Context: an optimization exercise on an open-source flow, tuned for a short achievable clock period and few clock cycles. The choices shown serve that exercise and are no tape-out recipe.
Where RTL was checked, it was by simulation tests only, not by an equivalence proof against the original.
Some runs may be left out. An edit can pass the tests and still lose a function that they never use.
No functional check of the RTL was part of runs 2 and 3.

[flow/config.mk]
export PLATFORM = sky130hd
export DESIGN_NAME = top
export DESIGN_NICKNAME = top
export VERILOG_FILES = /design/flow/design.v
export SDC_FILE = /design/flow/constraint.sdc
export NUM_CORES = 8
export LEC_CHECK = 0
export CAP_MARGIN = 20
export CORE_MARGIN = 2
export CORE_UTILIZATION = 40
export PLACE_DENSITY = 0.6
export SLEW_MARGIN = 20
[flow/constraint.sdc]
create_clock -name core_clock -period 13.0 [get_ports {clk}]
set_input_delay 2.6000 -clock core_clock [delete_from_list [all_inputs] [get_ports {clk}]]
set_output_delay 2.6000 -clock core_clock [all_outputs]
set_load 0.01 [all_outputs]
[flow/design.v]
module top (
	input clk,     
	input rst_n,   
	output wire [31:0] imem_addr,
	input  wire [31:0] imem_rdata,
	output wire [31:0] dmem_addr,
	output wire [31:0] dmem_wdata,
	output wire        dmem_we,
	input  wire [31:0] dmem_rdata
);
wire PC_srcE;
wire reg_writeW;
wire [1:0] imm_srcD;
wire [2:0] alu_controlE;
wire alu_srcE;
wire [1:0] result_srcW;
wire zeroE;
wire [31:0] instrD;
wire [4:0] Rs1D;
wire [4:0] Rs2D;
wire [4:0] Rs1E;
wire [4:0] Rs2E;
wire [4:0] RdM;
wire [4:0] RdE;
wire [4:0] RdW;
wire reg_writeM;
wire [1:0] forwardAE;
wire [1:0] forwardBE;
wire stallF;
wire stallD;
wire flushE;
wire flushD;
wire result_srcE0;
wire n_for1_4A;
wire n_for1_4B;
wire mem_writeM;
wire [31:0] alu_resultM;
wire [31:0] write_dataM;
assign dmem_addr  = alu_resultM;
assign dmem_wdata = write_dataM;
assign dmem_we    = mem_writeM;
data_path path (	.clk		 (clk),
					.rst_n       (rst_n),
					.instrD      (instrD),
					.reg_writeW  (reg_writeW),
					.PC_srcE     (PC_srcE),
					.imm_srcD    (imm_srcD),
					.zeroE       (zeroE),
					.alu_srcE    (alu_srcE),
					.result_srcW (result_srcW),
					.alu_controlE(alu_controlE),
					.RdE         (RdE),
					.Rs1D        (Rs1D),
					.Rs2D        (Rs2D),
					.flushD      (flushD),
					.flushE      (flushE),
					.stallD      (stallD),
					.stallF      (stallF),
					.forwardAE   (forwardAE),
					.forwardBE   (forwardBE),
					.n_for1_4A   (n_for1_4A),
					.n_for1_4B   (n_for1_4B),
					.RdM         (RdM),
					.RdW         (RdW),
					.Rs1E        (Rs1E),
					.Rs2E        (Rs2E),
					.imem_addr   (imem_addr),
					.imem_rdata  (imem_rdata),
					.dmem_rdata  (dmem_rdata),
					.write_dataM (write_dataM),
					.alu_resultM (alu_resultM));
control_unit ctrl (	.op			 (instrD[6:0]),
					.funct3      (instrD[14:12]),
					.funct7      (instrD[31:25]),
					.zeroE       (zeroE),
					.flushE      (flushE),
					.reg_writeW  (reg_writeW),
					.PC_srcE     (PC_srcE),
					.imm_srcD    (imm_srcD),
					.alu_srcE    (alu_srcE),
					.mem_writeM  (mem_writeM),
					.result_srcW (result_srcW),
					.alu_controlE(alu_controlE),
					.clk         (clk),
					.rst_n       (rst_n),
					.reg_writeM  (reg_writeM),
					.result_srcE0(result_srcE0));
hazard_unit hazard(	.clk         (clk),
					.rst_n       (rst_n),
					.PC_srcE(PC_srcE),
					.reg_writeW (reg_writeW),
					.RdE        (RdE),
					.Rs1D       (Rs1D),
					.Rs2D       (Rs2D),
					.flushD     (flushD),
					.flushE     (flushE),
					.stallD     (stallD),
					.stallF     (stallF),
					.forwardAE  (forwardAE),
					.forwardBE  (forwardBE),
					.RdM        (RdM),
					.RdW        (RdW),
					.reg_writeM (reg_writeM),
					.Rs1E       (Rs1E),
					.Rs2E       (Rs2E),
					.result_srcE0(result_srcE0),
					.n_for1_4A   (n_for1_4A),
					.n_for1_4B   (n_for1_4B));
endmodule
module data_path (
	input clk,     
	input rst_n,   
	input PC_srcE,
	input reg_writeW,
	input [1:0] imm_srcD,
	input [2:0] alu_controlE,
	input alu_srcE,
	input [1:0] result_srcW,
	input stallF,
	input stallD,
	input flushD,
	input flushE,
	input [1:0] forwardAE,
	input [1:0] forwardBE,
	input wire n_for1_4A,
	input wire n_for1_4B,
	input [31:0] imem_rdata,
	input [31:0] dmem_rdata,
	output zeroE,
	output [4:0] Rs1D,
	output [4:0] Rs2D,
	output [4:0] Rs1E,
	output [4:0] Rs2E,
	output [4:0] RdE,
	output [4:0] RdM,
	output [4:0] RdW,
	output [31:0] instrD,
	output wire [31:0] alu_resultM,
	output wire [31:0] write_dataM,
	output wire [31:0] imem_addr
);
wire[31:0] PC_targetE;
wire [31:0] PCD;
wire [31:0] PC_plus4D;
wire [31:0] RD2E;
wire [31:0] RD1E;
wire [31:0] PCE;
wire [31:0] immExtE;
wire [31:0] PC_plus4E;
wire [31:0] PC_plus4M;
wire [31:0] resultW;
assign Rs1D = instrD[19:15];
assign Rs2D = instrD[24:20];
instr_mem ins_mem(	.clk(clk),
					.rst_n     (rst_n),
					.PC_srcE   (PC_srcE),
					.PC_targetE(PC_targetE),
					.PCD       (PCD),
					.instrD    (instrD),
					.PC_plus4D (PC_plus4D),
					.imem_addr (imem_addr),
					.imem_rdata(imem_rdata),
					.flushD    (flushD),
					.stallD    (stallD),
					.stallF    (stallF));
Register_file res_file(		.clk(clk),
							.rst_n    (rst_n),
							.A1       (instrD[19:15]),
							.A2       (instrD[24:20]),
							.A3       (RdW),
							.forwardAE(forwardAE),
							.forwardBE(forwardBE),
							.n_for1_4A(n_for1_4A),
							.n_for1_4B(n_for1_4B),
							.WD3      (resultW),
							.PCD      (PCD),
							.PC_plus4D(PC_plus4D),
							.imm_srcD (imm_srcD),
							.PCE      (PCE),
							.RdD      (instrD[11:7]),
							.RdE      (RdE),
							.imm      (instrD[31:7]),
							.RD1E     (RD1E),
							.RD2E     (RD2E),
							.WE3      (reg_writeW),
							.immExtE  (immExtE),
							.PC_plus4E(PC_plus4E),
							.flushE   (flushE),
							.Rs1E     (Rs1E),
							.Rs2E     (Rs2E));
alu alu_excute(		.alu_controlE(alu_controlE),
					.PCE         (PCE),
					.RdE         (RdE),
					.RD2E        (RD2E),
					.RD1E       (RD1E),
					.immExtE     (immExtE),
					.PC_plus4E   (PC_plus4E),
					.alu_srcE    (alu_srcE),
					.PC_targetE  (PC_targetE),
					.RdM         (RdM),
					.zeroE       (zeroE),
					.PC_plus4M   (PC_plus4M),
					.alu_resultM (alu_resultM),
					.write_dataM (write_dataM),
					.rst_n       (rst_n),
					.clk         (clk),
					.resultW     (resultW),
					.forwardAE   (forwardAE),
					.forwardBE   (forwardBE));
Data_mem data_mem (	.clk(clk),
					.rst_n      (rst_n),
					.alu_resultM(alu_resultM),
					.dmem_rdata (dmem_rdata),
					.RdM        (RdM),
					.PC_plus4M  (PC_plus4M),
					.result_srcW(result_srcW),
					.resultW    (resultW),
					.RdW        (RdW));
endmodule
module instr_mem (
	input clk,     
	input stallF,
	input stallD,
	input flushD,
	input rst_n,   
	input PC_srcE,
	input [31:0] PC_targetE,
	output [31:0] imem_addr,
	input [31:0] imem_rdata,
	output reg [31:0] instrD,
	output reg [31:0] PCD,
	output reg [31:0] PC_plus4D
);
wire [31:0] RD;
reg [31:0] PC_counter;
wire [31:0] PC_plus4F;
  assign imem_addr = PC_counter;
  assign RD = imem_rdata;
  always @(posedge clk or negedge rst_n) begin 
  	if(~rst_n) begin
  		PC_counter <= 0;
  	end else begin
  		if(stallF) begin
  			PC_counter <= PC_counter;
  		end
  		else begin
  			if(PC_srcE) begin
  				PC_counter <= PC_targetE;
  			end 
  			else begin
  				PC_counter <= PC_plus4F;
  			end
  		end
  	end
  end
assign PC_plus4F = PC_counter + 4;
always @(posedge clk or negedge rst_n) begin 
	if(~rst_n) begin
		instrD <= 0;
		PCD <= 0;
		PC_plus4D <= 0;
	end else begin
		if(stallD) begin
			instrD <= instrD;
			PCD <= PCD;
			PC_plus4D <= PC_plus4D;
		end
		else begin
			if(flushD) begin
				instrD <= 0;
				PCD <= 0;
				PC_plus4D <= 0;	
			end
			else begin
				instrD <= RD;
				PCD <= PC_counter;
				PC_plus4D <= PC_plus4F;				
			end
		end
	end
end
endmodule
module Data_mem (
	input clk,     
	input rst_n,   
	input [31:0] alu_resultM,
	input [31:0] dmem_rdata,
	input [4:0] RdM,
	input [31:0] PC_plus4M,
	input [1:0] result_srcW,
	output reg [31:0] resultW,
	output reg [4:0] RdW
);
reg [31:0] read_dataW;
reg [31:0] alu_resultW;
reg [31:0] PC_plus4W;
wire [31:0] RD;
assign RD = dmem_rdata;
always @(posedge clk or negedge rst_n) begin 
	if(~rst_n) begin
		alu_resultW <= 0;
		read_dataW <= 0;
		RdW <= 0;
		PC_plus4W <= 0;
	end else begin
		alu_resultW <= alu_resultM;
		read_dataW <= RD;
		RdW <= RdM;
		PC_plus4W <= PC_plus4M;
	end
end
always @(result_srcW, alu_resultW, read_dataW, PC_plus4W) begin
	case (result_srcW)
		2'b00: resultW = alu_resultW;
		2'b01: resultW = read_dataW;
		2'b10: resultW = PC_plus4W;
		default : resultW = 0;
	endcase
end
endmodule 
module Register_file (
	input clk,     
	input rst_n,   
	input flushE,
	input [4:0] A1,
	input [4:0] A2,
	input [4:0] A3,
	input [31:0] WD3,
	input WE3,
	input [1:0] imm_srcD,
	input [31:0] PCD,
	input [4:0] RdD,
	input [24:0] imm,
	input [31:0] PC_plus4D,
	input [1:0] forwardAE,
	input [1:0] forwardBE,
	input wire n_for1_4A,
	input wire n_for1_4B,
	output reg [31:0] RD2E,
	output reg [31:0] RD1E,
	output reg [31:0] Rs1E,
	output reg [31:0] Rs2E,
	output reg [31:0] PCE,
	output reg [31:0] RdE,
	output reg [31:0] immExtE,
	output reg [31:0] PC_plus4E
);
wire [31:0] RD1;
wire [31:0] RD2;
reg [31:0] immExtD;
reg [31:0] register_file [0:31];
integer i;
always @(posedge clk or negedge rst_n) begin 
	if(~rst_n) begin
		for (i = 0; i < 32; i = i + 1) begin
			register_file[i] <= 0;
		end
	end else begin
		if (WE3 && (A3 != 5'd0)) begin
			register_file[A3] <= WD3;
		end
	end
end
assign RD1 = (n_for1_4A) ? WD3 : register_file[A1];
assign RD2 = (n_for1_4B) ? WD3 : register_file[A2];
always @(imm_srcD, imm) begin
	case (imm_srcD)
		2'b01: immExtD = {{20{imm[24]}},imm[24:18],imm[4:0]};    
		2'b10: immExtD = {{20{imm[24]}},imm[0],imm[23:18],imm[4:1],1'b0};   
		2'b00: immExtD = {{20{imm[24]}},imm[24:13]};    
		2'b11: immExtD = {{12{imm[24]}},imm[12:5],imm[13],imm[23:14],1'b0};    
		default : immExtD = 0;
	endcase
end
always @(posedge clk or negedge rst_n) begin
	if(~rst_n) begin
		RD1E <= 0;
		RD2E <= 0;
		PCE <= 0;
		RdE <= 0;
		immExtE <= 0;
		PC_plus4E <= 0;
		Rs1E <= 0;
		Rs2E <= 0;
	end else begin
		if(flushE) begin
			RD1E <= 0;
			RD2E <= 0;
			PCE <= 0;
			RdE <= 0;
			immExtE <= 0;
			PC_plus4E <= 0;
			Rs1E <= 0;
			Rs2E <= 0;	
		end
		else begin
			RD1E <= RD1;
			RD2E <= RD2;
			PCE <= PCD;
			RdE <= RdD;
			immExtE <= immExtD;
			PC_plus4E <= PC_plus4D;
			Rs1E <= A1;
			Rs2E <= A2;
		end
	end
end
endmodule
module alu (
	input clk,     
	input rst_n,   
	input [2:0] alu_controlE,
	input alu_srcE,
	input [31:0] RD1E,
	input [31:0] RD2E,
	input [31:0] PCE,
	input [4:0] RdE,
	input [31:0] immExtE,
	input [31:0] PC_plus4E,
	input [1:0] forwardAE,
	input [1:0] forwardBE,
	input [31:0] resultW,
	output reg [31:0] alu_resultM,
	output reg [31:0] write_dataM,
	output reg [4:0] RdM,
	output reg [31:0] PC_plus4M,
	output [31:0] PC_targetE,
	output zeroE
);
reg [31:0] SrcAE;
reg [31:0] SrcBE;
reg [31:0] alu_result;
reg [31:0] write_dataE;
localparam ADD = 3'b000;
localparam SUB = 3'b001;
localparam AND =  3'b010;
localparam OR = 3'b011;
localparam SLT = 3'b101;
localparam MUL = 3'b110;
assign PC_targetE = PCE + immExtE;
always @(alu_srcE, write_dataE, immExtE) begin
	if (alu_srcE) begin
		SrcBE = immExtE;
	end
	else begin
		SrcBE = write_dataE;
	end
end
always @(RD2E, immExtE, forwardBE, alu_resultM, resultW) begin
	case (forwardBE)
		2'b00: write_dataE = RD2E;
		2'b01: write_dataE = resultW;
		2'b10: write_dataE = alu_resultM;
		default : write_dataE = 0;
	endcase
end
always @(forwardAE, RD1E, alu_resultM, resultW) begin
	case (forwardAE)
		2'b00: SrcAE = RD1E;
		2'b01: SrcAE = resultW;
		2'b10: SrcAE = alu_resultM;
		default : SrcAE = 0;	
	endcase
end
always @(alu_controlE, SrcAE, SrcBE) begin
	case (alu_controlE)
		ADD: alu_result = SrcAE + SrcBE;
		SUB: alu_result = SrcAE - SrcBE;
		AND: alu_result = SrcAE & SrcBE;
		OR: alu_result = SrcAE | SrcBE;
		SLT: alu_result = (SrcAE < SrcBE)?1:0;
		MUL: alu_result = SrcAE * SrcBE;
		default : alu_result = 1;
	endcase
end
always @(posedge clk or negedge rst_n) begin
	if(~rst_n) begin
		alu_resultM <= 0;
		write_dataM <= 0;
		RdM <= 0;
		PC_plus4M <= 0;
	end else begin
		alu_resultM <= alu_result;
		write_dataM <= write_dataE;
		RdM <= RdE;
		PC_plus4M <= PC_plus4E;
	end
end
assign zeroE = (alu_result)?0:1;
endmodule
module control_unit (
	input clk,     
	input rst_n,   
	input [6:0] op,
	input [2:0] funct3,
	input [6:0] funct7,
	input zeroE,
	input flushE,
	output reg reg_writeW,
	output reg [1:0] result_srcW,
	output reg mem_writeM,
	output reg [2:0] alu_controlE,
	output reg alu_srcE,
	output reg [1:0] imm_srcD,
	output PC_srcE,
	output result_srcE0,
	output reg reg_writeM
);
reg reg_writeD;
reg [1:0] result_srcD;
reg mem_writeD;
reg jumpD;
reg branchD;
reg [2:0] alu_controlD;
reg alu_srcD;
reg reg_writeE;
reg [1:0] result_srcE;
reg mem_writeE;
reg jumpE;
reg branchE;
reg [1:0] result_srcM;
reg [1:0] alu_op;
assign result_srcE0 = result_srcE[0];
always @(op, funct3, funct7) begin
	case (op)
		7'b0000011: begin  
			reg_writeD = 1;
			imm_srcD = 2'b00;
			alu_srcD = 1;
			mem_writeD = 0;
			result_srcD = 01;
			alu_op = 2'b00;
			branchD = 0;
			jumpD = 0;
		end
		7'b0100011: begin  
			reg_writeD = 0;
			imm_srcD = 2'b01;
			alu_srcD = 1;
			mem_writeD = 1;
			result_srcD = 00;
			alu_op = 2'b00;
			branchD = 0;
			jumpD = 0;
		end
		7'b0110011: begin  
			reg_writeD = 1;
			imm_srcD = 2'b00;
			alu_srcD = 0;
			mem_writeD = 0;
			result_srcD = 00;	
			alu_op = 2'b10;	
			branchD = 0;
			jumpD = 0;	
		end
		7'b1100011: begin  
			reg_writeD = 0;
			imm_srcD = 2'b10;
			alu_srcD = 0;
			mem_writeD = 0;
			result_srcD = 00;		
			alu_op = 2'b01;	
			branchD = 1;
			jumpD = 0;
		end
		7'b0010011: begin  
			reg_writeD = 1;
			imm_srcD = 2'b00;
			alu_srcD = 1;
			mem_writeD = 0;
			result_srcD = 2'b00;		
			alu_op = 2'b10;	
			branchD = 0;
			jumpD = 0;
		end
		7'b1101111: begin  
			reg_writeD = 1;
			imm_srcD = 2'b11;
			alu_srcD = 0;
			mem_writeD = 0;
			result_srcD = 10;		
			alu_op = 2'b00;	
			branchD = 0;
			jumpD = 1;
		end
		default : begin
			reg_writeD = 0;
			imm_srcD = 2'b00;
			alu_srcD = 0;
			mem_writeD = 0;
			result_srcD = 00;		
			alu_op = 2'b00;
			branchD = 0;
			jumpD = 0;		
		end
	endcase
end
always @(alu_op, op, funct3, funct7) begin
	case (alu_op)
		2'b00: alu_controlD = 3'b000;
		2'b01: alu_controlD = 3'b001;
		2'b10: begin
			if(~(|funct3)) begin
				if(op[5]&funct7[5]) begin
					alu_controlD = 3'b001;
				end
				else if(op[5]&funct7[0]) begin
					alu_controlD = 3'b110;
				end
				else begin
					alu_controlD = 3'b000;
				end 
			end
			else if(funct3 == 3'b010) begin
				alu_controlD = 3'b101;
			end
			else if(funct3 == 3'b110) begin
				alu_controlD = 3'b011;
			end
			else if(funct3 == 3'b111) begin
				alu_controlD = 3'b010;
			end
			else begin
				alu_controlD = 3'b111;
			end
		end
		default : alu_controlD = 3'b111;
	endcase
end
always @(posedge clk or negedge rst_n) begin
	if(~rst_n) begin
		reg_writeE <= 0;
		result_srcE <= 0;
		mem_writeE <= 0;
		jumpE <= 0;
		branchE <= 0;
		alu_controlE <= 0;
		alu_srcE <= 0;
	end else if (flushE) begin
		reg_writeE <= 0;
		result_srcE <= 0;
		mem_writeE <= 0;
		jumpE <= 0;
		branchE <= 0;
		alu_controlE <= 0;
		alu_srcE <= 0;
	end else begin
		reg_writeE <= reg_writeD;
		result_srcE <= result_srcD;
		mem_writeE <= mem_writeD;
		jumpE <= jumpD;
		branchE <= branchD;
		alu_controlE <= alu_controlD;
		alu_srcE <= alu_srcD;
	end
end
assign PC_srcE = (zeroE & branchE) | jumpE;
always @(posedge clk or negedge rst_n) begin
	if(~rst_n) begin
		reg_writeM <= 0;
		result_srcM <= 0;
		mem_writeM <= 0;
	end else begin
		reg_writeM <= reg_writeE;
		result_srcM <= result_srcE;
		mem_writeM <= mem_writeE;
	end
end
always @(posedge clk or negedge rst_n) begin
	if(~rst_n) begin
		reg_writeW <= 0;
		result_srcW <= 0;
	end else begin
		reg_writeW <= reg_writeM;
		result_srcW <= result_srcM;
	end
end
endmodule 
module hazard_unit (
	input clk,
	input rst_n,
	input [4:0] Rs1D,
	input [4:0] Rs2D,	
	input [4:0] Rs1E,
	input [4:0] Rs2E,
	input [4:0] RdM,
	input [4:0] RdE,
	input [4:0] RdW,
	input reg_writeW,
	input reg_writeM,
	input result_srcE0,
	input PC_srcE,
	output reg [1:0] forwardAE,
	output reg [1:0] forwardBE,
	output reg n_for1_4A,
	output reg n_for1_4B,
	output stallF,
	output stallD,
	output flushE,
	output flushD
);
wire lwStall;
assign lwStall = result_srcE0 & ((Rs1D == RdE) | (Rs2D == RdE));
assign stallF = lwStall;
assign stallD = lwStall;
assign flushE = lwStall | PC_srcE;
assign flushD = PC_srcE;
always @(Rs1E, RdM, reg_writeM, RdW, reg_writeW, Rs1D) begin
	if(((Rs1D == RdW) && reg_writeW) && (Rs1D)) begin
		n_for1_4A = 1;
	end
	else begin
		n_for1_4A = 0;
	end
	if(((Rs1E == RdM) && reg_writeM) && (Rs1E)) begin
		forwardAE = 2'b10;
	end
	else if(((Rs1E == RdW) && reg_writeW) && (Rs1E)) begin
		forwardAE = 2'b01;
	end
	else begin
		forwardAE = 2'b00;
	end
end
always @(Rs2E, RdM, reg_writeM, RdW, reg_writeW, Rs2D) begin
	if(((Rs2D == RdW) && reg_writeW) && (Rs2D)) begin
		n_for1_4B = 1;
	end
	else begin
		n_for1_4B = 0;
	end
	if(((Rs2E == RdM) && reg_writeM) && (Rs2E)) begin
		forwardBE = 2'b10;
	end
	else if(((Rs2E == RdW) && reg_writeW) && (Rs2E)) begin
		forwardBE = 2'b01;
	end
	else begin
		forwardBE = 2'b00;
	end
end
endmodule
[flow/run.sh]
#!/bin/bash
# synth_recipe.tcl (not shown) runs the flow's synth.tcl, then flattens the netlist and writes it again
# the make line also repeats each setting of config.mk as NAME=value (left out here)
make -C /OpenROAD-flow-scripts/flow DESIGN_CONFIG=/design/flow/config.mk WORK_HOME=/design/flow/orfs CLKGATE_MAP_FILE= SYNTH_SCRIPT=/design/flow/synth_recipe.tcl finish
==> impl_metrics.env, run 1 <==
export IMPL_status="complete, no violations"
export IMPL_stdcell_area_um2=101000
export IMPL_slowest_stage="dfrtp_1"
export IMPL_yosys_top_cells_area="dfrtp_1, fa_1, nor2_1"
export IMPL_synth_most_common_cell="dfrtp_1"
export IMPL_drt_iter0_drc=14000
export IMPL_syn_area_per_cell_um2=9.33
export IMPL_r2r_start="path.data_mem.RdW[1]$_DFF_PN0_"
export IMPL_drv_slew=0
export IMPL_grt_pass1_vias=79500
export IMPL_critical_path_top_delay_family="adder cells"
export IMPL_cts_tree="done"
export IMPL_instances_no_fill=12500
export IMPL_largest_reg_flops=1024
export IMPL_post_cts_buffers=0
export IMPL_cp_end_kind="flip-flop"
export IMPL_cts_sinks=1531
export IMPL_clk_pin_slew_ns=0.06
export IMPL_io_buffers=162
export IMPL_antenna_left=0
export IMPL_crit_start="path.data_mem.RdW[1]$_DFF_PN0_"
export IMPL_critPathMaxStageDelay_ns=0.76
export IMPL_dr_pass1_iters=10
export IMPL_ys_top_cells_by_count="dfrtp_1, nor2_1, nand2_1"
export IMPL_crit_arrival_ns=13.22
export IMPL_grt_overflow_total=0
export IMPL_hold_viol=0
export IMPL_reg2reg_slack_ns=0.47
export IMPL_crit_buf_inv=10
export IMPL_yosys_warnings=10
export IMPL_cts_root_buf="clkbuf_16"
export IMPL_hp_class="reg -> reg"
export IMPL_rsz0062_at_grt="false"
export IMPL_antenna_found_initial=23
export IMPL_synth_ff_type="dfrtp_1"
export IMPL_worst_slack_ns=0.475
export IMPL_drt_wl_total_um=430000
export IMPL_coreArea_um2=222000
Testbench counts for the RTL of run 1, summed over its fixed seeds: cycles 23,885.
-- run 1: area by class of cell --
cell class                 instances  area (um2)
inverter                         642        2410
antenna                           18        45.0
multi-input combinational       6610       46400
clock buffer                     221        4590
timing repair buffer             478        4320
clock inverter                    62         744
sequential                      1531       38300
fill                           21100      121000
tap                             2975        3720
-- run 1: cells in the final DEF, fill, tap and decap left out, drive strengths merged, types with 126 or more instances in the layout --
cell / n
nand4: 126
a22oi: 156
a221oi: 414
fa: 411
a21oi: 804
a22o: 399
buf: 317
inv: 640
clkbuf: 221
clkdlybuf4s50: 161
xnor2: 138
nand2: 1045
dfrtp: 1531
o21ai: 574
nor2: 1154
ha: 251
-- run 1: layer usage --
metal / global-route usage / up-vias / share of wire
met2: 0.528 / 6904 / 0.41
met5: 0.00273 / - / 0.00027
met1: 0.470 / 40700 / 0.37
li1: - / 33100 / -
met4: 0.244 / 14 / 0.083
met3: 0.138 / 2067 / 0.14
-- run 1: logic make-up after synthesis --
family / count (synthesis) / share of synthesized area
compound gates: 2854 / 0.216
xor+xnor: 191 / 0.0200
fa+ha+maj: 662 / 0.127
buf+inv: 1419 / 0.0609
flops: 1531 / 0.430
mux: 116 / 0.0136
simple gates: 2787 / 0.133
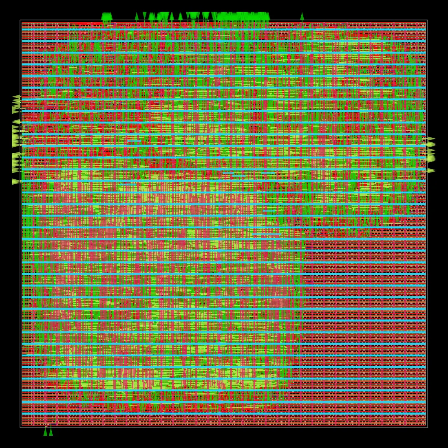
Figure 1: run 1, top view of the die.
die width: 476 um
die area: 227,000 um2

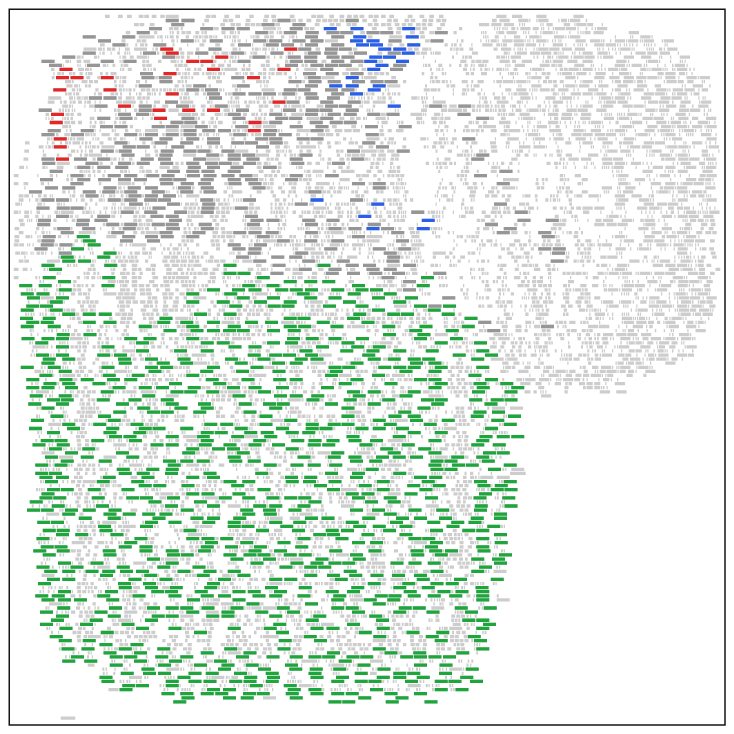
Figure 2: run 1, where the registers sit.
Drawn at 1.5 px/um. Other sequential cells in the stronger grey, the rest of the logic in the fainter grey.
legend:
  path.res_file.PCE:
    colour: red
    flops: 30
    where: top left
  path.alu_excute.write_dataM:
    colour: blue
    flops: 32
    where: top middle
  path.res_file.register_file:
    colour: green
    flops: 1,024
not coloured: 445
fraction of area in registers: 0.381

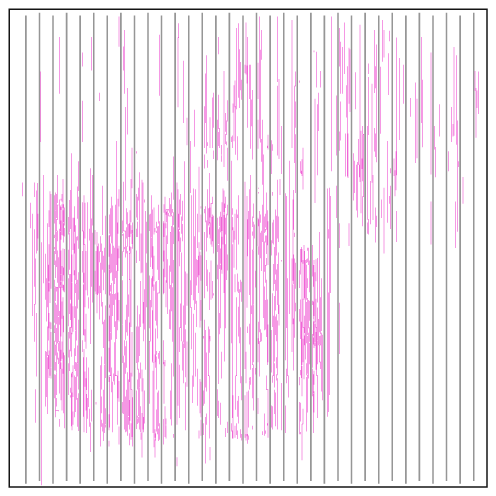
Figure 3: run 1, signal wires on met4.
Drawn at 1 px/um. Supply wires on this layer in grey.
main direction: vertical
share of all routed wire: 8.3%
wire length on this layer: 35.7 mm

Figure 4. Met1 routing (run 1).
Drawn at 1 px/um. Supply wires on this layer in grey.
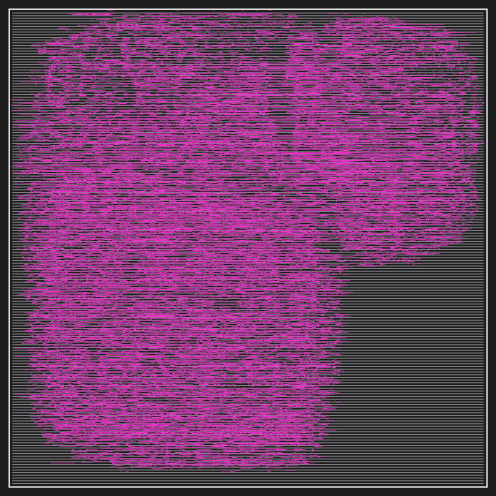

==> run 2: a larger rewrite; changed files in full <==
==> flow/design.v <==
module top (
	input clk,     
	input rst_n,   
	output wire [31:0] imem_addr,
	input  wire [31:0] imem_rdata,
	output wire [31:0] dmem_addr,
	output wire [31:0] dmem_wdata,
	output wire        dmem_we,
	input  wire [31:0] dmem_rdata
);
reg  [29:0] pcF;                  
wire [31:0] insF = imem_rdata;
wire isjalF = insF[6:0] == 7'b1101111;
wire isbrF  = insF[6:0] == 7'b1100011;
wire predF  = isjalF | (isbrF & ((insF[19:15] == insF[24:20]) | insF[31]));
wire [29:0] immJF = {{12{insF[31]}}, insF[19:12], insF[20], insF[30:22]};
wire [29:0] immBF = {{20{insF[31]}}, insF[7], insF[30:25], insF[11:9]};
wire [29:0] tgtF  = pcF + (insF[2] ? immJF : immBF);
assign imem_addr = {pcF, 2'b00};
reg  [31:0] irD;
reg  [29:0] pcD;
reg         predD;
reg         vD;
reg  [31:0] aE, bE, immE;
reg  [29:0] altE;
reg  [4:0]  rdE;
reg         wrE, lmE, brE, stE, ldE, mulE, predE;
reg         addE, subE, andE, orE, sltE, oneE, linkE, useImmE;
reg         fa1M, fa1W, fb1M, fb1W;
reg  [31:0] resM;
reg  [4:0]  rdM;
reg         wrM, ldM, mulM;
reg  [127:0] mulM_v;              
reg  [31:0] daddrM, dwdataM;
reg         dweM;
reg  [31:0] resW;
reg  [4:0]  rdW;
reg         wrW;
reg  [31:0] rf [1:31];
wire [6:0] opD  = irD[6:0];
wire [4:0] rdD  = irD[11:7];
wire [2:0] f3D  = irD[14:12];
wire [4:0] rs1D = irD[19:15];
wire [4:0] rs2D = irD[24:20];
wire [6:0] f7D  = irD[31:25];
wire ldD  = opD == 7'b0000011;
wire stD  = opD == 7'b0100011;
wire rD   = opD == 7'b0110011;
wire iD   = opD == 7'b0010011;
wire brD  = opD == 7'b1100011;
wire jalD = opD == 7'b1101111;
wire aluD = rD | iD;
wire wrD = (ldD | aluD | jalD) & (rdD != 5'd0);
wire u1D = ldD | stD | aluD | brD;
wire u2D = stD | rD | brD;
wire f3_0 = f3D == 3'b000;
wire subD = rD & f3_0 & f7D[5];
wire mulD = rD & f3_0 & ~f7D[5] & f7D[0];
wire addD = (iD & f3_0) | (rD & f3_0 & ~f7D[5] & ~f7D[0]) | ldD | stD;
wire sltD = aluD & (f3D == 3'b010);
wire orD  = aluD & (f3D == 3'b110);
wire andD = aluD & (f3D == 3'b111);
wire oneD = aluD & ~f3_0 & (f3D != 3'b010) & (f3D != 3'b110) & (f3D != 3'b111);
wire [31:0] immID = {{20{irD[31]}}, irD[31:20]};
wire [31:0] immSD = {{20{irD[31]}}, irD[31:25], irD[11:7]};
wire [29:0] immBD = {{20{irD[31]}}, irD[7], irD[30:25], irD[11:9]};
wire [29:0] pc1D  = pcD + 30'd1;
wire [31:0] immD  = jalD ? {pc1D, 2'b00} : stD ? immSD : immID;
wire [29:0] altD  = predD ? pc1D : pcD + immBD;
wire [31:0] rf1 = (rs1D == 5'd0) ? 32'd0 : (wrW && rdW == rs1D) ? resW : rf[rs1D];
wire [31:0] rf2 = (rs2D == 5'd0) ? 32'd0 : (wrW && rdW == rs2D) ? resW : rf[rs2D];
wire stallD = vD & lmE & ((u1D & (rs1D == rdE)) | (u2D & (rs2D == rdE)));
wire [31:0] A  = fa1M ? resM : fa1W ? resW : aE;
wire [31:0] Bv = fb1M ? resM : fb1W ? resW : bE;
wire [31:0] B  = useImmE ? immE : Bv;
wire [31:0] sumE  = A + B;
wire [32:0] diffE = {1'b0, A} - {1'b0, B};
wire [31:0] resE  = ({32{addE}} & sumE)
                  | ({32{subE}} & diffE[31:0])
                  | ({32{andE}} & (A & B))
                  | ({32{orE}}  & (A | B))
                  | {31'd0, (sltE & diffE[32]) | oneE}
                  | ({32{linkE}} & immE);
wire eqE   = A == Bv;
wire redirE = brE & (eqE != predE);
wire [32*32-1:0] pp;
genvar j;
generate
	for (j = 0; j < 32; j = j + 1) begin : ppg
		assign pp[32*j +: 32] = (Bv[j] ? A : 32'd0) << j;
	end
endgenerate
wire [32*22-1:0] l1;
wire [32*15-1:0] l2;
wire [32*10-1:0] l3;
wire [32*7-1:0]  l4;
wire [32*5-1:0]  l5;
wire [32*4-1:0]  l6;
csa_level #(.N_IN(32)) c1 (.din(pp), .dout(l1));
csa_level #(.N_IN(22)) c2 (.din(l1), .dout(l2));
csa_level #(.N_IN(15)) c3 (.din(l2), .dout(l3));
csa_level #(.N_IN(10)) c4 (.din(l3), .dout(l4));
csa_level #(.N_IN(7))  c5 (.din(l4), .dout(l5));
csa_level #(.N_IN(5))  c6 (.din(l5), .dout(l6));
wire [32*3-1:0] m1;
wire [32*2-1:0] m2;
csa_level #(.N_IN(4)) c7 (.din(mulM_v), .dout(m1));
csa_level #(.N_IN(3)) c8 (.din(m1), .dout(m2));
wire [31:0] mulres = m2[31:0] + m2[63:32];
wire killD = ~vD | stallD | redirE;
always @(posedge clk or negedge rst_n) begin
	if (~rst_n) begin
		pcF <= 30'd0;
		vD  <= 1'b0;
	end else begin
		if (redirE) begin
			pcF <= altE;
			vD  <= 1'b0;
		end else if (~stallD) begin
			pcF <= predF ? tgtF : pcF + 30'd1;
			vD  <= 1'b1;
		end
	end
end
always @(posedge clk) begin
	if (~stallD) begin
		irD   <= insF;
		pcD   <= pcF;
		predD <= predF;
	end
end
always @(posedge clk or negedge rst_n) begin
	if (~rst_n) begin
		wrE <= 1'b0; lmE <= 1'b0; brE <= 1'b0; stE <= 1'b0;
		ldE <= 1'b0; mulE <= 1'b0;
	end else begin
		wrE  <= wrD & ~killD;
		lmE  <= (ldD | mulD) & wrD & ~killD;
		brE  <= brD & ~killD;
		stE  <= stD & ~killD;
		ldE  <= ldD & ~killD;
		mulE <= mulD & ~killD;
	end
end
always @(posedge clk) begin
	aE <= rf1;
	bE <= rf2;
	immE <= immD;
	altE <= altD;
	rdE <= rdD;
	predE <= predD;
	addE <= addD; subE <= subD; andE <= andD; orE <= orD;
	sltE <= sltD; oneE <= oneD; linkE <= jalD;
	useImmE <= ldD | stD | iD | jalD;
	fa1M <= wrE & (rdE == rs1D);
	fa1W <= wrM & (rdM == rs1D);
	fb1M <= wrE & (rdE == rs2D);
	fb1W <= wrM & (rdM == rs2D);
end
always @(posedge clk or negedge rst_n) begin
	if (~rst_n) begin
		wrM <= 1'b0; ldM <= 1'b0; mulM <= 1'b0; dweM <= 1'b0;
		wrW <= 1'b0;
	end else begin
		wrM  <= wrE;
		ldM  <= ldE;
		mulM <= mulE;
		dweM <= stE;
		wrW  <= wrM;
	end
end
always @(posedge clk) begin
	resM   <= resE;
	rdM    <= rdE;
	mulM_v <= l6;
	if (ldE | stE) daddrM <= sumE;
	if (stE) dwdataM <= Bv;
	resW <= ldM ? dmem_rdata : mulM ? mulres : resM;
	rdW  <= rdM;
end
integer i;
always @(posedge clk or negedge rst_n) begin
	if (~rst_n) begin
		for (i = 1; i < 32; i = i + 1) rf[i] <= 32'd0;
	end else if (wrW) begin
		rf[rdW] <= resW;
	end
end
assign dmem_addr  = daddrM;
assign dmem_wdata = dwdataM;
assign dmem_we    = dweM;
endmodule
module csa_level #(
	parameter N_IN = 3
) (
	input  [32*N_IN-1:0] din,
	output [32*(N_IN-N_IN/3)-1:0] dout
);
localparam G = N_IN / 3;
localparam R = N_IN - 3*G;
genvar g;
generate
	for (g = 0; g < G; g = g + 1) begin : grp
		wire [31:0] x = din[32*(3*g)   +: 32];
		wire [31:0] y = din[32*(3*g+1) +: 32];
		wire [31:0] z = din[32*(3*g+2) +: 32];
		wire [31:0] m = (x & y) | (x & z) | (y & z);
		assign dout[32*(2*g)   +: 32] = x ^ y ^ z;
		assign dout[32*(2*g+1) +: 32] = {m[30:0], 1'b0};
	end
	for (g = 0; g < R; g = g + 1) begin : rest
		assign dout[32*(2*G+g) +: 32] = din[32*(3*G+g) +: 32];
	end
endgenerate
endmodule
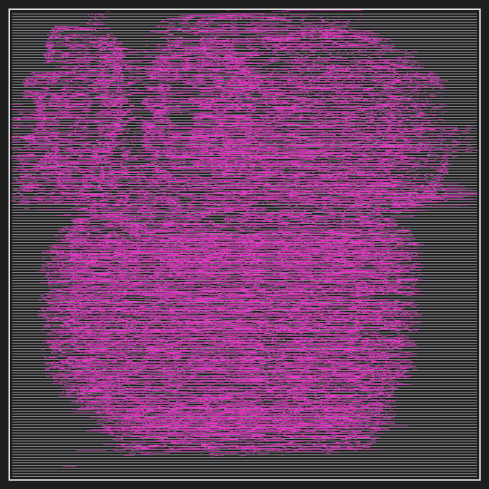
Figure 5: run 2, met1 routing.
Drawn at 1 px/um. Supply wires on this layer in grey.
wire length on this layer: 144 mm
longest straight run: 105 um
share of all routed wire: 39%

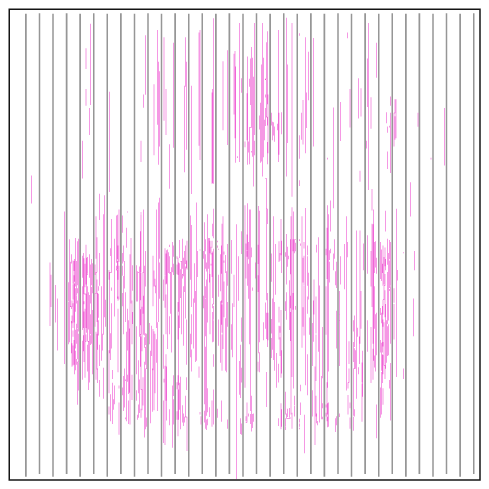
Figure 6: run 2, signal wires on met4.
Drawn at 1 px/um. Supply wires on this layer in grey.
wire length on this layer: 26.4 mm
nets with wire on the layer: 323
main direction: vertical

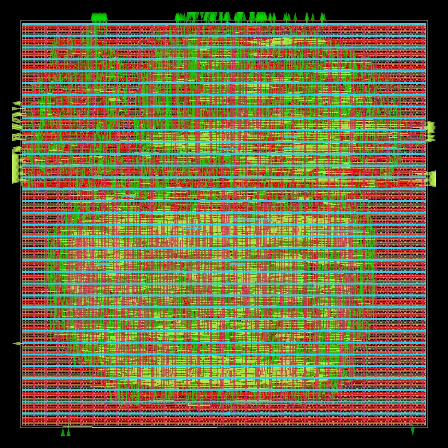
Figure 7: run 2, top view of the die.
Cell Count, Final, Fillers Out: 11,000
Final Core Density: 0.454

==> run 2 against run 1 <==
  * Critical path type is now in -> reg
  * Non-clock buffer count decreased by 77
  * Synthesized cell count decreased by 15%
  * Largest cell class unchanged
  * Sequential share of layout area decreased by 1.7 points
  * Cell count decreased by 12%
  * Maximum frequency increased by 74%
  * Setup slack improved by 5.3 ns
  * Clock skew increased by 0.0069 ns
  * Sequential cell count decreased by 84
==> impl_metrics.env, run 2 <==
export IMPL_diodes=7
export IMPL_coreArea_um2=215000
export IMPL_multi_input_comb_area_um2=47500
export IMPL_drt_iter0_drc=11600
export IMPL_cts_sinks=1447
export IMPL_stdcell_area_um2=97500
export IMPL_sh_seq_area=0.364
export IMPL_buf_share=0.0364
export IMPL_final_cell_mix="dfrtp_1, mux2_2, a22oi_1, nor2_1, inv_1"
export IMPL_largest_reg_flops=992
export IMPL_io_buffers=160
export IMPL_antenna_left=0
export IMPL_ys_top_cells_by_count="dfrtp_1, mux2_2, nor2_1"
export IMPL_layout_commonest_cell="dfrtp_1"
export IMPL_critPathMaxStageDelay_ns=0.48
export IMPL_clk_share=0.0563
export IMPL_slowest_stage="clkdlybuf4s50_1"
export IMPL_grt_pass1_wl_um=526000
export IMPL_wl_met2_um=149000
export IMPL_dr_wl_met3_um=53700
export IMPL_cts_hold_buffers=0
export IMPL_cp_end_kind="flip-flop"
export IMPL_synth_most_common_cell="dfrtp_1"
export IMPL_n_clock_buffer=226
export IMPL_post_cts_buffers=0
export IMPL_hold_viol=0
export IMPL_cts_tree="done"
export IMPL_hp_class="reg -> reg"
export IMPL_multi_input_cells=5510
export IMPL_dr_pass1_iters=13
export IMPL_top_layer_used="met5"
export IMPL_worst_slack_ns=5.81
export IMPL_status="complete, no violations"
export IMPL_yosys_warnings=2
export IMPL_synth_cell_types=85
export IMPL_wl_met1_um=144000
export IMPL_dieArea_um2=220000
export IMPL_cts_root_buf="clkbuf_16"
export IMPL_drv_slew=0
export IMPL_grt_pass1_vias=71700
export IMPL_fp_dieW_um=469
export IMPL_multi_input_area_share=0.488
export IMPL_yosys_top_cells_area="dfrtp_1, mux2_2, fa_1"
export IMPL_grt_overflow_total=0
export IMPL_n_all_inverters=507
export IMPL_crit_arrival_ns=7.93
export IMPL_initial_core_util=0.403
export IMPL_syn_area_per_cell_um2=10.7
export IMPL_crit_buf_inv=2
export IMPL_clk_pin_slew_ns=0.06
export IMPL_seqCellArea_um2=35400
export IMPL_critical_path_top_delay_family="compound AO/OA/AOI/OAI gates"
## run 2: cells by family after synthesis
group	synth area share
muxes	0.142
adders and majority gates	0.138
DFF	0.409
other	0.0000433
and+or+nand+nor	0.0870
AOI/OAI and AO/OA	0.147
xor gates and xnor gates	0.0264
buffers and inverters	0.0503
## run 2: worst paths after layout
| kind | slack (ns) | end | from | cells past startpoint |
|---|---|---|---|---|
| hold / removal | 0.35 | mulM$_DFF_PN0_ | mulE$_DFF_PN0_ | 0 |
| setup / recovery | 5.81 | pcF[28]$_DFFE_PN0P_ | imem_rdata[22] | 22 |
| hold reg to reg | 0.35 | mulM$_DFF_PN0_ | mulE$_DFF_PN0_ | 0 |
| max in group asynchronous | 8.82 | rf[1][3]$_DFFE_PN0P_ | rst_n | 3 |
| min in group asynchronous | 1.84 | rf[28][24]$_DFFE_PN0P_ | rst_n | 1 |
| setup reg to reg | 6.45 | lmE$_DFF_PN0_ | fa1M$_DFF_P_ | 14 |
## run 2: metal layers
metal / track usage / vias to the layer above
met3: 0.131 / 1484
met4: 0.193 / 22
li1: - / 28900
met2: 0.459 / 5879
met5: 0.00195 / -
met1: 0.439 / 36900
Figure 8. Where the registers sit (run 2).
Drawn at 1.5 px/um. Other sequential cells in the stronger grey, the rest of the logic in the fainter grey.
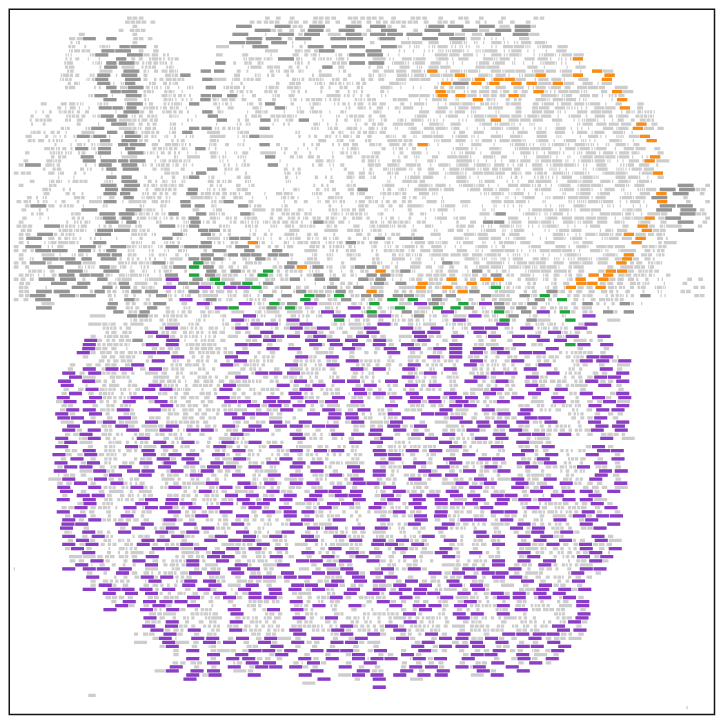

==> inputs of run 3 (changes only) <==
--- a/flow/design.v
+++ b/flow/design.v
@@ -12,10 +12,17 @@
 wire [31:0] insF = imem_rdata;
 wire isjalF = insF[6:0] == 7'b1101111;
 wire isbrF  = insF[6:0] == 7'b1100011;
-wire predF  = isjalF | (isbrF & ((insF[19:15] == insF[24:20]) | insF[31]));
-wire [29:0] immJF = {{12{insF[31]}}, insF[19:12], insF[20], insF[30:22]};
-wire [29:0] immBF = {{20{insF[31]}}, insF[7], insF[30:25], insF[11:9]};
-wire [29:0] tgtF  = pcF + (insF[2] ? immJF : immBF);
+wire sgnF   = insF[31];
+wire smallJF = (insF[30] == sgnF) & (insF[20] == sgnF) & (insF[19:12] == {8{sgnF}});
+wire smallBF = (insF[30] == sgnF) & (insF[7] == sgnF);
+wire [7:0] offF = insF[2] ? {insF[29:22]} : {insF[29:25], insF[11:9]};
+wire predF  = (isjalF & smallJF) |
+              (isbrF & smallBF & ((insF[19:15] == insF[24:20]) | sgnF));
+wire [8:0]  loF   = {1'b0, pcF[7:0]} + {1'b0, offF};
+wire [21:0] hiP1F = pcF[29:8] + 22'd1;
+wire [21:0] hiM1F = pcF[29:8] - 22'd1;
+wire [21:0] hiF   = (loF[8] == sgnF) ? pcF[29:8] : loF[8] ? hiP1F : hiM1F;
+wire [29:0] tgtF  = {hiF, loF[7:0]};
 assign imem_addr = {pcF, 2'b00};
 reg  [31:0] irD;
 reg  [29:0] pcD;
@@ -67,6 +74,9 @@
 wire [29:0] pc1D  = pcD + 30'd1;
 wire [31:0] immD  = jalD ? {pc1D, 2'b00} : stD ? immSD : immID;
 wire [29:0] altD  = predD ? pc1D : pcD + immBD;
+wire [29:0] immJD = {{12{irD[31]}}, irD[19:12], irD[20], irD[30:22]};
+wire        redirD = vD & jalD & ~predD;
+wire [29:0] tgtD  = pcD + immJD;
 wire [31:0] rf1 = (rs1D == 5'd0) ? 32'd0 : (wrW && rdW == rs1D) ? resW : rf[rs1D];
 wire [31:0] rf2 = (rs2D == 5'd0) ? 32'd0 : (wrW && rdW == rs2D) ? resW : rf[rs2D];
 wire stallD = vD & lmE & ((u1D & (rs1D == rdE)) | (u2D & (rs2D == rdE)));
@@ -108,6 +118,7 @@
 csa_level #(.N_IN(3)) c8 (.din(m1), .dout(m2));
 wire [31:0] mulres = m2[31:0] + m2[63:32];
 wire killD = ~vD | stallD | redirE;
+wire killF = redirE | redirD;
 always @(posedge clk or negedge rst_n) begin
 	if (~rst_n) begin
 		pcF <= 30'd0;
@@ -115,6 +126,9 @@
 	end else begin
 		if (redirE) begin
 			pcF <= altE;
+			vD  <= 1'b0;
+		end else if (redirD) begin
+			pcF <= tgtD;
 			vD  <= 1'b0;
 		end else if (~stallD) begin
 			pcF <= predF ? tgtF : pcF + 30'd1;
--- a/flow/config.mk
+++ b/flow/config.mk
@@ -9,4 +9,5 @@
 export CORE_MARGIN = 2
 export CORE_UTILIZATION = 40
 export PLACE_DENSITY = 0.6
+export SETUP_SLACK_MARGIN = 5
 export SLEW_MARGIN = 20
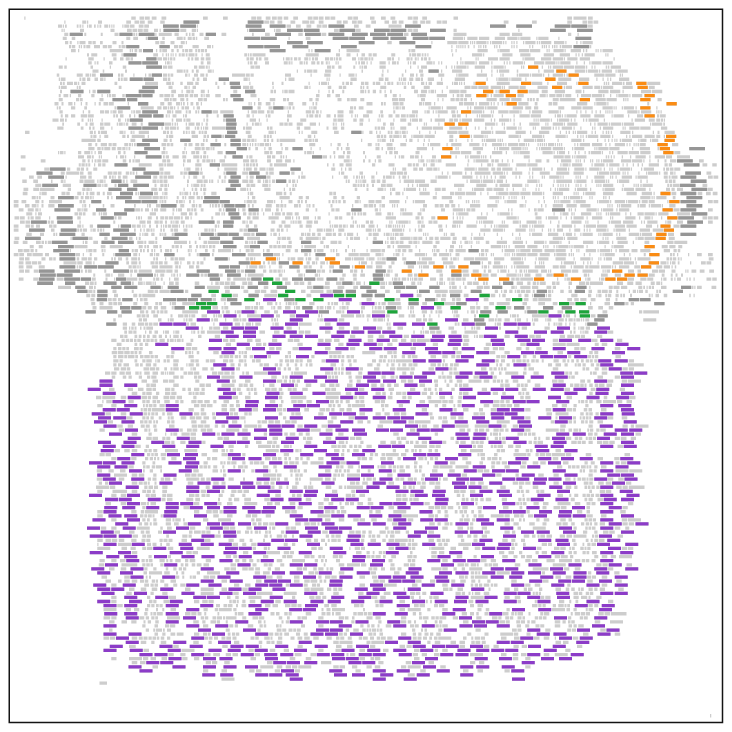
Figure 9: run 3, where the registers sit.
Drawn at 1.5 px/um. Other sequential cells in the stronger grey, the rest of the logic in the fainter grey.
legend:
  rf:
    colour: purple
    flops: 992
  mulM_v:
    colour: orange
    flops: 68
    where: top right
  aE:
    colour: green
    flops: 32
not coloured: 355
fraction of area in registers: 0.355
Seq. cell area: 35,400 um2
Final Core Density: 0.454

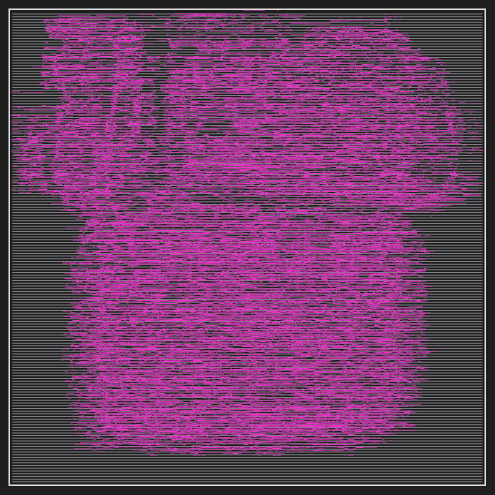
Figure 10: run 3, met1 routing.
Drawn at 1 px/um. Supply wires on this layer in grey.
wire length on this layer: 147 mm
main direction: horizontal
DRT Wirelength: 384,000 um
met1 Use GR: 0.443
total number of vias: 75,100

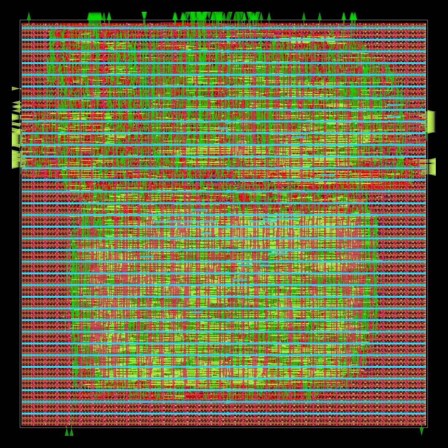
Figure 11: run 3, top view of the die.
Die Ht: 475 um
Cell Count, Final, Fillers Out: 11,400

==> run 3 against run 2 <==
  * Cell count increased by 3.2%
  * Sequential share of layout area decreased by 0.84 points
  * Non-clock buffer count decreased by 9
  * Synthesized cell count increased by 3.1%
  * Global-route usage increased by 0.11 points
  * Still clean
==> impl_metrics.env, run 3 <==
export IMPL_final_cell_mix="dfrtp_1, mux2_2, a22oi_1, nor2_1, inv_1"
export IMPL_min_from="mulE$_DFF_PN0_"
export IMPL_cts_tree="done"
export IMPL_synthMuxAreaShare=0.142
export IMPL_holdPathStages=0
export IMPL_slowest_stage="clkdlybuf4s50_1"
export IMPL_synth_simple_area_share=0.0869
export IMPL_cts_sinks=1447
export IMPL_dr_pass1_iters=10
export IMPL_grt_overflow_total=0
export IMPL_ys_top_cells_by_count="dfrtp_1, mux2_2, nor2_1"
export IMPL_critPathMaxStageDelay_ns=0.63
export IMPL_cts_hold_buffers=0
export IMPL_post_cts_buffers=0
export IMPL_yosys_warnings=2
export IMPL_antenna_left=0
export IMPL_drt_iter0_drc=12900
export IMPL_worst_r2r_path_depth=14
export IMPL_use_met2=0.467
export IMPL_status="complete, no violations"
export IMPL_largest_reg_flops=992
export IMPL_fp_dieW_um=475
export IMPL_critical_path_top_delay_family="compound AO/OA/AOI/OAI gates"
export IMPL_crit_buf_inv=2
export IMPL_top_layer_used="met5"
export IMPL_synth_cell_types=80
export IMPL_clk_pin_slew_ns=0.06
==> run 3: cell types whose count changed in the layout (fill, tap and decap cells not counted), moves of 24 or more <==
cell,delta
o21ai_0,+25
a221oi_1,+26
nor2_1,-24
xnor2_1,+31
a22o_1,+29
a22oi_1,-40
==> run 3: kinds of logic (layout without fill, tap and decap cells) <==
logic type / Yosys count / count (layout)
and+or+nand+nor: 1702 / 1703
muxes: 1131 / 1131
other: 1 / 13
DFF: 1447 / 1447
xor gates and xnor gates: 309 / 309
adders and majority gates: 719 / 719
buffers and inverters: 1183 / 1213
AOI/OAI and AO/OA: 1865 / 1865
==> run 3: final cells by class <==
class | count | area (um2)
antenna | 11 | 27.5
inverter | 522 | 1960
clock buffer | 227 | 4700
fill | 20400 | 120000
tap | 2958 | 3700
multi-input combinational | 5729 | 49500
clock inverter | 72 | 1010
sequential | 1447 | 35400
timing repair buffer | 392 | 3430
==> run 3: through the flow <==
step | setup slack [ns] | util
after floorplan | 5.20 | -
after global placement | 3.49 | 0.427
after detailed placement | 3.65 | 0.427
after CTS | 5.06 | 0.453
after global routing | 5.02 | 0.454
final | 5.47 | 0.454
Figure 12. Signal wires on met4 (run 3).
Drawn at 1 px/um. Supply wires on this layer in grey.
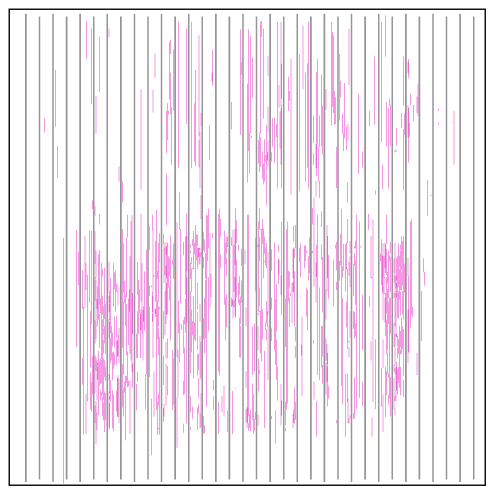

==> run 4: a larger rewrite; changed files in full <==
removed: flow/run.sh
==> flow/design.v <==
module top (
	input clk,     
	input rst_n,   
	output wire [31:0] imem_addr,
	input  wire [31:0] imem_rdata,
	output wire [31:0] dmem_addr,
	output wire [31:0] dmem_wdata,
	output wire        dmem_we,
	input  wire [31:0] dmem_rdata
);
reg  [29:0] pcF;                  
reg  [31:0] irD;
reg  [29:0] pcD;
reg         predD;
reg         vD;
reg  [31:0] aE, bE, immE;
reg  [29:0] altE;
reg  [4:0]  rdE;
reg         wrE, lmE, brE, stE, ldE, eldE, mulE, predE;
reg         addE, subE, andE, orE, sltE, oneE, linkE, useImmE;
reg         fa1M, fa1W, fb1M, fb1W;
reg  [31:0] resM;
reg  [4:0]  rdM;
reg         wrM, ldM, mulM;
reg  [127:0] mulM_v;              
reg  [31:0] daddrM, dwdataM;
reg         dweM;
reg  [31:0] resW;
reg  [4:0]  rdW;
reg         wrW;
reg  [31:0] rf [1:31];
reg  [31:1] zf;                   
wire [31:0] insF = imem_rdata;
wire [29:0] pc1F;
wire [21:0] hiP1F, hiM1F;
wire        predF;
wire [29:0] tgtF;
pc_inc     u_pcinc (.pc(pcF), .pc1(pc1F), .hip1(hiP1F), .him1(hiM1F));
fetch_pred u_fpred (.ins(insF), .pc(pcF), .hip1(hiP1F), .him1(hiM1F), .pred(predF), .tgt(tgtF));
assign imem_addr = {pcF, 2'b00};
wire [6:0] opD  = irD[6:0];
wire [4:0] rdD  = irD[11:7];
wire [2:0] f3D  = irD[14:12];
wire [4:0] rs1D = irD[19:15];
wire [4:0] rs2D = irD[24:20];
wire [6:0] f7D  = irD[31:25];
wire ldD  = opD == 7'b0000011;
wire stD  = opD == 7'b0100011;
wire rD   = opD == 7'b0110011;
wire iD   = opD == 7'b0010011;
wire brD  = opD == 7'b1100011;
wire jalD = opD == 7'b1101111;
wire aluD = rD | iD;
wire wrD = (ldD | aluD | jalD) & (rdD != 5'd0);
wire u1D = ldD | stD | aluD | brD;
wire u2D = stD | rD | brD;
wire eldD = ldD & (rs1D == 5'd0) & ~stE & ~ldE;
wire nldD = ldD & ~eldD;
wire f3_0 = f3D == 3'b000;
wire subD = rD & f3_0 & f7D[5];
wire mulD = rD & f3_0 & ~f7D[5] & f7D[0];
wire addD = (iD & f3_0) | (rD & f3_0 & ~f7D[5] & ~f7D[0]) | nldD | stD;
wire sltD = aluD & (f3D == 3'b010);
wire orD  = aluD & (f3D == 3'b110);
wire andD = aluD & (f3D == 3'b111);
wire oneD = aluD & ~f3_0 & (f3D != 3'b010) & (f3D != 3'b110) & (f3D != 3'b111);
wire [31:0] immID = {{20{irD[31]}}, irD[31:20]};
wire [31:0] immSD = {{20{irD[31]}}, irD[31:25], irD[11:7]};
wire [29:0] immBD = {{20{irD[31]}}, irD[7], irD[30:25], irD[11:9]};
wire [29:0] immJD = {{12{irD[31]}}, irD[19:12], irD[20], irD[30:22]};
wire [29:0] pc1D  = pcD + 30'd1;
wire [31:0] immD  = jalD ? {pc1D, 2'b00} : stD ? immSD : immID;
wire [29:0] altD  = predD ? pc1D : pcD + immBD;
wire [29:0] tgtD  = pcD + immJD;
wire [31:0] rf1 = (rs1D == 5'd0) ? 32'd0 : (wrW && rdW == rs1D) ? resW : rf[rs1D];
wire [31:0] rf2 = (rs2D == 5'd0) ? 32'd0 : (wrW && rdW == rs2D) ? resW : rf[rs2D];
wire stallD = vD & lmE & ((u1D & (rs1D == rdE)) | (u2D & (rs2D == rdE)));
wire [31:0] A  = fa1M ? resM : fa1W ? resW : aE;
wire [31:0] Bv = fb1M ? resM : fb1W ? resW : bE;
wire [31:0] B  = useImmE ? immE : Bv;
wire [31:0] aluE, sumE;
wire        zaluE, zrdata;
alu_core u_alu (.a(A), .b(B), .imm(immE),
                .op_add(addE), .op_sub(subE), .op_and(andE), .op_or(orE),
                .op_slt(sltE), .op_one(oneE), .op_link(linkE),
                .res(aluE), .sum(sumE), .zero(zaluE));
zero32 u_zrd (.x(dmem_rdata), .z(zrdata));
wire [31:0] resE = eldE ? dmem_rdata : aluE;
wire eqE    = A == Bv;
wire redirE = brE & (eqE != predE);
wire zresE = eldE ? zrdata : zaluE;
wire unkE  = sltE | lmE;          
wire [4:0] rxD  = (rs2D == 5'd0) ? rs1D : rs2D;
wire bzD  = brD & ((rs1D == 5'd0) | (rs2D == 5'd0));
wire fromE = wrE & (rdE == rxD);
wire fromM = wrM & (rdM == rxD);
wire fromW = wrW & (rdW == rxD);
wire zM    = ldM ? zrdata : (resM == 32'd0);
wire zW    = resW == 32'd0;
wire zxD   = (rxD == 5'd0) ? 1'b1 : fromE ? zresE : fromM ? zM : fromW ? zW : zf[rxD];
wire unkD  = fromE ? unkE : fromM ? mulM : 1'b0;
wire resolvD = vD & bzD & ~unkD;
wire redirBD = resolvD & (zxD != predD);
wire redirJD = vD & jalD & ~predD;
wire redirD  = redirBD | redirJD;
wire [127:0] l6;
wire [31:0]  mulres;
mul_part1 u_mul1 (.a(A), .b(Bv), .v(l6));
mul_part2 u_mul2 (.v(mulM_v), .p(mulres));
wire killD = ~vD | stallD | redirE;
wire [29:0] npcF;
wire [29:0] epcF = redirE ? altE : redirD ? (jalD ? tgtD : altD) : pcF;
pc_next u_pcn (.early(redirE | redirD | stallD), .early_pc(epcF), .pred(predF),
               .tgt(tgtF), .pc1(pc1F), .npc(npcF));
always @(posedge clk or negedge rst_n) begin
	if (~rst_n) begin
		pcF <= 30'd0;
		vD  <= 1'b0;
	end else begin
		pcF <= npcF;
		vD  <= ~(redirE | redirD) & (vD | ~stallD);
	end
end
always @(posedge clk) begin
	if (~stallD) begin
		irD   <= insF;
		pcD   <= pcF;
		predD <= predF;
	end
end
always @(posedge clk or negedge rst_n) begin
	if (~rst_n) begin
		wrE <= 1'b0; lmE <= 1'b0; brE <= 1'b0; stE <= 1'b0;
		ldE <= 1'b0; eldE <= 1'b0; mulE <= 1'b0;
	end else begin
		wrE  <= wrD & ~killD;
		lmE  <= (nldD | mulD) & wrD & ~killD;
		brE  <= brD & ~resolvD & ~killD;
		stE  <= stD & ~killD;
		ldE  <= nldD & ~killD;
		eldE <= eldD & ~killD;
		mulE <= mulD & ~killD;
	end
end
always @(posedge clk) begin
	aE <= rf1;
	bE <= rf2;
	immE <= immD;
	altE <= altD;
	rdE <= rdD;
	predE <= predD;
	addE <= addD; subE <= subD; andE <= andD; orE <= orD;
	sltE <= sltD; oneE <= oneD; linkE <= jalD;
	useImmE <= ldD | stD | iD | jalD;
	fa1M <= wrE & (rdE == rs1D);
	fa1W <= wrM & (rdM == rs1D);
	fb1M <= wrE & (rdE == rs2D);
	fb1W <= wrM & (rdM == rs2D);
end
always @(posedge clk or negedge rst_n) begin
	if (~rst_n) begin
		wrM <= 1'b0; ldM <= 1'b0; mulM <= 1'b0; dweM <= 1'b0;
		wrW <= 1'b0;
	end else begin
		wrM  <= wrE;
		ldM  <= ldE;
		mulM <= mulE;
		dweM <= stE;
		wrW  <= wrM;
	end
end
always @(posedge clk) begin
	resM   <= resE;
	rdM    <= rdE;
	mulM_v <= l6;
	if (eldD) daddrM <= immID;
	else if (ldE | stE) daddrM <= sumE;
	if (stE) dwdataM <= Bv;
	resW <= ldM ? dmem_rdata : mulM ? mulres : resM;
	rdW  <= rdM;
end
integer i;
always @(posedge clk or negedge rst_n) begin
	if (~rst_n) begin
		for (i = 1; i < 32; i = i + 1) rf[i] <= 32'd0;
		zf <= {31{1'b1}};
	end else if (wrW) begin
		rf[rdW] <= resW;
		zf[rdW] <= zW;
	end
end
assign dmem_addr  = daddrM;
assign dmem_wdata = dwdataM;
assign dmem_we    = dweM;
endmodule
module pc_inc (
	input  [29:0] pc,
	output [29:0] pc1,        
	output [21:0] hip1,       
	output [21:0] him1        
);
assign pc1  = pc + 30'd1;
assign hip1 = pc[29:8] + 22'd1;
assign him1 = pc[29:8] - 22'd1;
endmodule
module fetch_pred (
	input  [31:0] ins,
	input  [29:0] pc,
	input  [21:0] hip1,
	input  [21:0] him1,
	output        pred,
	output [29:0] tgt
);
wire isjal = ins[6:0] == 7'b1101111;
wire isbr  = ins[6:0] == 7'b1100011;
wire sgn   = ins[31];
wire smallJ = (ins[30] == sgn) & (ins[20] == sgn) & (ins[19:12] == {8{sgn}});
wire smallB = (ins[30] == sgn) & (ins[7] == sgn);
wire [7:0] off = ins[2] ? ins[29:22] : {ins[29:25], ins[11:9]};
assign pred = (isjal & smallJ) | (isbr & smallB & ((ins[19:15] == ins[24:20]) | sgn));
wire [8:0]  lo = {1'b0, pc[7:0]} + {1'b0, off};
wire [21:0] hi = (lo[8] == sgn) ? pc[29:8] : lo[8] ? hip1 : him1;
assign tgt = {hi, lo[7:0]};
endmodule
module pc_next (
	input         early,      
	input  [29:0] early_pc,
	input         pred,
	input  [29:0] tgt,
	input  [29:0] pc1,
	output [29:0] npc
);
assign npc = early ? early_pc : pred ? tgt : pc1;
endmodule
module csa_level #(
	parameter N_IN = 3
) (
	input  [32*N_IN-1:0] din,
	output [32*(N_IN-N_IN/3)-1:0] dout
);
localparam G = N_IN / 3;
localparam R = N_IN - 3*G;
genvar g;
generate
	for (g = 0; g < G; g = g + 1) begin : grp
		wire [31:0] x = din[32*(3*g)   +: 32];
		wire [31:0] y = din[32*(3*g+1) +: 32];
		wire [31:0] z = din[32*(3*g+2) +: 32];
		wire [31:0] m = (x & y) | (x & z) | (y & z);
		assign dout[32*(2*g)   +: 32] = x ^ y ^ z;
		assign dout[32*(2*g+1) +: 32] = {m[30:0], 1'b0};
	end
	for (g = 0; g < R; g = g + 1) begin : rest
		assign dout[32*(2*G+g) +: 32] = din[32*(3*G+g) +: 32];
	end
endgenerate
endmodule
module alu_core (
	input  [31:0] a,
	input  [31:0] b,
	input  [31:0] imm,
	input         op_add, op_sub, op_and, op_or, op_slt, op_one, op_link,
	output [31:0] res,
	output [31:0] sum,
	output        zero
);
assign sum = a + b;
wire [32:0] diff = {1'b0, a} - {1'b0, b};
assign res = ({32{op_add}} & sum)
           | ({32{op_sub}} & diff[31:0])
           | ({32{op_and}} & (a & b))
           | ({32{op_or}}  & (a | b))
           | {31'd0, (op_slt & diff[32]) | op_one}
           | ({32{op_link}} & imm);
wire zadd = (a ^ b) == {a[30:0] | b[30:0], 1'b0};
assign zero = (op_add & zadd) | (op_sub & (a == b)) | (op_and & ((a & b) == 32'd0))
            | (op_or & ((a | b) == 32'd0)) | (op_link & (imm == 32'd0));
endmodule
module zero32 (
	input  [31:0] x,
	output        z
);
assign z = x == 32'd0;
endmodule
module mul_part1 (
	input  [31:0] a,
	input  [31:0] b,
	output [127:0] v
);
wire [32*32-1:0] pp;
genvar j;
generate
	for (j = 0; j < 32; j = j + 1) begin : ppg
		assign pp[32*j +: 32] = (b[j] ? a : 32'd0) << j;
	end
endgenerate
wire [32*22-1:0] l1;
wire [32*15-1:0] l2;
wire [32*10-1:0] l3;
wire [32*7-1:0]  l4;
wire [32*5-1:0]  l5;
csa_level #(.N_IN(32)) c1 (.din(pp), .dout(l1));
csa_level #(.N_IN(22)) c2 (.din(l1), .dout(l2));
csa_level #(.N_IN(15)) c3 (.din(l2), .dout(l3));
csa_level #(.N_IN(10)) c4 (.din(l3), .dout(l4));
csa_level #(.N_IN(7))  c5 (.din(l4), .dout(l5));
csa_level #(.N_IN(5))  c6 (.din(l5), .dout(v));
endmodule
module mul_part2 (
	input  [127:0] v,
	output [31:0] p
);
wire [32*3-1:0] m1;
wire [32*2-1:0] m2;
csa_level #(.N_IN(4)) c7 (.din(v), .dout(m1));
csa_level #(.N_IN(3)) c8 (.din(m1), .dout(m2));
assign p = m2[31:0] + m2[63:32];
endmodule
==> flow/flow/run.sh <==
#!/bin/bash
# The standard layout (standard.sh, all steps), with the setup repair
# aiming for slack beyond the clock period so that the achieved period shrinks.
set -euo pipefail
bash standard.sh SETUP_SLACK_MARGIN=8.7 > standard_make.log 2>&1
==> flow/standard.sh <==
#!/bin/bash
# synth_recipe.tcl (not shown) runs the flow's synth.tcl, then flattens the netlist and writes it again
# the make line also repeats each setting of config.mk as NAME=value (left out here)
make -C /OpenROAD-flow-scripts/flow DESIGN_CONFIG=/design/flow/config.mk WORK_HOME=/design/flow/orfs CLKGATE_MAP_FILE= SYNTH_SCRIPT=/design/flow/synth_recipe.tcl "${@:-finish}"
==> flow/config.mk <==
export PLATFORM = sky130hd
export DESIGN_NAME = top
export DESIGN_NICKNAME = top
export VERILOG_FILES = /design/flow/design.v
export SDC_FILE = /design/flow/constraint.sdc
export NUM_CORES = 8
export LEC_CHECK = 0
export CAP_MARGIN = 20
export CORE_MARGIN = 2
export CORE_UTILIZATION = 40
export PLACE_DENSITY = 0.6
export SLEW_MARGIN = 20
export SYNTH_HIERARCHICAL = 1
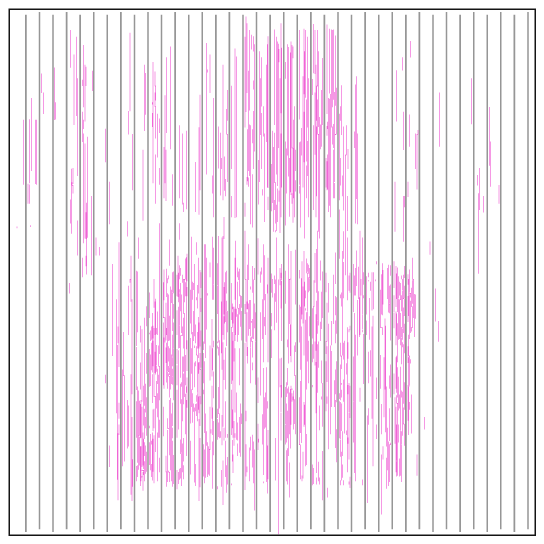
Figure 13: run 4, signal wires on met4.
Drawn at 1 px/um. Supply wires on this layer in grey.
longest straight run: 254 um
nets with wire on the layer: 463

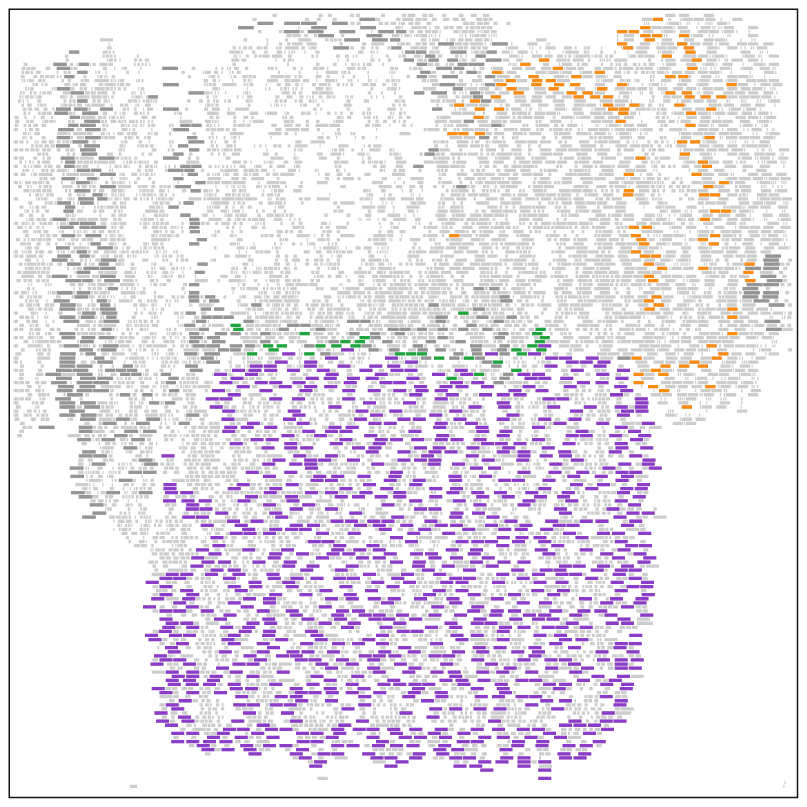
Figure 14: run 4, where the registers sit.
Drawn at 1.5 px/um. Other sequential cells in the stronger grey, the rest of the logic in the fainter grey.
legend:
  aE:
    colour: green
    flops: 32
    where: middle
  rf:
    colour: purple
    flops: 992
  mulM_v:
    colour: orange
    flops: 128
    where: top right
not coloured: 387
Final Core Density: 0.472

==> run 4 against run 3 <==
  * Still clean on timing, DRC and antenna
  * Via count grew 20%
  * Sequential share of layout area shrank 6.1 points
  * Non-clock buffer count grew 370
  * Cell count grew 23%
  * Area after synthesis grew 22%
  * Register-to-register slack gained 1.3 ns
  * Critical path depth shrank 4
  * Maximum frequency grew 46%
  * Cell area grew 28%
  * Critical endpoint is now mulM_v[22]$_DFF_P_
  * Largest cell class unchanged
==> impl_metrics.env, run 4 <==
export IMPL_cts_sinks=1539
export IMPL_dr_pass1_iters=10
export IMPL_cts_hold_buffers=0
export IMPL_areaGrowthSynthToFinish_pct=17.6
export IMPL_drc=0
export IMPL_place_ws_ns=5.61
export IMPL_instances_no_fill=13900
export IMPL_slowest_stage="fa_1"
export IMPL_worst_slack_ns=7.84
export IMPL_holdPathStages=0
export IMPL_crit_fanout=8
export IMPL_drt_iter0_drc=14400
export IMPL_critPathMaxStageDelay_ns=0.60
export IMPL_status="complete, no violations"
export IMPL_n_fill_cell=24400
export IMPL_critical_path_top_delay_family="adder cells"
export IMPL_die_y_um=524
export IMPL_worst_r2r_path_depth=17
export IMPL_min_from="mulE$_DFF_PN0_"
export IMPL_io_buffers=160
export IMPL_ys_top_cells_by_count="mux2_2, dfrtp_1, fa_1"
export IMPL_clk_pin_slew_ns=0.06
export IMPL_synth_cell_types=121
export IMPL_ioPinCount=163
export IMPL_vias=89900
export IMPL_antenna_left=0
export IMPL_cts_tree="done"
export IMPL_crit_chain="buf_6 -> buf_12 -> buf_16 -> mux2i_1 -> nor2_1 -> a21oi_2 -> buf_6 -> clkinvlp_4 -> buf_12 -> clkbuf_16 -> and2_4 -> fa_1 -> fa_1 -> fa_1 -> fa_2 -> fa_2 -> fa_2"
export IMPL_post_cts_buffers=198
export IMPL_yosys_warnings=8
export IMPL_grt_overflow_total=0
export IMPL_crit_buf_inv=7
export IMPL_final_cell_mix="mux2_2, dfrtp_1, fa_1, a22oi_1, conb_1"
export IMPL_fp_dieW_um=524
export IMPL_drt_wl_total_um=473000
export IMPL_largest_reg_flops=992
export IMPL_cp_depth=17
Testbench counts for the RTL of run 4, summed over its fixed seeds: cycles 20,198.
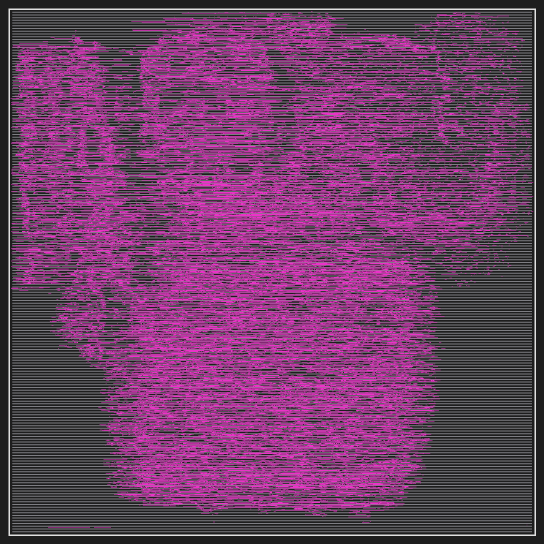
Figure 15: run 4, met1 routing.
Drawn at 1 px/um. Supply wires on this layer in grey.
wire length on this layer: 175 mm
nets with wire on the layer: 10,437
longest straight run: 118 um
share of all routed wire: 37%
main direction: horizontal

run 4: routing by layer:
| metal | wire, um | up-vias | global-route usage |
|---|---|---|---|
| met3 | 60800 | 2043 | 0.123 |
| met1 | 175000 | 45600 | 0.424 |
| met2 | 199000 | 6965 | 0.487 |
| met4 | 37700 | 20 | 0.207 |
| met5 | 138 | - | 0.00156 |
| li1 | - | 35300 | - |
run 4: area by class of cell:
cell class / instances / area [um2] / area share
antenna: 35 / 87.6 / 0.000687
clock buffer: 229 / 4780 / 0.0375
clock inverter: 90 / 1160 / 0.00910
inverter: 193 / 868 / 0.00681
multi-input combinational: 7505 / 71200 / 0.559
sequential: 1539 / 37500 / 0.295
tap: 3570 / 4470 / 0.0350
timing repair buffer: 762 / 7290 / 0.0572
timing repair inverter: 6 / 67.6 / 0.000530
run 4: cell families after synthesis:
kind of cell / after synthesis / share of synthesized area
and+or+nand+nor: 2210 / 0.107
DFF: 1539 / 0.346
other: 10 / 0.000347
xor gates and xnor gates: 348 / 0.0324
buffers and inverters: 1230 / 0.0556
adders and majority gates: 1131 / 0.195
AOI/OAI and AO/OA: 2029 / 0.135
muxes: 1252 / 0.129
Figure 16. Top view of the die (run 4).
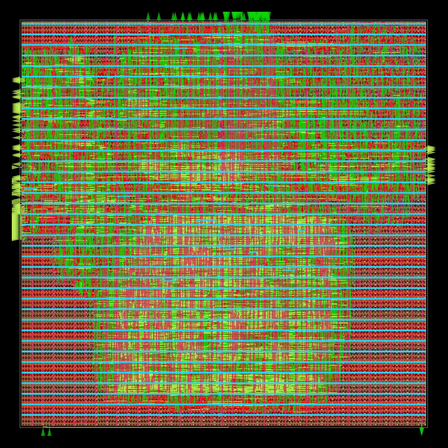

## Run 5: files that changed since run 4, shown whole
==> flow/design.v <==
module top (
	input clk,     
	input rst_n,   
	output wire [31:0] imem_addr,
	input  wire [31:0] imem_rdata,
	output wire [31:0] dmem_addr,
	output wire [31:0] dmem_wdata,
	output wire        dmem_we,
	input  wire [31:0] dmem_rdata
);
reg  [29:0] pcF;                  
reg  [29:0] pcO;                  
reg  [31:0] irD;
reg  [29:0] pcD;
reg         predD;
reg         vD;
reg  [31:0] s1D, s2D;             
reg  [31:0] sxD;                  
reg  [4:0]  rxD;                  
reg         bzD;                  
reg         zpD;                  
reg  [31:0] aE, bE, sE;           
reg  [29:0] altE;
reg  [4:0]  rdE;
reg         wrE, lmE, brE, stE, ldE, eldE, mulE, predE;
reg         addE, subE, andE, orE, sltE, oneE;
reg  [2:0]  fa, ha, ga;           
reg  [2:0]  fb, hb, gb, kb;       
reg  [2:0]  fs;                   
reg  [31:0] resM;
reg  [4:0]  rdM;
reg         wrM, ldM, mulM;
reg  [191:0] mulv;                
reg  [31:0] daddrM, dwdataM;
reg         dweM;
reg  [31:0] resW;
reg  [4:0]  rdW;
reg         wrW;
reg  [31:0] rf [1:31];
reg  [31:1] zf;                   
reg  [31:1] of;                   
wire [31:0] insF = imem_rdata;
wire [29:0] pc1F;
wire [21:0] hiP1F, hiM1F;
wire [31:0] s1F, s2F;
pc_inc     u_pcinc (.pc(pcF), .pc1(pc1F), .hip1(hiP1F), .him1(hiM1F));
dec5       u_dec1  (.a(insF[19:15]), .y(s1F));
dec5       u_dec2  (.a(insF[24:20]), .y(s2F));
wire        r1zF = insF[19:15] == 5'd0;
wire        r2zF = insF[24:20] == 5'd0;
wire [4:0]  rxF  = r2zF ? insF[19:15] : insF[24:20];
wire        bzF  = (insF[6:0] == 7'b1100011) & (r1zF | r2zF);
wire [31:0] sxF;
dec5       u_decx  (.a(rxF), .y(sxF));
wire        zdD;                
wire        predF, predFo, tpF, tpO, cF, cO;
wire [7:0]  nloF, nloO;
wire [21:0] nhiF, nhiO;
wire        pc1c = &pcF[7:0];
fetch_pred u_fpred (.ins(insF), .pclo(pcF[7:0]), .pc1lo(pc1F[7:0]), .stall(stallD), .zd(zdD), .rd(irD[11:7]),
                    .pred(predF), .tp(tpF), .c(cF), .nlo(nloF));
fetch_pred u_fpreo (.ins(insF), .pclo(pcF[7:0]), .pc1lo(pc1F[7:0]), .stall(stallD), .zd(zdD), .rd(irD[11:7]),
                    .pred(predFo), .tp(tpO), .c(cO), .nlo(nloO));
wire        tpHF, tpHO;
wire [21:0] t1F, t0F, nphF, t1O, t0O, nphO, ctF, ctO;
pred_tp u_tpHF (.ins(insF), .stall(stallD), .zd(zdD), .rd(irD[11:7]), .tp(tpHF));
pred_tp u_tpHO (.ins(insF), .stall(stallD), .zd(zdD), .rd(irD[11:7]), .tp(tpHO));
hi_prep u_hpF (.sgn(insF[31]), .stall(stallD), .pc1c(pc1c), .hi(pcF[29:8]),
               .hip1(hiP1F), .him1(hiM1F), .t1(t1F), .t0(t0F), .nph(nphF));
hi_prep u_hpO (.sgn(insF[31]), .stall(stallD), .pc1c(pc1c), .hi(pcF[29:8]),
               .hip1(hiP1F), .him1(hiM1F), .t1(t1O), .t0(t0O), .nph(nphO));
mux2w #(.W(22)) u_cF (.s(cF), .a(t1F), .b(t0F), .y(ctF));
mux2w #(.W(22)) u_cO (.s(cO), .a(t1O), .b(t0O), .y(ctO));
mux2w #(.W(22)) u_hiF (.s(tpHF), .a(ctF), .b(nphF), .y(nhiF));
mux2w #(.W(22)) u_hiO (.s(tpHO), .a(ctO), .b(nphO), .y(nhiO));
assign imem_addr = {pcO, 2'b00};
wire [6:0] opD  = irD[6:0];
wire [4:0] rdD  = irD[11:7];
wire [2:0] f3D  = irD[14:12];
wire [4:0] rs1D = irD[19:15];
wire [4:0] rs2D = irD[24:20];
wire [6:0] f7D  = irD[31:25];
wire ldD  = opD == 7'b0000011;
wire stD  = opD == 7'b0100011;
wire rD   = opD == 7'b0110011;
wire iD   = opD == 7'b0010011;
wire brD  = opD == 7'b1100011;
wire jalD = opD == 7'b1101111;
wire aluD = rD | iD;
wire wrD = (ldD | aluD | jalD) & (rdD != 5'd0);
wire u1D = ldD | stD | aluD | brD;
wire u2D = stD | rD | brD;
wire immUseD = ldD | stD | iD | jalD;
wire eldD = ldD & (rs1D == 5'd0) & ~stE & ~ldE;
wire nldD = ldD & ~eldD;
wire f3_0 = f3D == 3'b000;
wire subD = rD & f3_0 & f7D[5];
wire mulD = rD & f3_0 & ~f7D[5] & f7D[0];
wire addD = (iD & f3_0) | (rD & f3_0 & ~f7D[5] & ~f7D[0]) | nldD | stD | jalD;
wire sltD = aluD & (f3D == 3'b010);
wire orD  = aluD & (f3D == 3'b110);
wire andD = aluD & (f3D == 3'b111);
wire oneD = aluD & ~f3_0 & (f3D != 3'b010) & (f3D != 3'b110) & (f3D != 3'b111);
wire [31:0] immID = {{20{irD[31]}}, irD[31:20]};
wire [31:0] immSD = {{20{irD[31]}}, irD[31:25], irD[11:7]};
wire [29:0] immBD = {{20{irD[31]}}, irD[7], irD[30:25], irD[11:9]};
wire [29:0] immJD = {{12{irD[31]}}, irD[19:12], irD[20], irD[30:22]};
wire [29:0] pc1D  = pcD + 30'd1;
wire [31:0] immD  = jalD ? {pc1D, 2'b00} : stD ? immSD : immID;
wire [29:0] altD  = predD ? pc1D : pcD + immBD;
wire [29:0] tgtD  = pcD + immJD;
wire [32*32-1:0] rf_flat;
wire [31:0] rfr1, rfr2;
rf_read u_rd1 (.sel(s1D), .rf_flat(rf_flat), .y(rfr1));
rf_read u_rd2 (.sel(s2D), .rf_flat(rf_flat), .y(rfr2));
wire byp1 = wrW & (rdW == rs1D);
wire byp2 = wrW & (rdW == rs2D);
wire [31:0] rf1 = byp1 ? resW : rfr1;
wire [31:0] rf2 = byp2 ? resW : rfr2;
genvar g;
generate
	assign rf_flat[31:0] = 32'd0;
	for (g = 1; g < 32; g = g + 1) begin : rff
		assign rf_flat[32*g +: 32] = rf[g];
	end
endgenerate
wire        zfF = s1F[0] | (|(s1F[31:1] & zf));
wire        ofF = |(s1F[31:1] & of);
wire        im0F = insF[31:20] == 12'h000;
wire        im1F = insF[31:20] == 12'hfff;
wire        zsF = (im0F & zfF) | (im1F & ofF);
wire        hzF = (vD & wrD & (rdD == insF[19:15])) | (wrE & (rdE == insF[19:15])) |
                  (wrM & (rdM == insF[19:15])) | (wrW & (rdW == insF[19:15]));
assign zdD = vD & iD & f3_0 & wrD & zpD;
wire stallD = vD & lmE & ((u1D & (rs1D == rdE)) | (u2D & (rs2D == rdE)));
wire [2:0] fa_n, ha_n, ga_n, fb_n, hb_n, gb_n, kb_n, fs_n;
src_sel u_sfa (.use_(u1D), .rs(rs1D), .wrE(wrE), .rdE(rdE), .wrM(wrM), .rdM(rdM), .sel(fa_n));
src_sel u_sha (.use_(u1D), .rs(rs1D), .wrE(wrE), .rdE(rdE), .wrM(wrM), .rdM(rdM), .sel(ha_n));
src_sel u_sga (.use_(u1D), .rs(rs1D), .wrE(wrE), .rdE(rdE), .wrM(wrM), .rdM(rdM), .sel(ga_n));
src_sel u_sfb (.use_(u2D & ~immUseD), .rs(rs2D), .wrE(wrE), .rdE(rdE), .wrM(wrM), .rdM(rdM), .sel(fb_n));
src_sel u_shb (.use_(u2D & ~immUseD), .rs(rs2D), .wrE(wrE), .rdE(rdE), .wrM(wrM), .rdM(rdM), .sel(hb_n));
src_sel u_sgb (.use_(u2D & ~immUseD), .rs(rs2D), .wrE(wrE), .rdE(rdE), .wrM(wrM), .rdM(rdM), .sel(gb_n));
src_sel u_skb (.use_(u2D & ~immUseD), .rs(rs2D), .wrE(wrE), .rdE(rdE), .wrM(wrM), .rdM(rdM), .sel(kb_n));
src_sel u_sfs (.use_(stD), .rs(rs2D), .wrE(wrE), .rdE(rdE), .wrM(wrM), .rdM(rdM), .sel(fs_n));
wire [31:0] A, Ah, Am, B, Bh, S;
fwd3 u_fa  (.sm(fa[0]), .sw(fa[1]), .s0(fa[2]), .vm(resM), .vw(resW), .v0(aE), .y(A));
fwd3 u_fah (.sm(ha[0]), .sw(ha[1]), .s0(ha[2]), .vm(resM), .vw(resW), .v0(aE), .y(Ah));
fwd3 u_fam (.sm(ga[0]), .sw(ga[1]), .s0(ga[2]), .vm(resM), .vw(resW), .v0(aE), .y(Am));
fwd3 u_fb  (.sm(fb[0]), .sw(fb[1]), .s0(fb[2]), .vm(resM), .vw(resW), .v0(bE), .y(B));
fwd3 u_fbh (.sm(hb[0]), .sw(hb[1]), .s0(hb[2]), .vm(resM), .vw(resW), .v0(bE), .y(Bh));
fwd3 u_fs  (.sm(fs[0]), .sw(fs[1]), .s0(fs[2]), .vm(resM), .vw(resW), .v0(sE), .y(S));
wire [31:0] resE, sumE;
wire        zresE;
wire [31:0] aluE;
wire        zaluE;
alu_core u_alu (.a(A), .b(B), .ah(Ah), .bh(Bh),
                .op_add(addE), .op_sub(subE), .op_and(andE), .op_or(orE),
                .op_slt(sltE), .op_one(oneE),
                .res(aluE), .sum(sumE), .zero(zaluE));
assign resE  = aluE | ({32{eldE}} & dmem_rdata);
assign zresE = zaluE;
wire unkE = sltE | lmE | eldE;
wire eqE    = Ah == Bh;
wire redirE = brE & (eqE != predE);
wire [31:0] Bml, Bmh;
wire [47:0] encl, ench;
fwd3 u_fbml (.sm(gb[0]), .sw(gb[1]), .s0(gb[2]), .vm(resM), .vw(resW), .v0(bE), .y(Bml));
fwd3 u_fbmh (.sm(kb[0]), .sw(kb[1]), .s0(kb[2]), .vm(resM), .vw(resW), .v0(bE), .y(Bmh));
booth_enc u_encl (.b(Bml), .e(encl));
booth_enc u_ench (.b(Bmh), .e(ench));
wire [191:0] mulvE;
mul_part1 u_mul1 (.a(Am), .el(encl), .eh(ench), .v(mulvE));
wire [31:0] mulres;
mul_part2 u_mul2 (.v(mulv), .p(mulres));
wire fromE = wrE & (rdE == rxD);
wire fromM = wrM & (rdM == rxD);
wire fromW = wrW & (rdW == rxD);
wire zresM, zW;
zero32 u_zm  (.x(resM), .z(zresM));
zero32 u_zw  (.x(resW), .z(zW));
wire oW;
zero32 u_ow  (.x(resW ^ 32'd1), .z(oW));
wire zfx    = sxD[0] | (|(sxD[31:1] & zf));
wire zOth   = fromM ? zresM : fromW ? zW : zfx;
wire unkM   = fromM & (mulM | ldM);
wire unkD   = fromE ? unkE : unkM;
wire resolvD = vD & bzD & ~unkD;
wire redirBD;
wire bzsE   = vD & bzD & fromE & ~unkE;
wire bzearly = vD & bzD & ~fromE & ~unkM & (zOth ^ predD);
late_sel u_rbd (.s(bzsE), .late(zresE ^ predD), .early(bzearly), .y(redirBD));
wire redirJD = vD & jalD & ~predD;
wire redirD  = redirBD | redirJD;
wire takeX, takeF, takeO;
take_calc u_tk  (.brE(brE), .eqE(eqE), .predE(predE), .bzsE(bzsE), .zE(zresE), .predD(predD),
                 .early(bzearly | redirJD), .take(takeX));
take_calc u_tkf (.brE(brE), .eqE(eqE), .predE(predE), .bzsE(bzsE), .zE(zresE), .predD(predD),
                 .early(bzearly | redirJD), .take(takeF));
take_calc u_tko (.brE(brE), .eqE(eqE), .predE(predE), .bzsE(bzsE), .zE(zresE), .predD(predD),
                 .early(bzearly | redirJD), .take(takeO));
wire [29:0] xpc = redirE ? altE : jalD ? tgtD : altD;
wire [29:0] npcF, npcO;
pc_next u_pcn  (.take(takeF), .xpc(xpc), .fpc({nhiF, nloF}), .npc(npcF));
pc_next u_pcno (.take(takeO), .xpc(xpc), .fpc({nhiO, nloO}), .npc(npcO));
wire killD = ~vD | stallD | redirE;
always @(posedge clk or negedge rst_n) begin
	if (~rst_n) begin
		pcF <= 30'd0;
		pcO <= 30'd0;
		vD  <= 1'b0;
	end else begin
		pcF <= npcF;
		pcO <= npcO;
		vD  <= ~takeX & (vD | ~stallD);
	end
end
always @(posedge clk) begin
	if (~stallD) begin
		irD   <= insF;
		pcD   <= pcF;
		predD <= predF;
		s1D   <= s1F;
		s2D   <= s2F;
		sxD   <= sxF;
		rxD   <= rxF;
		bzD   <= bzF;
		zpD   <= zsF & ~hzF;
	end
end
always @(posedge clk or negedge rst_n) begin
	if (~rst_n) begin
		wrE <= 1'b0; lmE <= 1'b0; brE <= 1'b0; stE <= 1'b0;
		ldE <= 1'b0; eldE <= 1'b0; mulE <= 1'b0;
	end else begin
		wrE  <= wrD & ~killD;
		lmE  <= (nldD | mulD) & wrD & ~killD;
		brE  <= brD & ~resolvD & ~killD;
		stE  <= stD & ~killD;
		ldE  <= nldD & ~killD;
		eldE <= eldD & ~killD;
		mulE <= mulD & ~killD;
	end
end
always @(posedge clk) begin
	aE <= jalD ? 32'd0 : rf1;
	bE <= immUseD ? immD : rf2;
	sE <= rf2;
	altE <= altD;
	rdE <= rdD;
	predE <= predD;
	addE <= addD; subE <= subD; andE <= andD; orE <= orD;
	sltE <= sltD; oneE <= oneD;
	fa <= fa_n; ha <= ha_n; ga <= ga_n;
	fb <= fb_n; hb <= hb_n; gb <= gb_n; kb <= kb_n;
	fs <= fs_n;
end
always @(posedge clk or negedge rst_n) begin
	if (~rst_n) begin
		wrM <= 1'b0; ldM <= 1'b0; mulM <= 1'b0; dweM <= 1'b0;
		wrW <= 1'b0;
	end else begin
		wrM  <= wrE;
		ldM  <= ldE;
		mulM <= mulE;
		dweM <= stE;
		wrW  <= wrM;
	end
end
always @(posedge clk) begin
	resM <= resE;
	rdM  <= rdE;
	mulv <= mulvE;
	daddrM  <= eldD ? immID : sumE;
	dwdataM <= S;
	resW <= ldM ? dmem_rdata : mulM ? mulres : resM;
	rdW  <= rdM;
end
integer i;
always @(posedge clk or negedge rst_n) begin
	if (~rst_n) begin
		for (i = 1; i < 32; i = i + 1) rf[i] <= 32'd0;
		zf <= {31{1'b1}};
		of <= {31{1'b0}};
	end else if (wrW) begin
		rf[rdW] <= resW;
		zf[rdW] <= zW;
		of[rdW] <= oW;
	end
end
assign dmem_addr  = daddrM;
assign dmem_wdata = dwdataM;
assign dmem_we    = dweM;
endmodule
module ks_pg (
	input  [31:0] a,
	input  [31:0] b,
	input         cin,
	output [31:0] g,
	output [31:0] p,      
	output [31:0] h       
);
assign h = a ^ b;
assign g = {a[31:1] & b[31:1], (a[0] & b[0]) | (h[0] & cin)};
assign p = {h[31:1], 1'b0};
endmodule
module ks_lvl #(
	parameter D = 1
) (
	input  [31:0] gi,
	input  [31:0] pi,
	output [31:0] go,
	output [31:0] po
);
assign go = {gi[31:D] | (pi[31:D] & gi[31-D:0]), gi[D-1:0]};
assign po = {pi[31:D] & pi[31-D:0], pi[D-1:0]};
endmodule
module ks_sum (
	input  [31:0] h,
	input  [31:0] g,      
	input         cin,
	output [31:0] s,
	output        cout
);
assign s = h ^ {g[30:0], cin};
assign cout = g[31];
endmodule
module ks_add32 (
	input  [31:0] a,
	input  [31:0] b,
	input         cin,
	output [31:0] s,
	output        cout
);
wire [31:0] g0, p0, h, g1, p1, g2, p2, g3, p3, g4, p4, g5, p5;
ks_pg            u0 (.a(a), .b(b), .cin(cin), .g(g0), .p(p0), .h(h));
ks_lvl #(.D(1))  u1 (.gi(g0), .pi(p0), .go(g1), .po(p1));
ks_lvl #(.D(2))  u2 (.gi(g1), .pi(p1), .go(g2), .po(p2));
ks_lvl #(.D(4))  u3 (.gi(g2), .pi(p2), .go(g3), .po(p3));
ks_lvl #(.D(8))  u4 (.gi(g3), .pi(p3), .go(g4), .po(p4));
ks_lvl #(.D(16)) u5 (.gi(g4), .pi(p4), .go(g5), .po(p5));
ks_sum           u6 (.h(h), .g(g5), .cin(cin), .s(s), .cout(cout));
endmodule
module ks_add8 (
	input  [7:0] a,
	input  [7:0] b,
	output [7:0] s,
	output       cout
);
wire [7:0] h = a ^ b;
wire [7:0] g0 = a & b;
wire [7:0] p0 = {h[7:1], 1'b0};
wire [7:0] g1, p1, g2, p2, g3, p3;
ks_lvl8 #(.D(1)) u1 (.gi(g0), .pi(p0), .go(g1), .po(p1));
ks_lvl8 #(.D(2)) u2 (.gi(g1), .pi(p1), .go(g2), .po(p2));
ks_lvl8 #(.D(4)) u3 (.gi(g2), .pi(p2), .go(g3), .po(p3));
assign s = h ^ {g3[6:0], 1'b0};
assign cout = g3[7];
endmodule
module ks_lvl8 #(
	parameter D = 1
) (
	input  [7:0] gi,
	input  [7:0] pi,
	output [7:0] go,
	output [7:0] po
);
assign go = {gi[7:D] | (pi[7:D] & gi[7-D:0]), gi[D-1:0]};
assign po = {pi[7:D] & pi[7-D:0], pi[D-1:0]};
endmodule
module pc_inc (
	input  [29:0] pc,
	output [29:0] pc1,        
	output [21:0] hip1,       
	output [21:0] him1        
);
assign pc1  = pc + 30'd1;
assign hip1 = pc[29:8] + 22'd1;
assign him1 = pc[29:8] - 22'd1;
endmodule
module fetch_pred (
	input  [31:0] ins,
	input  [7:0]  pclo,
	input  [7:0]  pc1lo,      
	input         stall,
	input         zd,         
	input  [4:0]  rd,
	output        pred,
	output        tp,         
	output        c,          
	output [7:0]  nlo         
);
wire isjal = ins[6:0] == 7'b1101111;
wire isbr  = ins[6:0] == 7'b1100011;
wire sgn   = ins[31];
wire smallJ = (ins[30] == sgn) & (ins[20] == sgn) & (ins[19:12] == {8{sgn}});
wire smallB = (ins[30] == sgn) & (ins[7] == sgn);
wire zt;
zcmp u_zt (.rs1(ins[19:15]), .rs2(ins[24:20]), .rd(rd), .zd(zd), .y(zt));
assign pred = (isjal & smallJ) | (isbr & smallB & ((ins[19:15] == ins[24:20]) | sgn | zt));
assign tp = pred & ~stall;
wire [7:0] sJ, sB;
wire       cJ, cB;
ks_add8 u_aj (.a(pclo), .b(ins[29:22]), .s(sJ), .cout(cJ));
ks_add8 u_ab (.a(pclo), .b({ins[29:25], ins[11:9]}), .s(sB), .cout(cB));
assign c = ins[2] ? cJ : cB;
wire [7:0] tlo = ins[2] ? sJ : sB;
wire [7:0] elo = stall ? pclo : pc1lo;
mux2w #(.W(8)) u_lo (.s(tp), .a(tlo), .b(elo), .y(nlo));
endmodule
module pred_tp (
	input  [31:0] ins,
	input         stall,
	input         zd,         
	input  [4:0]  rd,
	output        tp
);
wire isjal = ins[6:0] == 7'b1101111;
wire isbr  = ins[6:0] == 7'b1100011;
wire sgn   = ins[31];
wire smallJ = (ins[30] == sgn) & (ins[20] == sgn) & (ins[19:12] == {8{sgn}});
wire smallB = (ins[30] == sgn) & (ins[7] == sgn);
wire t_a = ~stall & ((isjal & smallJ) | (isbr & smallB & sgn));
wire t_b = ~stall & isbr & smallB;
wire eq, zt;
eq5 u_eq (.a(ins[19:15]), .b(ins[24:20]), .y(eq));
zcmp u_zt (.rs1(ins[19:15]), .rs2(ins[24:20]), .rd(rd), .zd(zd), .y(zt));
ao21 u_tp (.a(t_b), .b(eq | zt), .c(t_a), .y(tp));
endmodule
module zcmp (
	input  [4:0] rs1,
	input  [4:0] rs2,
	input  [4:0] rd,
	input        zd,
	output       y
);
wire e, z;
eq5   u_e (.a(rs1), .b(rd), .y(e));
zero5 u_z (.a(rs2), .y(z));
assign y = zd & e & z;
endmodule
module zero5 (
	input  [4:0] a,
	output       y
);
assign y = ~(a[0] | a[1] | a[2] | a[3] | a[4]);
endmodule
module eq5 (
	input  [4:0] a,
	input  [4:0] b,
	output       y
);
assign y = a == b;
endmodule
module ao21 (
	input  a,
	input  b,
	input  c,
	output y
);
assign y = (a & b) | c;
endmodule
module hi_prep (
	input         sgn,
	input         stall,
	input         pc1c,       
	input  [21:0] hi,
	input  [21:0] hip1,
	input  [21:0] him1,
	output [21:0] t1,
	output [21:0] t0,
	output [21:0] nph
);
assign nph = (~stall & pc1c) ? hip1 : hi;
assign t1  = sgn ? hi : hip1;
assign t0  = sgn ? him1 : hi;
endmodule
module mux2w #(
	parameter W = 1
) (
	input          s,
	input  [W-1:0] a,
	input  [W-1:0] b,
	output [W-1:0] y
);
assign y = s ? a : b;
endmodule
module pc_next (
	input         take,
	input  [29:0] xpc,
	input  [29:0] fpc,
	output [29:0] npc
);
assign npc = take ? xpc : fpc;
endmodule
module rf_read (
	input  [31:0]      sel,
	input  [32*32-1:0] rf_flat,
	output [31:0]      y
);
reg [31:0] acc;
integer i;
always @(*) begin
	acc = 32'd0;
	for (i = 0; i < 32; i = i + 1)
		acc = acc | ({32{sel[i]}} & rf_flat[32*i +: 32]);
end
assign y = acc;
endmodule
module dec5 (
	input  [4:0]  a,
	output [31:0] y
);
assign y = 32'd1 << a;
endmodule
module fwd3 #(
	parameter W = 32
) (
	input          sm, sw, s0,
	input  [W-1:0] vm, vw, v0,
	output [W-1:0] y
);
wire [W-1:0] nm, nw, n0;
nand2v #(.W(W)) u_m (.a({W{sm}}), .b(vm), .y(nm));
nand2v #(.W(W)) u_w (.a({W{sw}}), .b(vw), .y(nw));
nand2v #(.W(W)) u_0 (.a({W{s0}}), .b(v0), .y(n0));
nand3v #(.W(W)) u_y (.a(nm), .b(nw), .c(n0), .y(y));
endmodule
module nand2v #(
	parameter W = 1
) (
	input  [W-1:0] a,
	input  [W-1:0] b,
	output [W-1:0] y
);
assign y = ~(a & b);
endmodule
module nand3v #(
	parameter W = 1
) (
	input  [W-1:0] a,
	input  [W-1:0] b,
	input  [W-1:0] c,
	output [W-1:0] y
);
assign y = ~(a & b & c);
endmodule
module late_sel (
	input  s,
	input  late,
	input  early,
	output y
);
assign y = s ? late : early;
endmodule
module src_sel (
	input        use_,
	input  [4:0] rs,
	input        wrE,
	input  [4:0] rdE,
	input        wrM,
	input  [4:0] rdM,
	output [2:0] sel
);
wire m = use_ & wrE & (rdE == rs);
wire w = use_ & wrM & (rdM == rs) & ~m;
assign sel = {~m & ~w, w, m};
endmodule
module take_calc (
	input  brE, eqE, predE,
	input  bzsE, zE, predD,
	input  early,
	output take
);
assign take = (brE & (eqE ^ predE)) | (bzsE ? (zE ^ predD) : early);
endmodule
module csa_level #(
	parameter N_IN = 3
) (
	input  [32*N_IN-1:0] din,
	output [32*(N_IN-N_IN/3)-1:0] dout
);
localparam G = N_IN / 3;
localparam R = N_IN - 3*G;
genvar g;
generate
	for (g = 0; g < G; g = g + 1) begin : grp
		wire [31:0] x = din[32*(3*g)   +: 32];
		wire [31:0] y = din[32*(3*g+1) +: 32];
		wire [31:0] z = din[32*(3*g+2) +: 32];
		wire [31:0] m = (x & y) | (x & z) | (y & z);
		assign dout[32*(2*g)   +: 32] = x ^ y ^ z;
		assign dout[32*(2*g+1) +: 32] = {m[30:0], 1'b0};
	end
	for (g = 0; g < R; g = g + 1) begin : rest
		assign dout[32*(2*G+g) +: 32] = din[32*(3*G+g) +: 32];
	end
endgenerate
endmodule
module alu_core (
	input  [31:0] a,              
	input  [31:0] b,
	input  [31:0] ah,             
	input  [31:0] bh,
	input         op_add, op_sub, op_and, op_or, op_slt, op_one,
	output [31:0] res,
	output [31:0] sum,
	output        zero
);
wire [31:0] diff;
wire        nborrow, unused;
ks_add32 u_add (.a(a), .b(b), .cin(1'b0), .s(sum), .cout(unused));
ks_add32 u_sub (.a(ah), .b(~bh), .cin(1'b1), .s(diff), .cout(nborrow));
assign res = ({32{op_add}} & sum)
           | ({32{op_sub}} & diff)
           | ({32{op_and}} & (ah & bh))
           | ({32{op_or}}  & (ah | bh))
           | {31'd0, (op_slt & ~nborrow) | op_one};
wire zadd = (ah ^ bh) == {ah[30:0] | bh[30:0], 1'b0};
assign zero = (op_add & zadd) | (op_sub & (ah == bh)) | (op_and & ((ah & bh) == 32'd0))
            | (op_or & ((ah | bh) == 32'd0));
endmodule
module zero_sum (
	input  [31:0] a,
	input  [31:0] b,
	output        z
);
assign z = (a ^ b) == {a[30:0] | b[30:0], 1'b0};
endmodule
module zero32 (
	input  [31:0] x,
	output        z
);
assign z = x == 32'd0;
endmodule
module booth_enc (
	input  [31:0] b,
	output [47:0] e
);
wire [32:0] bx = {b, 1'b0};
genvar k;
generate
	for (k = 0; k < 16; k = k + 1) begin : dg
		wire x2 = bx[2*k+2];
		wire x1 = bx[2*k+1];
		wire x0 = bx[2*k];
		assign e[k]      = x1 ^ x0;
		assign e[16 + k] = (x2 & ~x1 & ~x0) | (~x2 & x1 & x0);
		assign e[32 + k] = x2 & ~(x1 & x0);
	end
endgenerate
endmodule
module mul_part1 (
	input  [31:0]  a,
	input  [47:0]  el,
	input  [47:0]  eh,
	output [191:0] v
);
wire [32*17-1:0] pp;
wire [31:0] a2 = {a[30:0], 1'b0};
genvar k;
generate
	for (k = 0; k < 16; k = k + 1) begin : ppg
		wire [31:0] one = {{16{eh[k]}}, {16{el[k]}}};
		wire [31:0] two = {{16{eh[16 + k]}}, {16{el[16 + k]}}};
		wire [31:0] neg = {{16{eh[32 + k]}}, {16{el[32 + k]}}};
		wire [31:0] mag = (one & a) | (two & a2);
		wire [31:0] p   = mag ^ neg;
		assign pp[32*k +: 32] = p << (2*k);
	end
endgenerate
wire [31:0] corr;
generate
	for (k = 0; k < 16; k = k + 1) begin : cg
		assign corr[2*k]   = el[32 + k];
		assign corr[2*k+1] = 1'b0;
	end
endgenerate
assign pp[32*16 +: 32] = corr;
wire [32*12-1:0] l1;
wire [32*8-1:0]  l2;
csa_level #(.N_IN(17)) c1 (.din(pp), .dout(l1));
csa_level #(.N_IN(12)) c2 (.din(l1), .dout(l2));
csa_level #(.N_IN(8))  c3 (.din(l2), .dout(v));
endmodule
module mul_part2 (
	input  [191:0] v,
	output [31:0]  p
);
wire [32*4-1:0] m1;
wire [32*3-1:0] m2;
wire [32*2-1:0] m3;
wire unused;
csa_level #(.N_IN(6)) c4 (.din(v), .dout(m1));
csa_level #(.N_IN(4)) c5 (.din(m1), .dout(m2));
csa_level #(.N_IN(3)) c6 (.din(m2), .dout(m3));
ks_add32 u_add (.a(m3[31:0]), .b(m3[63:32]), .cin(1'b0), .s(p), .cout(unused));
endmodule
==> flow/flow/run.sh <==
#!/bin/bash
# The standard layout (standard.sh, all steps) with two changes to how
# it is made: the port buffers are buf_8 cells, and the setup repair aims for
# slack beyond the clock period so that the achieved period shrinks.
set -euo pipefail
bash standard.sh SETUP_SLACK_MARGIN=9.2 "BUFFER_PORTS_ARGS=-buffer_cell sky130_fd_sc_hd__buf_8" > standard_make.log 2>&1
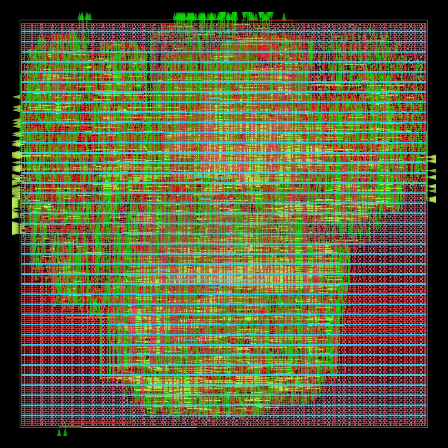
Figure 17: run 5, top view of the die.
io pins: 163
Rows: 199

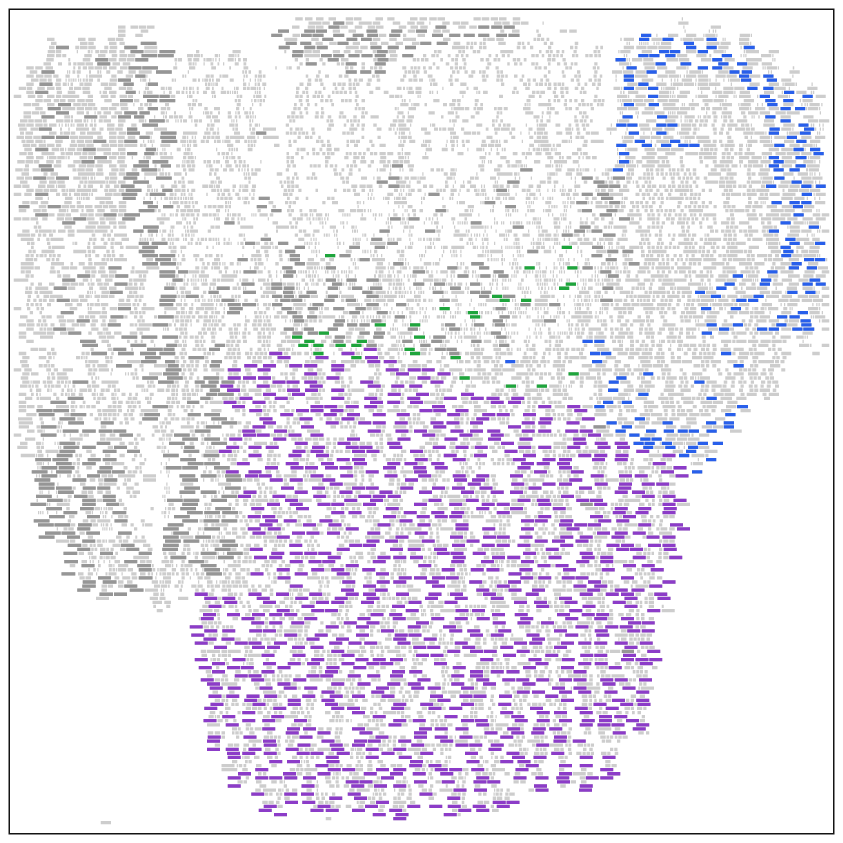
Figure 18: run 5, where the registers sit.
Drawn at 1.5 px/um. Other sequential cells in the stronger grey, the rest of the logic in the fainter grey.
legend:
  aE:
    colour: green
    flops: 32
    where: middle
  mulv:
    colour: blue
    flops: 192
  rf:
    colour: purple
    flops: 992
Seq. cell area: 43,300 um2
Final Core Density: 0.458
fraction of area in registers: 0.321

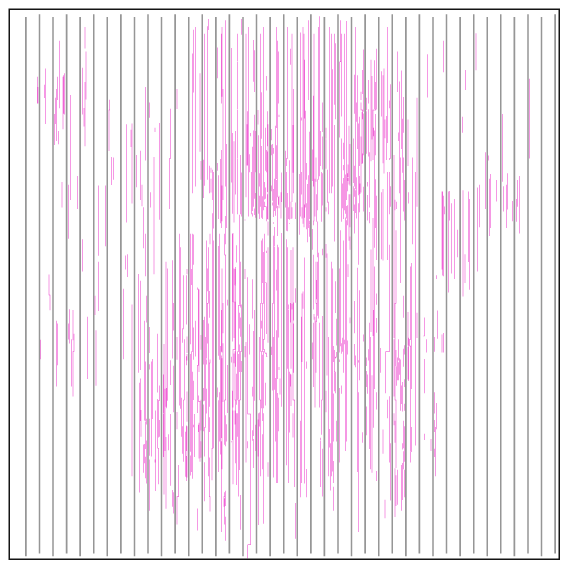
Figure 19: run 5, signal wires on met4.
Drawn at 1 px/um. Supply wires on this layer in grey.
wire length on this layer: 37.8 mm
nets with wire on the layer: 486
longest straight run: 273 um
share of all routed wire: 7.7%
main direction: vertical

==> run 5 against run 4 <==
  * Still clean on timing, DRC and antenna
  * Non-clock buffer count decreased by 221
  * Maximum frequency rose by 23%
  * Count of clock-buffer cells in the layout is 62 higher
  * Global-route usage is 2.2 points lower
  * Critical path depth shrank 7
  * Register-to-register slack better by 0.99 ns
  * Cell count rose by 8.8%
  * Setup slack improved by 0.98 ns
==> impl_metrics.env, run 5 <==
export IMPL_drt_iter0_drc=13100
export IMPL_multi_input_area_share=0.537
export IMPL_vias=95800
export IMPL_final_cell_mix="a22oi_1, mux2_2, dfrtp_1, nand2_1, a21o_1"
export IMPL_n_fill_cell=26900
export IMPL_well_tap_count=3919
export IMPL_grt_use_met3=0.0863
export IMPL_cts_tree="done"
export IMPL_wl_met2_um=211000
export IMPL_antenna_left=0
export IMPL_n_clock_buffer=291
export IMPL_critPathMaxStageDelay_ns=0.54
export IMPL_diodes=20
export IMPL_place_ws_ns=7.33
export IMPL_io_buffers=160
export IMPL_top_usage_layer="met2"
export IMPL_worst_slack_ns=8.82
export IMPL_yosys_warnings=9
export IMPL_crit_fanout=6
export IMPL_drc=0
export IMPL_fp_dieW_um=549
export IMPL_areaGrowthSynthToFinish_pct=13.6
export IMPL_crit_chain="buf_16 -> or4_4 -> nor4_4 -> o211ai_1 -> a21oi_1 -> a21o_2 -> buf_6 -> buf_16 -> mux2_4 -> mux2_4"
export IMPL_status="complete, no violations"
export IMPL_nFlopsAndLatches=1785
export IMPL_dr_wl_met3_um=53100
export IMPL_multi_input_cells=8407
export IMPL_clk_share=0.0532
Testbench counts for the RTL of run 5, summed over its fixed seeds: cycles 19,925.
[run 5: final timing paths]
| kind | depth (start not counted) | slack [ns] | startpoint | endpoint |
|---|---|---|---|---|
| min in group asynchronous | 1 | 1.68 | rst_n | rf[8][26]$_DFFE_PN0P_ |
| worst max register to register | 12 | 8.83 | pcD[0]$_DFFE_PN_ | pcO[26]$_DFF_PN0_ |
| worst min-delay path | 0 | 0.36 | mulE$_DFF_PN0_ | mulM$_DFF_PN0_ |
| worst min register to register | 0 | 0.36 | mulE$_DFF_PN0_ | mulM$_DFF_PN0_ |
| worst max-delay path | 10 | 8.82 | imem_rdata[15] | pcO[19]$_DFF_PN0_ |
| max in group asynchronous | 3 | 9.44 | rst_n | rf[1][12]$_DFFE_PN0P_ |
[run 5: stage by stage]
| step | instance area, um2 | hold WS (ns) | cells |
|---|---|---|---|
| after floorplan | 120000 | 0.331 | 11400 |
| after global placement | 123000 | 0.332 | 14600 |
| after detailed placement | 123000 | 0.335 | 14600 |
| after CTS | 133000 | 0.356 | 15100 |
| after global routing | 135000 | 0.367 | 15100 |
| final | 135000 | 0.357 | 15200 |
Figure 20. Met1 routing (run 5).
Drawn at 1 px/um. Supply wires on this layer in grey.
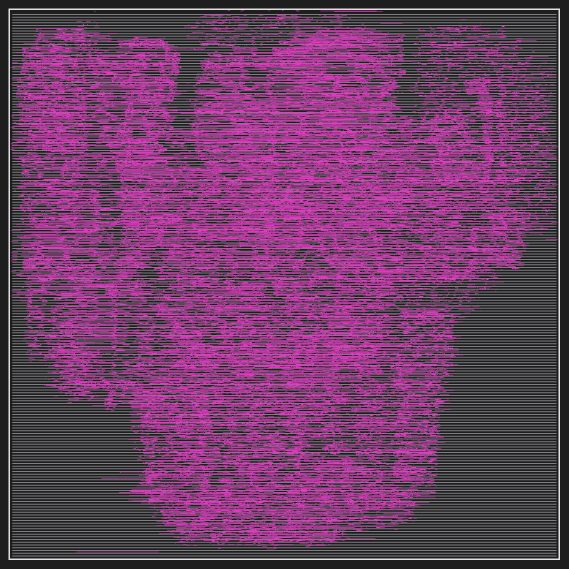

==> inputs of run 6 (changes only) <==
--- a/flow/design.v
+++ b/flow/design.v
@@ -53,26 +53,21 @@
 wire [31:0] sxF;
 dec5       u_decx  (.a(rxF), .y(sxF));
 wire        zdD;                
-wire        predF, predFo, tpF, tpO, cF, cO;
-wire [7:0]  nloF, nloO;
-wire [21:0] nhiF, nhiO;
+wire        predF, cF, cO;
+wire [7:0]  tloF, eloF, tloO, eloO;
 wire        pc1c = &pcF[7:0];
-fetch_pred u_fpred (.ins(insF), .pclo(pcF[7:0]), .pc1lo(pc1F[7:0]), .stall(stallD), .zd(zdD), .rd(irD[11:7]),
-                    .pred(predF), .tp(tpF), .c(cF), .nlo(nloF));
-fetch_pred u_fpreo (.ins(insF), .pclo(pcF[7:0]), .pc1lo(pc1F[7:0]), .stall(stallD), .zd(zdD), .rd(irD[11:7]),
-                    .pred(predFo), .tp(tpO), .c(cO), .nlo(nloO));
-wire        tpHF, tpHO;
+fetch_pred u_fpred (.ins(insF), .zd(zdD), .rd(irD[11:7]), .pred(predF));
+fetch_tgt  u_ftF (.ins(insF), .pclo(pcF[7:0]), .pc1lo(pc1F[7:0]), .stall(stallD),
+                  .c(cF), .tlo(tloF), .elo(eloF));
+fetch_tgt  u_ftO (.ins(insF), .pclo(pcF[7:0]), .pc1lo(pc1F[7:0]), .stall(stallD),
+                  .c(cO), .tlo(tloO), .elo(eloO));
 wire [21:0] t1F, t0F, nphF, t1O, t0O, nphO, ctF, ctO;
-pred_tp u_tpHF (.ins(insF), .stall(stallD), .zd(zdD), .rd(irD[11:7]), .tp(tpHF));
-pred_tp u_tpHO (.ins(insF), .stall(stallD), .zd(zdD), .rd(irD[11:7]), .tp(tpHO));
 hi_prep u_hpF (.sgn(insF[31]), .stall(stallD), .pc1c(pc1c), .hi(pcF[29:8]),
                .hip1(hiP1F), .him1(hiM1F), .t1(t1F), .t0(t0F), .nph(nphF));
 hi_prep u_hpO (.sgn(insF[31]), .stall(stallD), .pc1c(pc1c), .hi(pcF[29:8]),
                .hip1(hiP1F), .him1(hiM1F), .t1(t1O), .t0(t0O), .nph(nphO));
 mux2w #(.W(22)) u_cF (.s(cF), .a(t1F), .b(t0F), .y(ctF));
 mux2w #(.W(22)) u_cO (.s(cO), .a(t1O), .b(t0O), .y(ctO));
-mux2w #(.W(22)) u_hiF (.s(tpHF), .a(ctF), .b(nphF), .y(nhiF));
-mux2w #(.W(22)) u_hiO (.s(tpHO), .a(ctO), .b(nphO), .y(nhiO));
 assign imem_addr = {pcO, 2'b00};
 wire [6:0] opD  = irD[6:0];
 wire [4:0] rdD  = irD[11:7];
@@ -191,17 +186,38 @@
 late_sel u_rbd (.s(bzsE), .late(zresE ^ predD), .early(bzearly), .y(redirBD));
 wire redirJD = vD & jalD & ~predD;
 wire redirD  = redirBD | redirJD;
-wire takeX, takeF, takeO;
-take_calc u_tk  (.brE(brE), .eqE(eqE), .predE(predE), .bzsE(bzsE), .zE(zresE), .predD(predD),
-                 .early(bzearly | redirJD), .take(takeX));
-take_calc u_tkf (.brE(brE), .eqE(eqE), .predE(predE), .bzsE(bzsE), .zE(zresE), .predD(predD),
-                 .early(bzearly | redirJD), .take(takeF));
-take_calc u_tko (.brE(brE), .eqE(eqE), .predE(predE), .bzsE(bzsE), .zE(zresE), .predD(predD),
-                 .early(bzearly | redirJD), .take(takeO));
-wire [29:0] xpc = redirE ? altE : jalD ? tgtD : altD;
+wire takeX, takeF1, takeF2, takeO1, takeO2;
 wire [29:0] npcF, npcO;
-pc_next u_pcn  (.take(takeF), .xpc(xpc), .fpc({nhiF, nloF}), .npc(npcF));
-pc_next u_pcno (.take(takeO), .xpc(xpc), .fpc({nhiO, nloO}), .npc(npcO));
+wire [29:0] xpc = redirE ? altE : jalD ? tgtD : altD;
+wire tk_early = bzearly | redirJD;
+take_calc u_tk  (.brE(brE), .eqE(eqE), .predE(predE), .bzsE(bzsE), .zE(zresE), .predD(predD),
+                 .early(tk_early), .take(takeX));
+take_calc u_tkf1 (.brE(brE), .eqE(eqE), .predE(predE), .bzsE(bzsE), .zE(zresE), .predD(predD),
+                  .early(tk_early), .take(takeF1));
+take_calc u_tkf2 (.brE(brE), .eqE(eqE), .predE(predE), .bzsE(bzsE), .zE(zresE), .predD(predD),
+                  .early(tk_early), .take(takeF2));
+take_calc u_tko1 (.brE(brE), .eqE(eqE), .predE(predE), .bzsE(bzsE), .zE(zresE), .predD(predD),
+                  .early(tk_early), .take(takeO1));
+take_calc u_tko2 (.brE(brE), .eqE(eqE), .predE(predE), .bzsE(bzsE), .zE(zresE), .predD(predD),
+                  .early(tk_early), .take(takeO2));
+wire [29:0] othF, othO;
+wire [29:0] ordF = {nphF, eloF};
+wire [29:0] ordO = {nphO, eloO};
+mux2w #(.W(15)) u_othF1 (.s(takeF1), .a(xpc[14:0]),  .b(ordF[14:0]),  .y(othF[14:0]));
+mux2w #(.W(15)) u_othF2 (.s(takeF2), .a(xpc[29:15]), .b(ordF[29:15]), .y(othF[29:15]));
+mux2w #(.W(15)) u_othO1 (.s(takeO1), .a(xpc[14:0]),  .b(ordO[14:0]),  .y(othO[14:0]));
+mux2w #(.W(15)) u_othO2 (.s(takeO2), .a(xpc[29:15]), .b(ordO[29:15]), .y(othO[29:15]));
+wire tpF1, tpF2, tpO1, tpO2;
+pred_tp u_tpF1 (.ins(insF), .stall(stallD), .zd(zdD), .rd(irD[11:7]), .take(takeF1), .tp(tpF1));
+pred_tp u_tpF2 (.ins(insF), .stall(stallD), .zd(zdD), .rd(irD[11:7]), .take(takeF2), .tp(tpF2));
+pred_tp u_tpO1 (.ins(insF), .stall(stallD), .zd(zdD), .rd(irD[11:7]), .take(takeO1), .tp(tpO1));
+pred_tp u_tpO2 (.ins(insF), .stall(stallD), .zd(zdD), .rd(irD[11:7]), .take(takeO2), .tp(tpO2));
+wire [29:0] tgtF = {ctF, tloF};
+wire [29:0] tgtO = {ctO, tloO};
+mux2w #(.W(15)) u_nF1 (.s(tpF1), .a(tgtF[14:0]),  .b(othF[14:0]),  .y(npcF[14:0]));
+mux2w #(.W(15)) u_nF2 (.s(tpF2), .a(tgtF[29:15]), .b(othF[29:15]), .y(npcF[29:15]));
+mux2w #(.W(15)) u_nO1 (.s(tpO1), .a(tgtO[14:0]),  .b(othO[14:0]),  .y(npcO[14:0]));
+mux2w #(.W(15)) u_nO2 (.s(tpO2), .a(tgtO[29:15]), .b(othO[29:15]), .y(npcO[29:15]));
 wire killD = ~vD | stallD | redirE;
 always @(posedge clk or negedge rst_n) begin
 	if (~rst_n) begin
@@ -377,17 +393,28 @@
 assign hip1 = pc[29:8] + 22'd1;
 assign him1 = pc[29:8] - 22'd1;
 endmodule
-module fetch_pred (
+module fetch_tgt (
 	input  [31:0] ins,
 	input  [7:0]  pclo,
 	input  [7:0]  pc1lo,      
 	input         stall,
+	output        c,          
+	output [7:0]  tlo,        
+	output [7:0]  elo         
+);
+wire [7:0] sJ, sB;
+wire       cJ, cB;
+ks_add8 u_aj (.a(pclo), .b(ins[29:22]), .s(sJ), .cout(cJ));
+ks_add8 u_ab (.a(pclo), .b({ins[29:25], ins[11:9]}), .s(sB), .cout(cB));
+assign c   = ins[2] ? cJ : cB;
+assign tlo = ins[2] ? sJ : sB;
+assign elo = stall ? pclo : pc1lo;
+endmodule
+module fetch_pred (
+	input  [31:0] ins,
 	input         zd,         
 	input  [4:0]  rd,
-	output        pred,
-	output        tp,         
-	output        c,          
-	output [7:0]  nlo         
+	output        pred
 );
 wire isjal = ins[6:0] == 7'b1101111;
 wire isbr  = ins[6:0] == 7'b1100011;
@@ -397,34 +424,44 @@
 wire zt;
 zcmp u_zt (.rs1(ins[19:15]), .rs2(ins[24:20]), .rd(rd), .zd(zd), .y(zt));
 assign pred = (isjal & smallJ) | (isbr & smallB & ((ins[19:15] == ins[24:20]) | sgn | zt));
-assign tp = pred & ~stall;
-wire [7:0] sJ, sB;
-wire       cJ, cB;
-ks_add8 u_aj (.a(pclo), .b(ins[29:22]), .s(sJ), .cout(cJ));
-ks_add8 u_ab (.a(pclo), .b({ins[29:25], ins[11:9]}), .s(sB), .cout(cB));
-assign c = ins[2] ? cJ : cB;
-wire [7:0] tlo = ins[2] ? sJ : sB;
-wire [7:0] elo = stall ? pclo : pc1lo;
-mux2w #(.W(8)) u_lo (.s(tp), .a(tlo), .b(elo), .y(nlo));
 endmodule
 module pred_tp (
 	input  [31:0] ins,
 	input         stall,
-	input         zd,         
+	input         zd,
 	input  [4:0]  rd,
+	input         take,       
 	output        tp
 );
 wire isjal = ins[6:0] == 7'b1101111;
 wire isbr  = ins[6:0] == 7'b1100011;
 wire sgn   = ins[31];
-wire smallJ = (ins[30] == sgn) & (ins[20] == sgn) & (ins[19:12] == {8{sgn}});
-wire smallB = (ins[30] == sgn) & (ins[7] == sgn);
+wire smallJ, smallB;
+allsame #(.N(10)) u_sj (.x({ins[30], ins[20], ins[19:12]}), .s(sgn), .y(smallJ));
+allsame #(.N(2))  u_sb (.x({ins[30], ins[7]}), .s(sgn), .y(smallB));
 wire t_a = ~stall & ((isjal & smallJ) | (isbr & smallB & sgn));
 wire t_b = ~stall & isbr & smallB;
-wire eq, zt;
+wire eq, zt, p;
 eq5 u_eq (.a(ins[19:15]), .b(ins[24:20]), .y(eq));
 zcmp u_zt (.rs1(ins[19:15]), .rs2(ins[24:20]), .rd(rd), .zd(zd), .y(zt));
-ao21 u_tp (.a(t_b), .b(eq | zt), .c(t_a), .y(tp));
+ao21 u_p (.a(t_b), .b(eq | zt), .c(t_a), .y(p));
+andn2 u_tp (.a(p), .b(take), .y(tp));
+endmodule
+module allsame #(
+	parameter N = 2
+) (
+	input  [N-1:0] x,
+	input          s,
+	output         y
+);
+assign y = &(~(x ^ {N{s}}));
+endmodule
+module andn2 (
+	input  a,
+	input  b,
+	output y
+);
+assign y = a & ~b;
 endmodule
 module zcmp (
 	input  [4:0] rs1,
--- a/flow/config.mk
+++ b/flow/config.mk
@@ -8,6 +8,8 @@
 export CAP_MARGIN = 20
 export CORE_MARGIN = 2
 export CORE_UTILIZATION = 40
+export CTS_CLUSTER_DIAMETER = 150
+export CTS_CLUSTER_SIZE = 20
 export PLACE_DENSITY = 0.6
 export SLEW_MARGIN = 20
 export SYNTH_HIERARCHICAL = 1
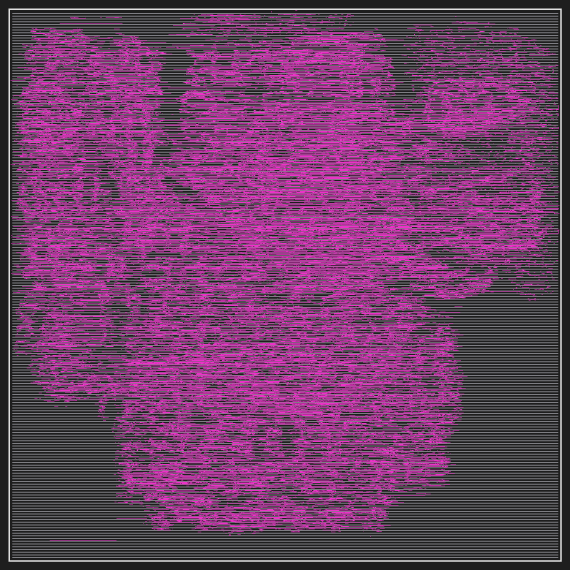
Figure 21: run 6, met1 routing.
Drawn at 1 px/um. Supply wires on this layer in grey.
longest straight run: 121 um
wire length on this layer: 192 mm
total number of vias: 96,900
met1 Use GR: 0.405
DRT Wirelength: 505,000 um

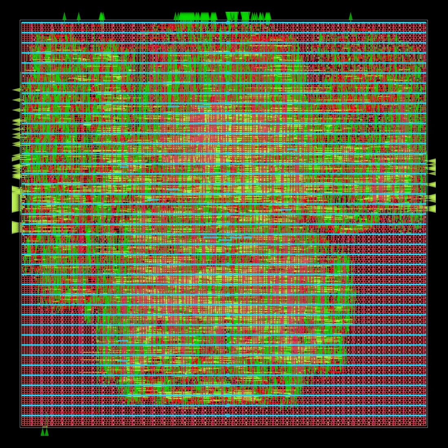
Figure 22: run 6, top view of the die.
Final Core Density: 0.451
die width: 550 um

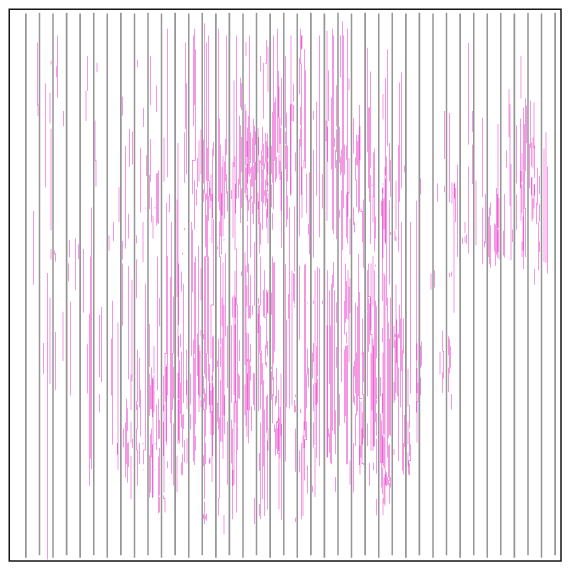
Figure 23: run 6, signal wires on met4.
Drawn at 1 px/um. Supply wires on this layer in grey.
share of all routed wire: 8.2%
longest straight run: 286 um
wire length on this layer: 41.6 mm

==> run 6 against run 5 <==
  * Still clean on timing, DRC and antenna
  * First-iteration DRC count down 2.1%
  * Via count up 1.1%
  * Global-route usage up 0.35 points
  * Synthesized cell count up 0.39%
  * Cell count down 0.54%
  * Cell area down 0.66%
  * Largest cell class unchanged
==> impl_metrics.env, run 6 <==
export IMPL_status="complete, no violations"
export IMPL_areaGrowthSynthToFinish_pct=12.2
export IMPL_placedCellCount=14700
export IMPL_io_buffers=160
export IMPL_seqCellArea_um2=43400
export IMPL_holdWs_ns=0.352
export IMPL_reg2reg_slack_ns=8.97
export IMPL_fp_row_count=200
export IMPL_cap_violations=0
export IMPL_gr_usage_all_layers=0.317
export IMPL_crit_chain="buf_8"
export IMPL_drt_iter0_drc=12800
export IMPL_cp_depth=1
export IMPL_place_ws_ns=7.32
export IMPL_cts_tree="done"
export IMPL_gp_congestion=0.992
export IMPL_holdPathStages=0
export IMPL_n_fill_cell=27400
export IMPL_instances_no_fill=15100
export IMPL_min_from="mulE$_DFF_PN0_"
export IMPL_critPathMaxStageDelay_ns=0.50
export IMPL_min_to="mulM$_DFF_PN0_"
export IMPL_r2r_end="resW[22]$_DFF_P_"
export IMPL_stdcell_area_um2=134000
export IMPL_grt_max_degree=164
export IMPL_dr_pass1_iters=10
export IMPL_worst_slack_ns=8.84
export IMPL_antenna_left=0
export IMPL_ioPinCount=163
export IMPL_final_nets=11900
export IMPL_startpoint_type="flip-flop"
export IMPL_crit_fanout=1
export IMPL_drc=0
export IMPL_crit_start="dweM$_DFF_PN0_"
Testbench counts for the RTL of run 6, summed over its fixed seeds: cycles 19,925.
[run 6: final cells by class]
type                            instances  share of cell area
Multi-Input combinational cell       8453               0.554
Sequential cell                      1785               0.324
Timing Repair Buffer                  621              0.0599
Tap cell                             3939              0.0368
Clock buffer                          144              0.0215
Inverter                              106             0.00305
Clock inverter                          5            0.000533
Antenna cell                           24            0.000448
[run 6: timing repair]
item / in CTS / in global routing
setup buffers: 85 / 103
hold buffers: 0 / 0
gates cloned: 29 / 33
pin swaps: 109 / 127
resized for setup: 525 / 449
endpoints found under the setup margin: 913 / 709
[run 6: layer usage]
metal | share of wire | track usage | wire, um | up-vias
li1 | - | - | - | 39500
met1 | 0.38 | 0.405 | 192000 | 49100
met2 | 0.43 | 0.473 | 215000 | 6507
met3 | 0.11 | 0.0859 | 56500 | 1685
met4 | 0.082 | 0.204 | 41600 | 26
met5 | 0.00033 | 0 | 168 | -

port drivers added, routing unchanged:
No port has a modelled driver above. Below, the same layouts with a new extraction and two added sets of constraints.
Step 1: set_driving_cell puts a clkbuf_16 on clk and a buf_2 on each other input, an assumption about the parent block.
Step 2 also shifts input and output timing later by t, the mid clock arrival at the registers, as if the neighbouring blocks saw the same clock.
a / b / c = ideal ports / drivers / drivers and shift; a / b = the first two.
run | t, ns | slack for setup (ns) | worst hold slack (ns) | worst setup path after step 2 | cell pins on the clock port's net
run 1 | 0.941 | 0.475 / 0.475 / 0.475 | 0.345 / 0.345 / 0.345 | register to register | 1
run 2 | 0.922 | 5.808 / 5.866 / 4.944 | 0.349 / 0.349 / 0.349 | input to register | 1
run 3 | 0.929 | 5.474 / 5.543 / 4.614 | 0.358 / 0.358 / 0.358 | input to register | 1
run 4 | 0.945 | 7.843 / 7.843 / 7.037 | 0.349 / 0.349 / 0.349 | input to register | 1
run 5 | 1.009 | 8.822 / 8.786 / 7.777 | 0.357 / 0.357 / 0.357 | input to register | 1
run 6 | 0.996 | 8.837 / 8.726 / 8.096 | 0.352 / 0.352 / 0.352 | input to register | 1
After both steps every run listed still meets setup and hold. The setup slack of run 5, which loses most, moves by -0.036 ns with the drivers and by -1.045 ns with both steps.
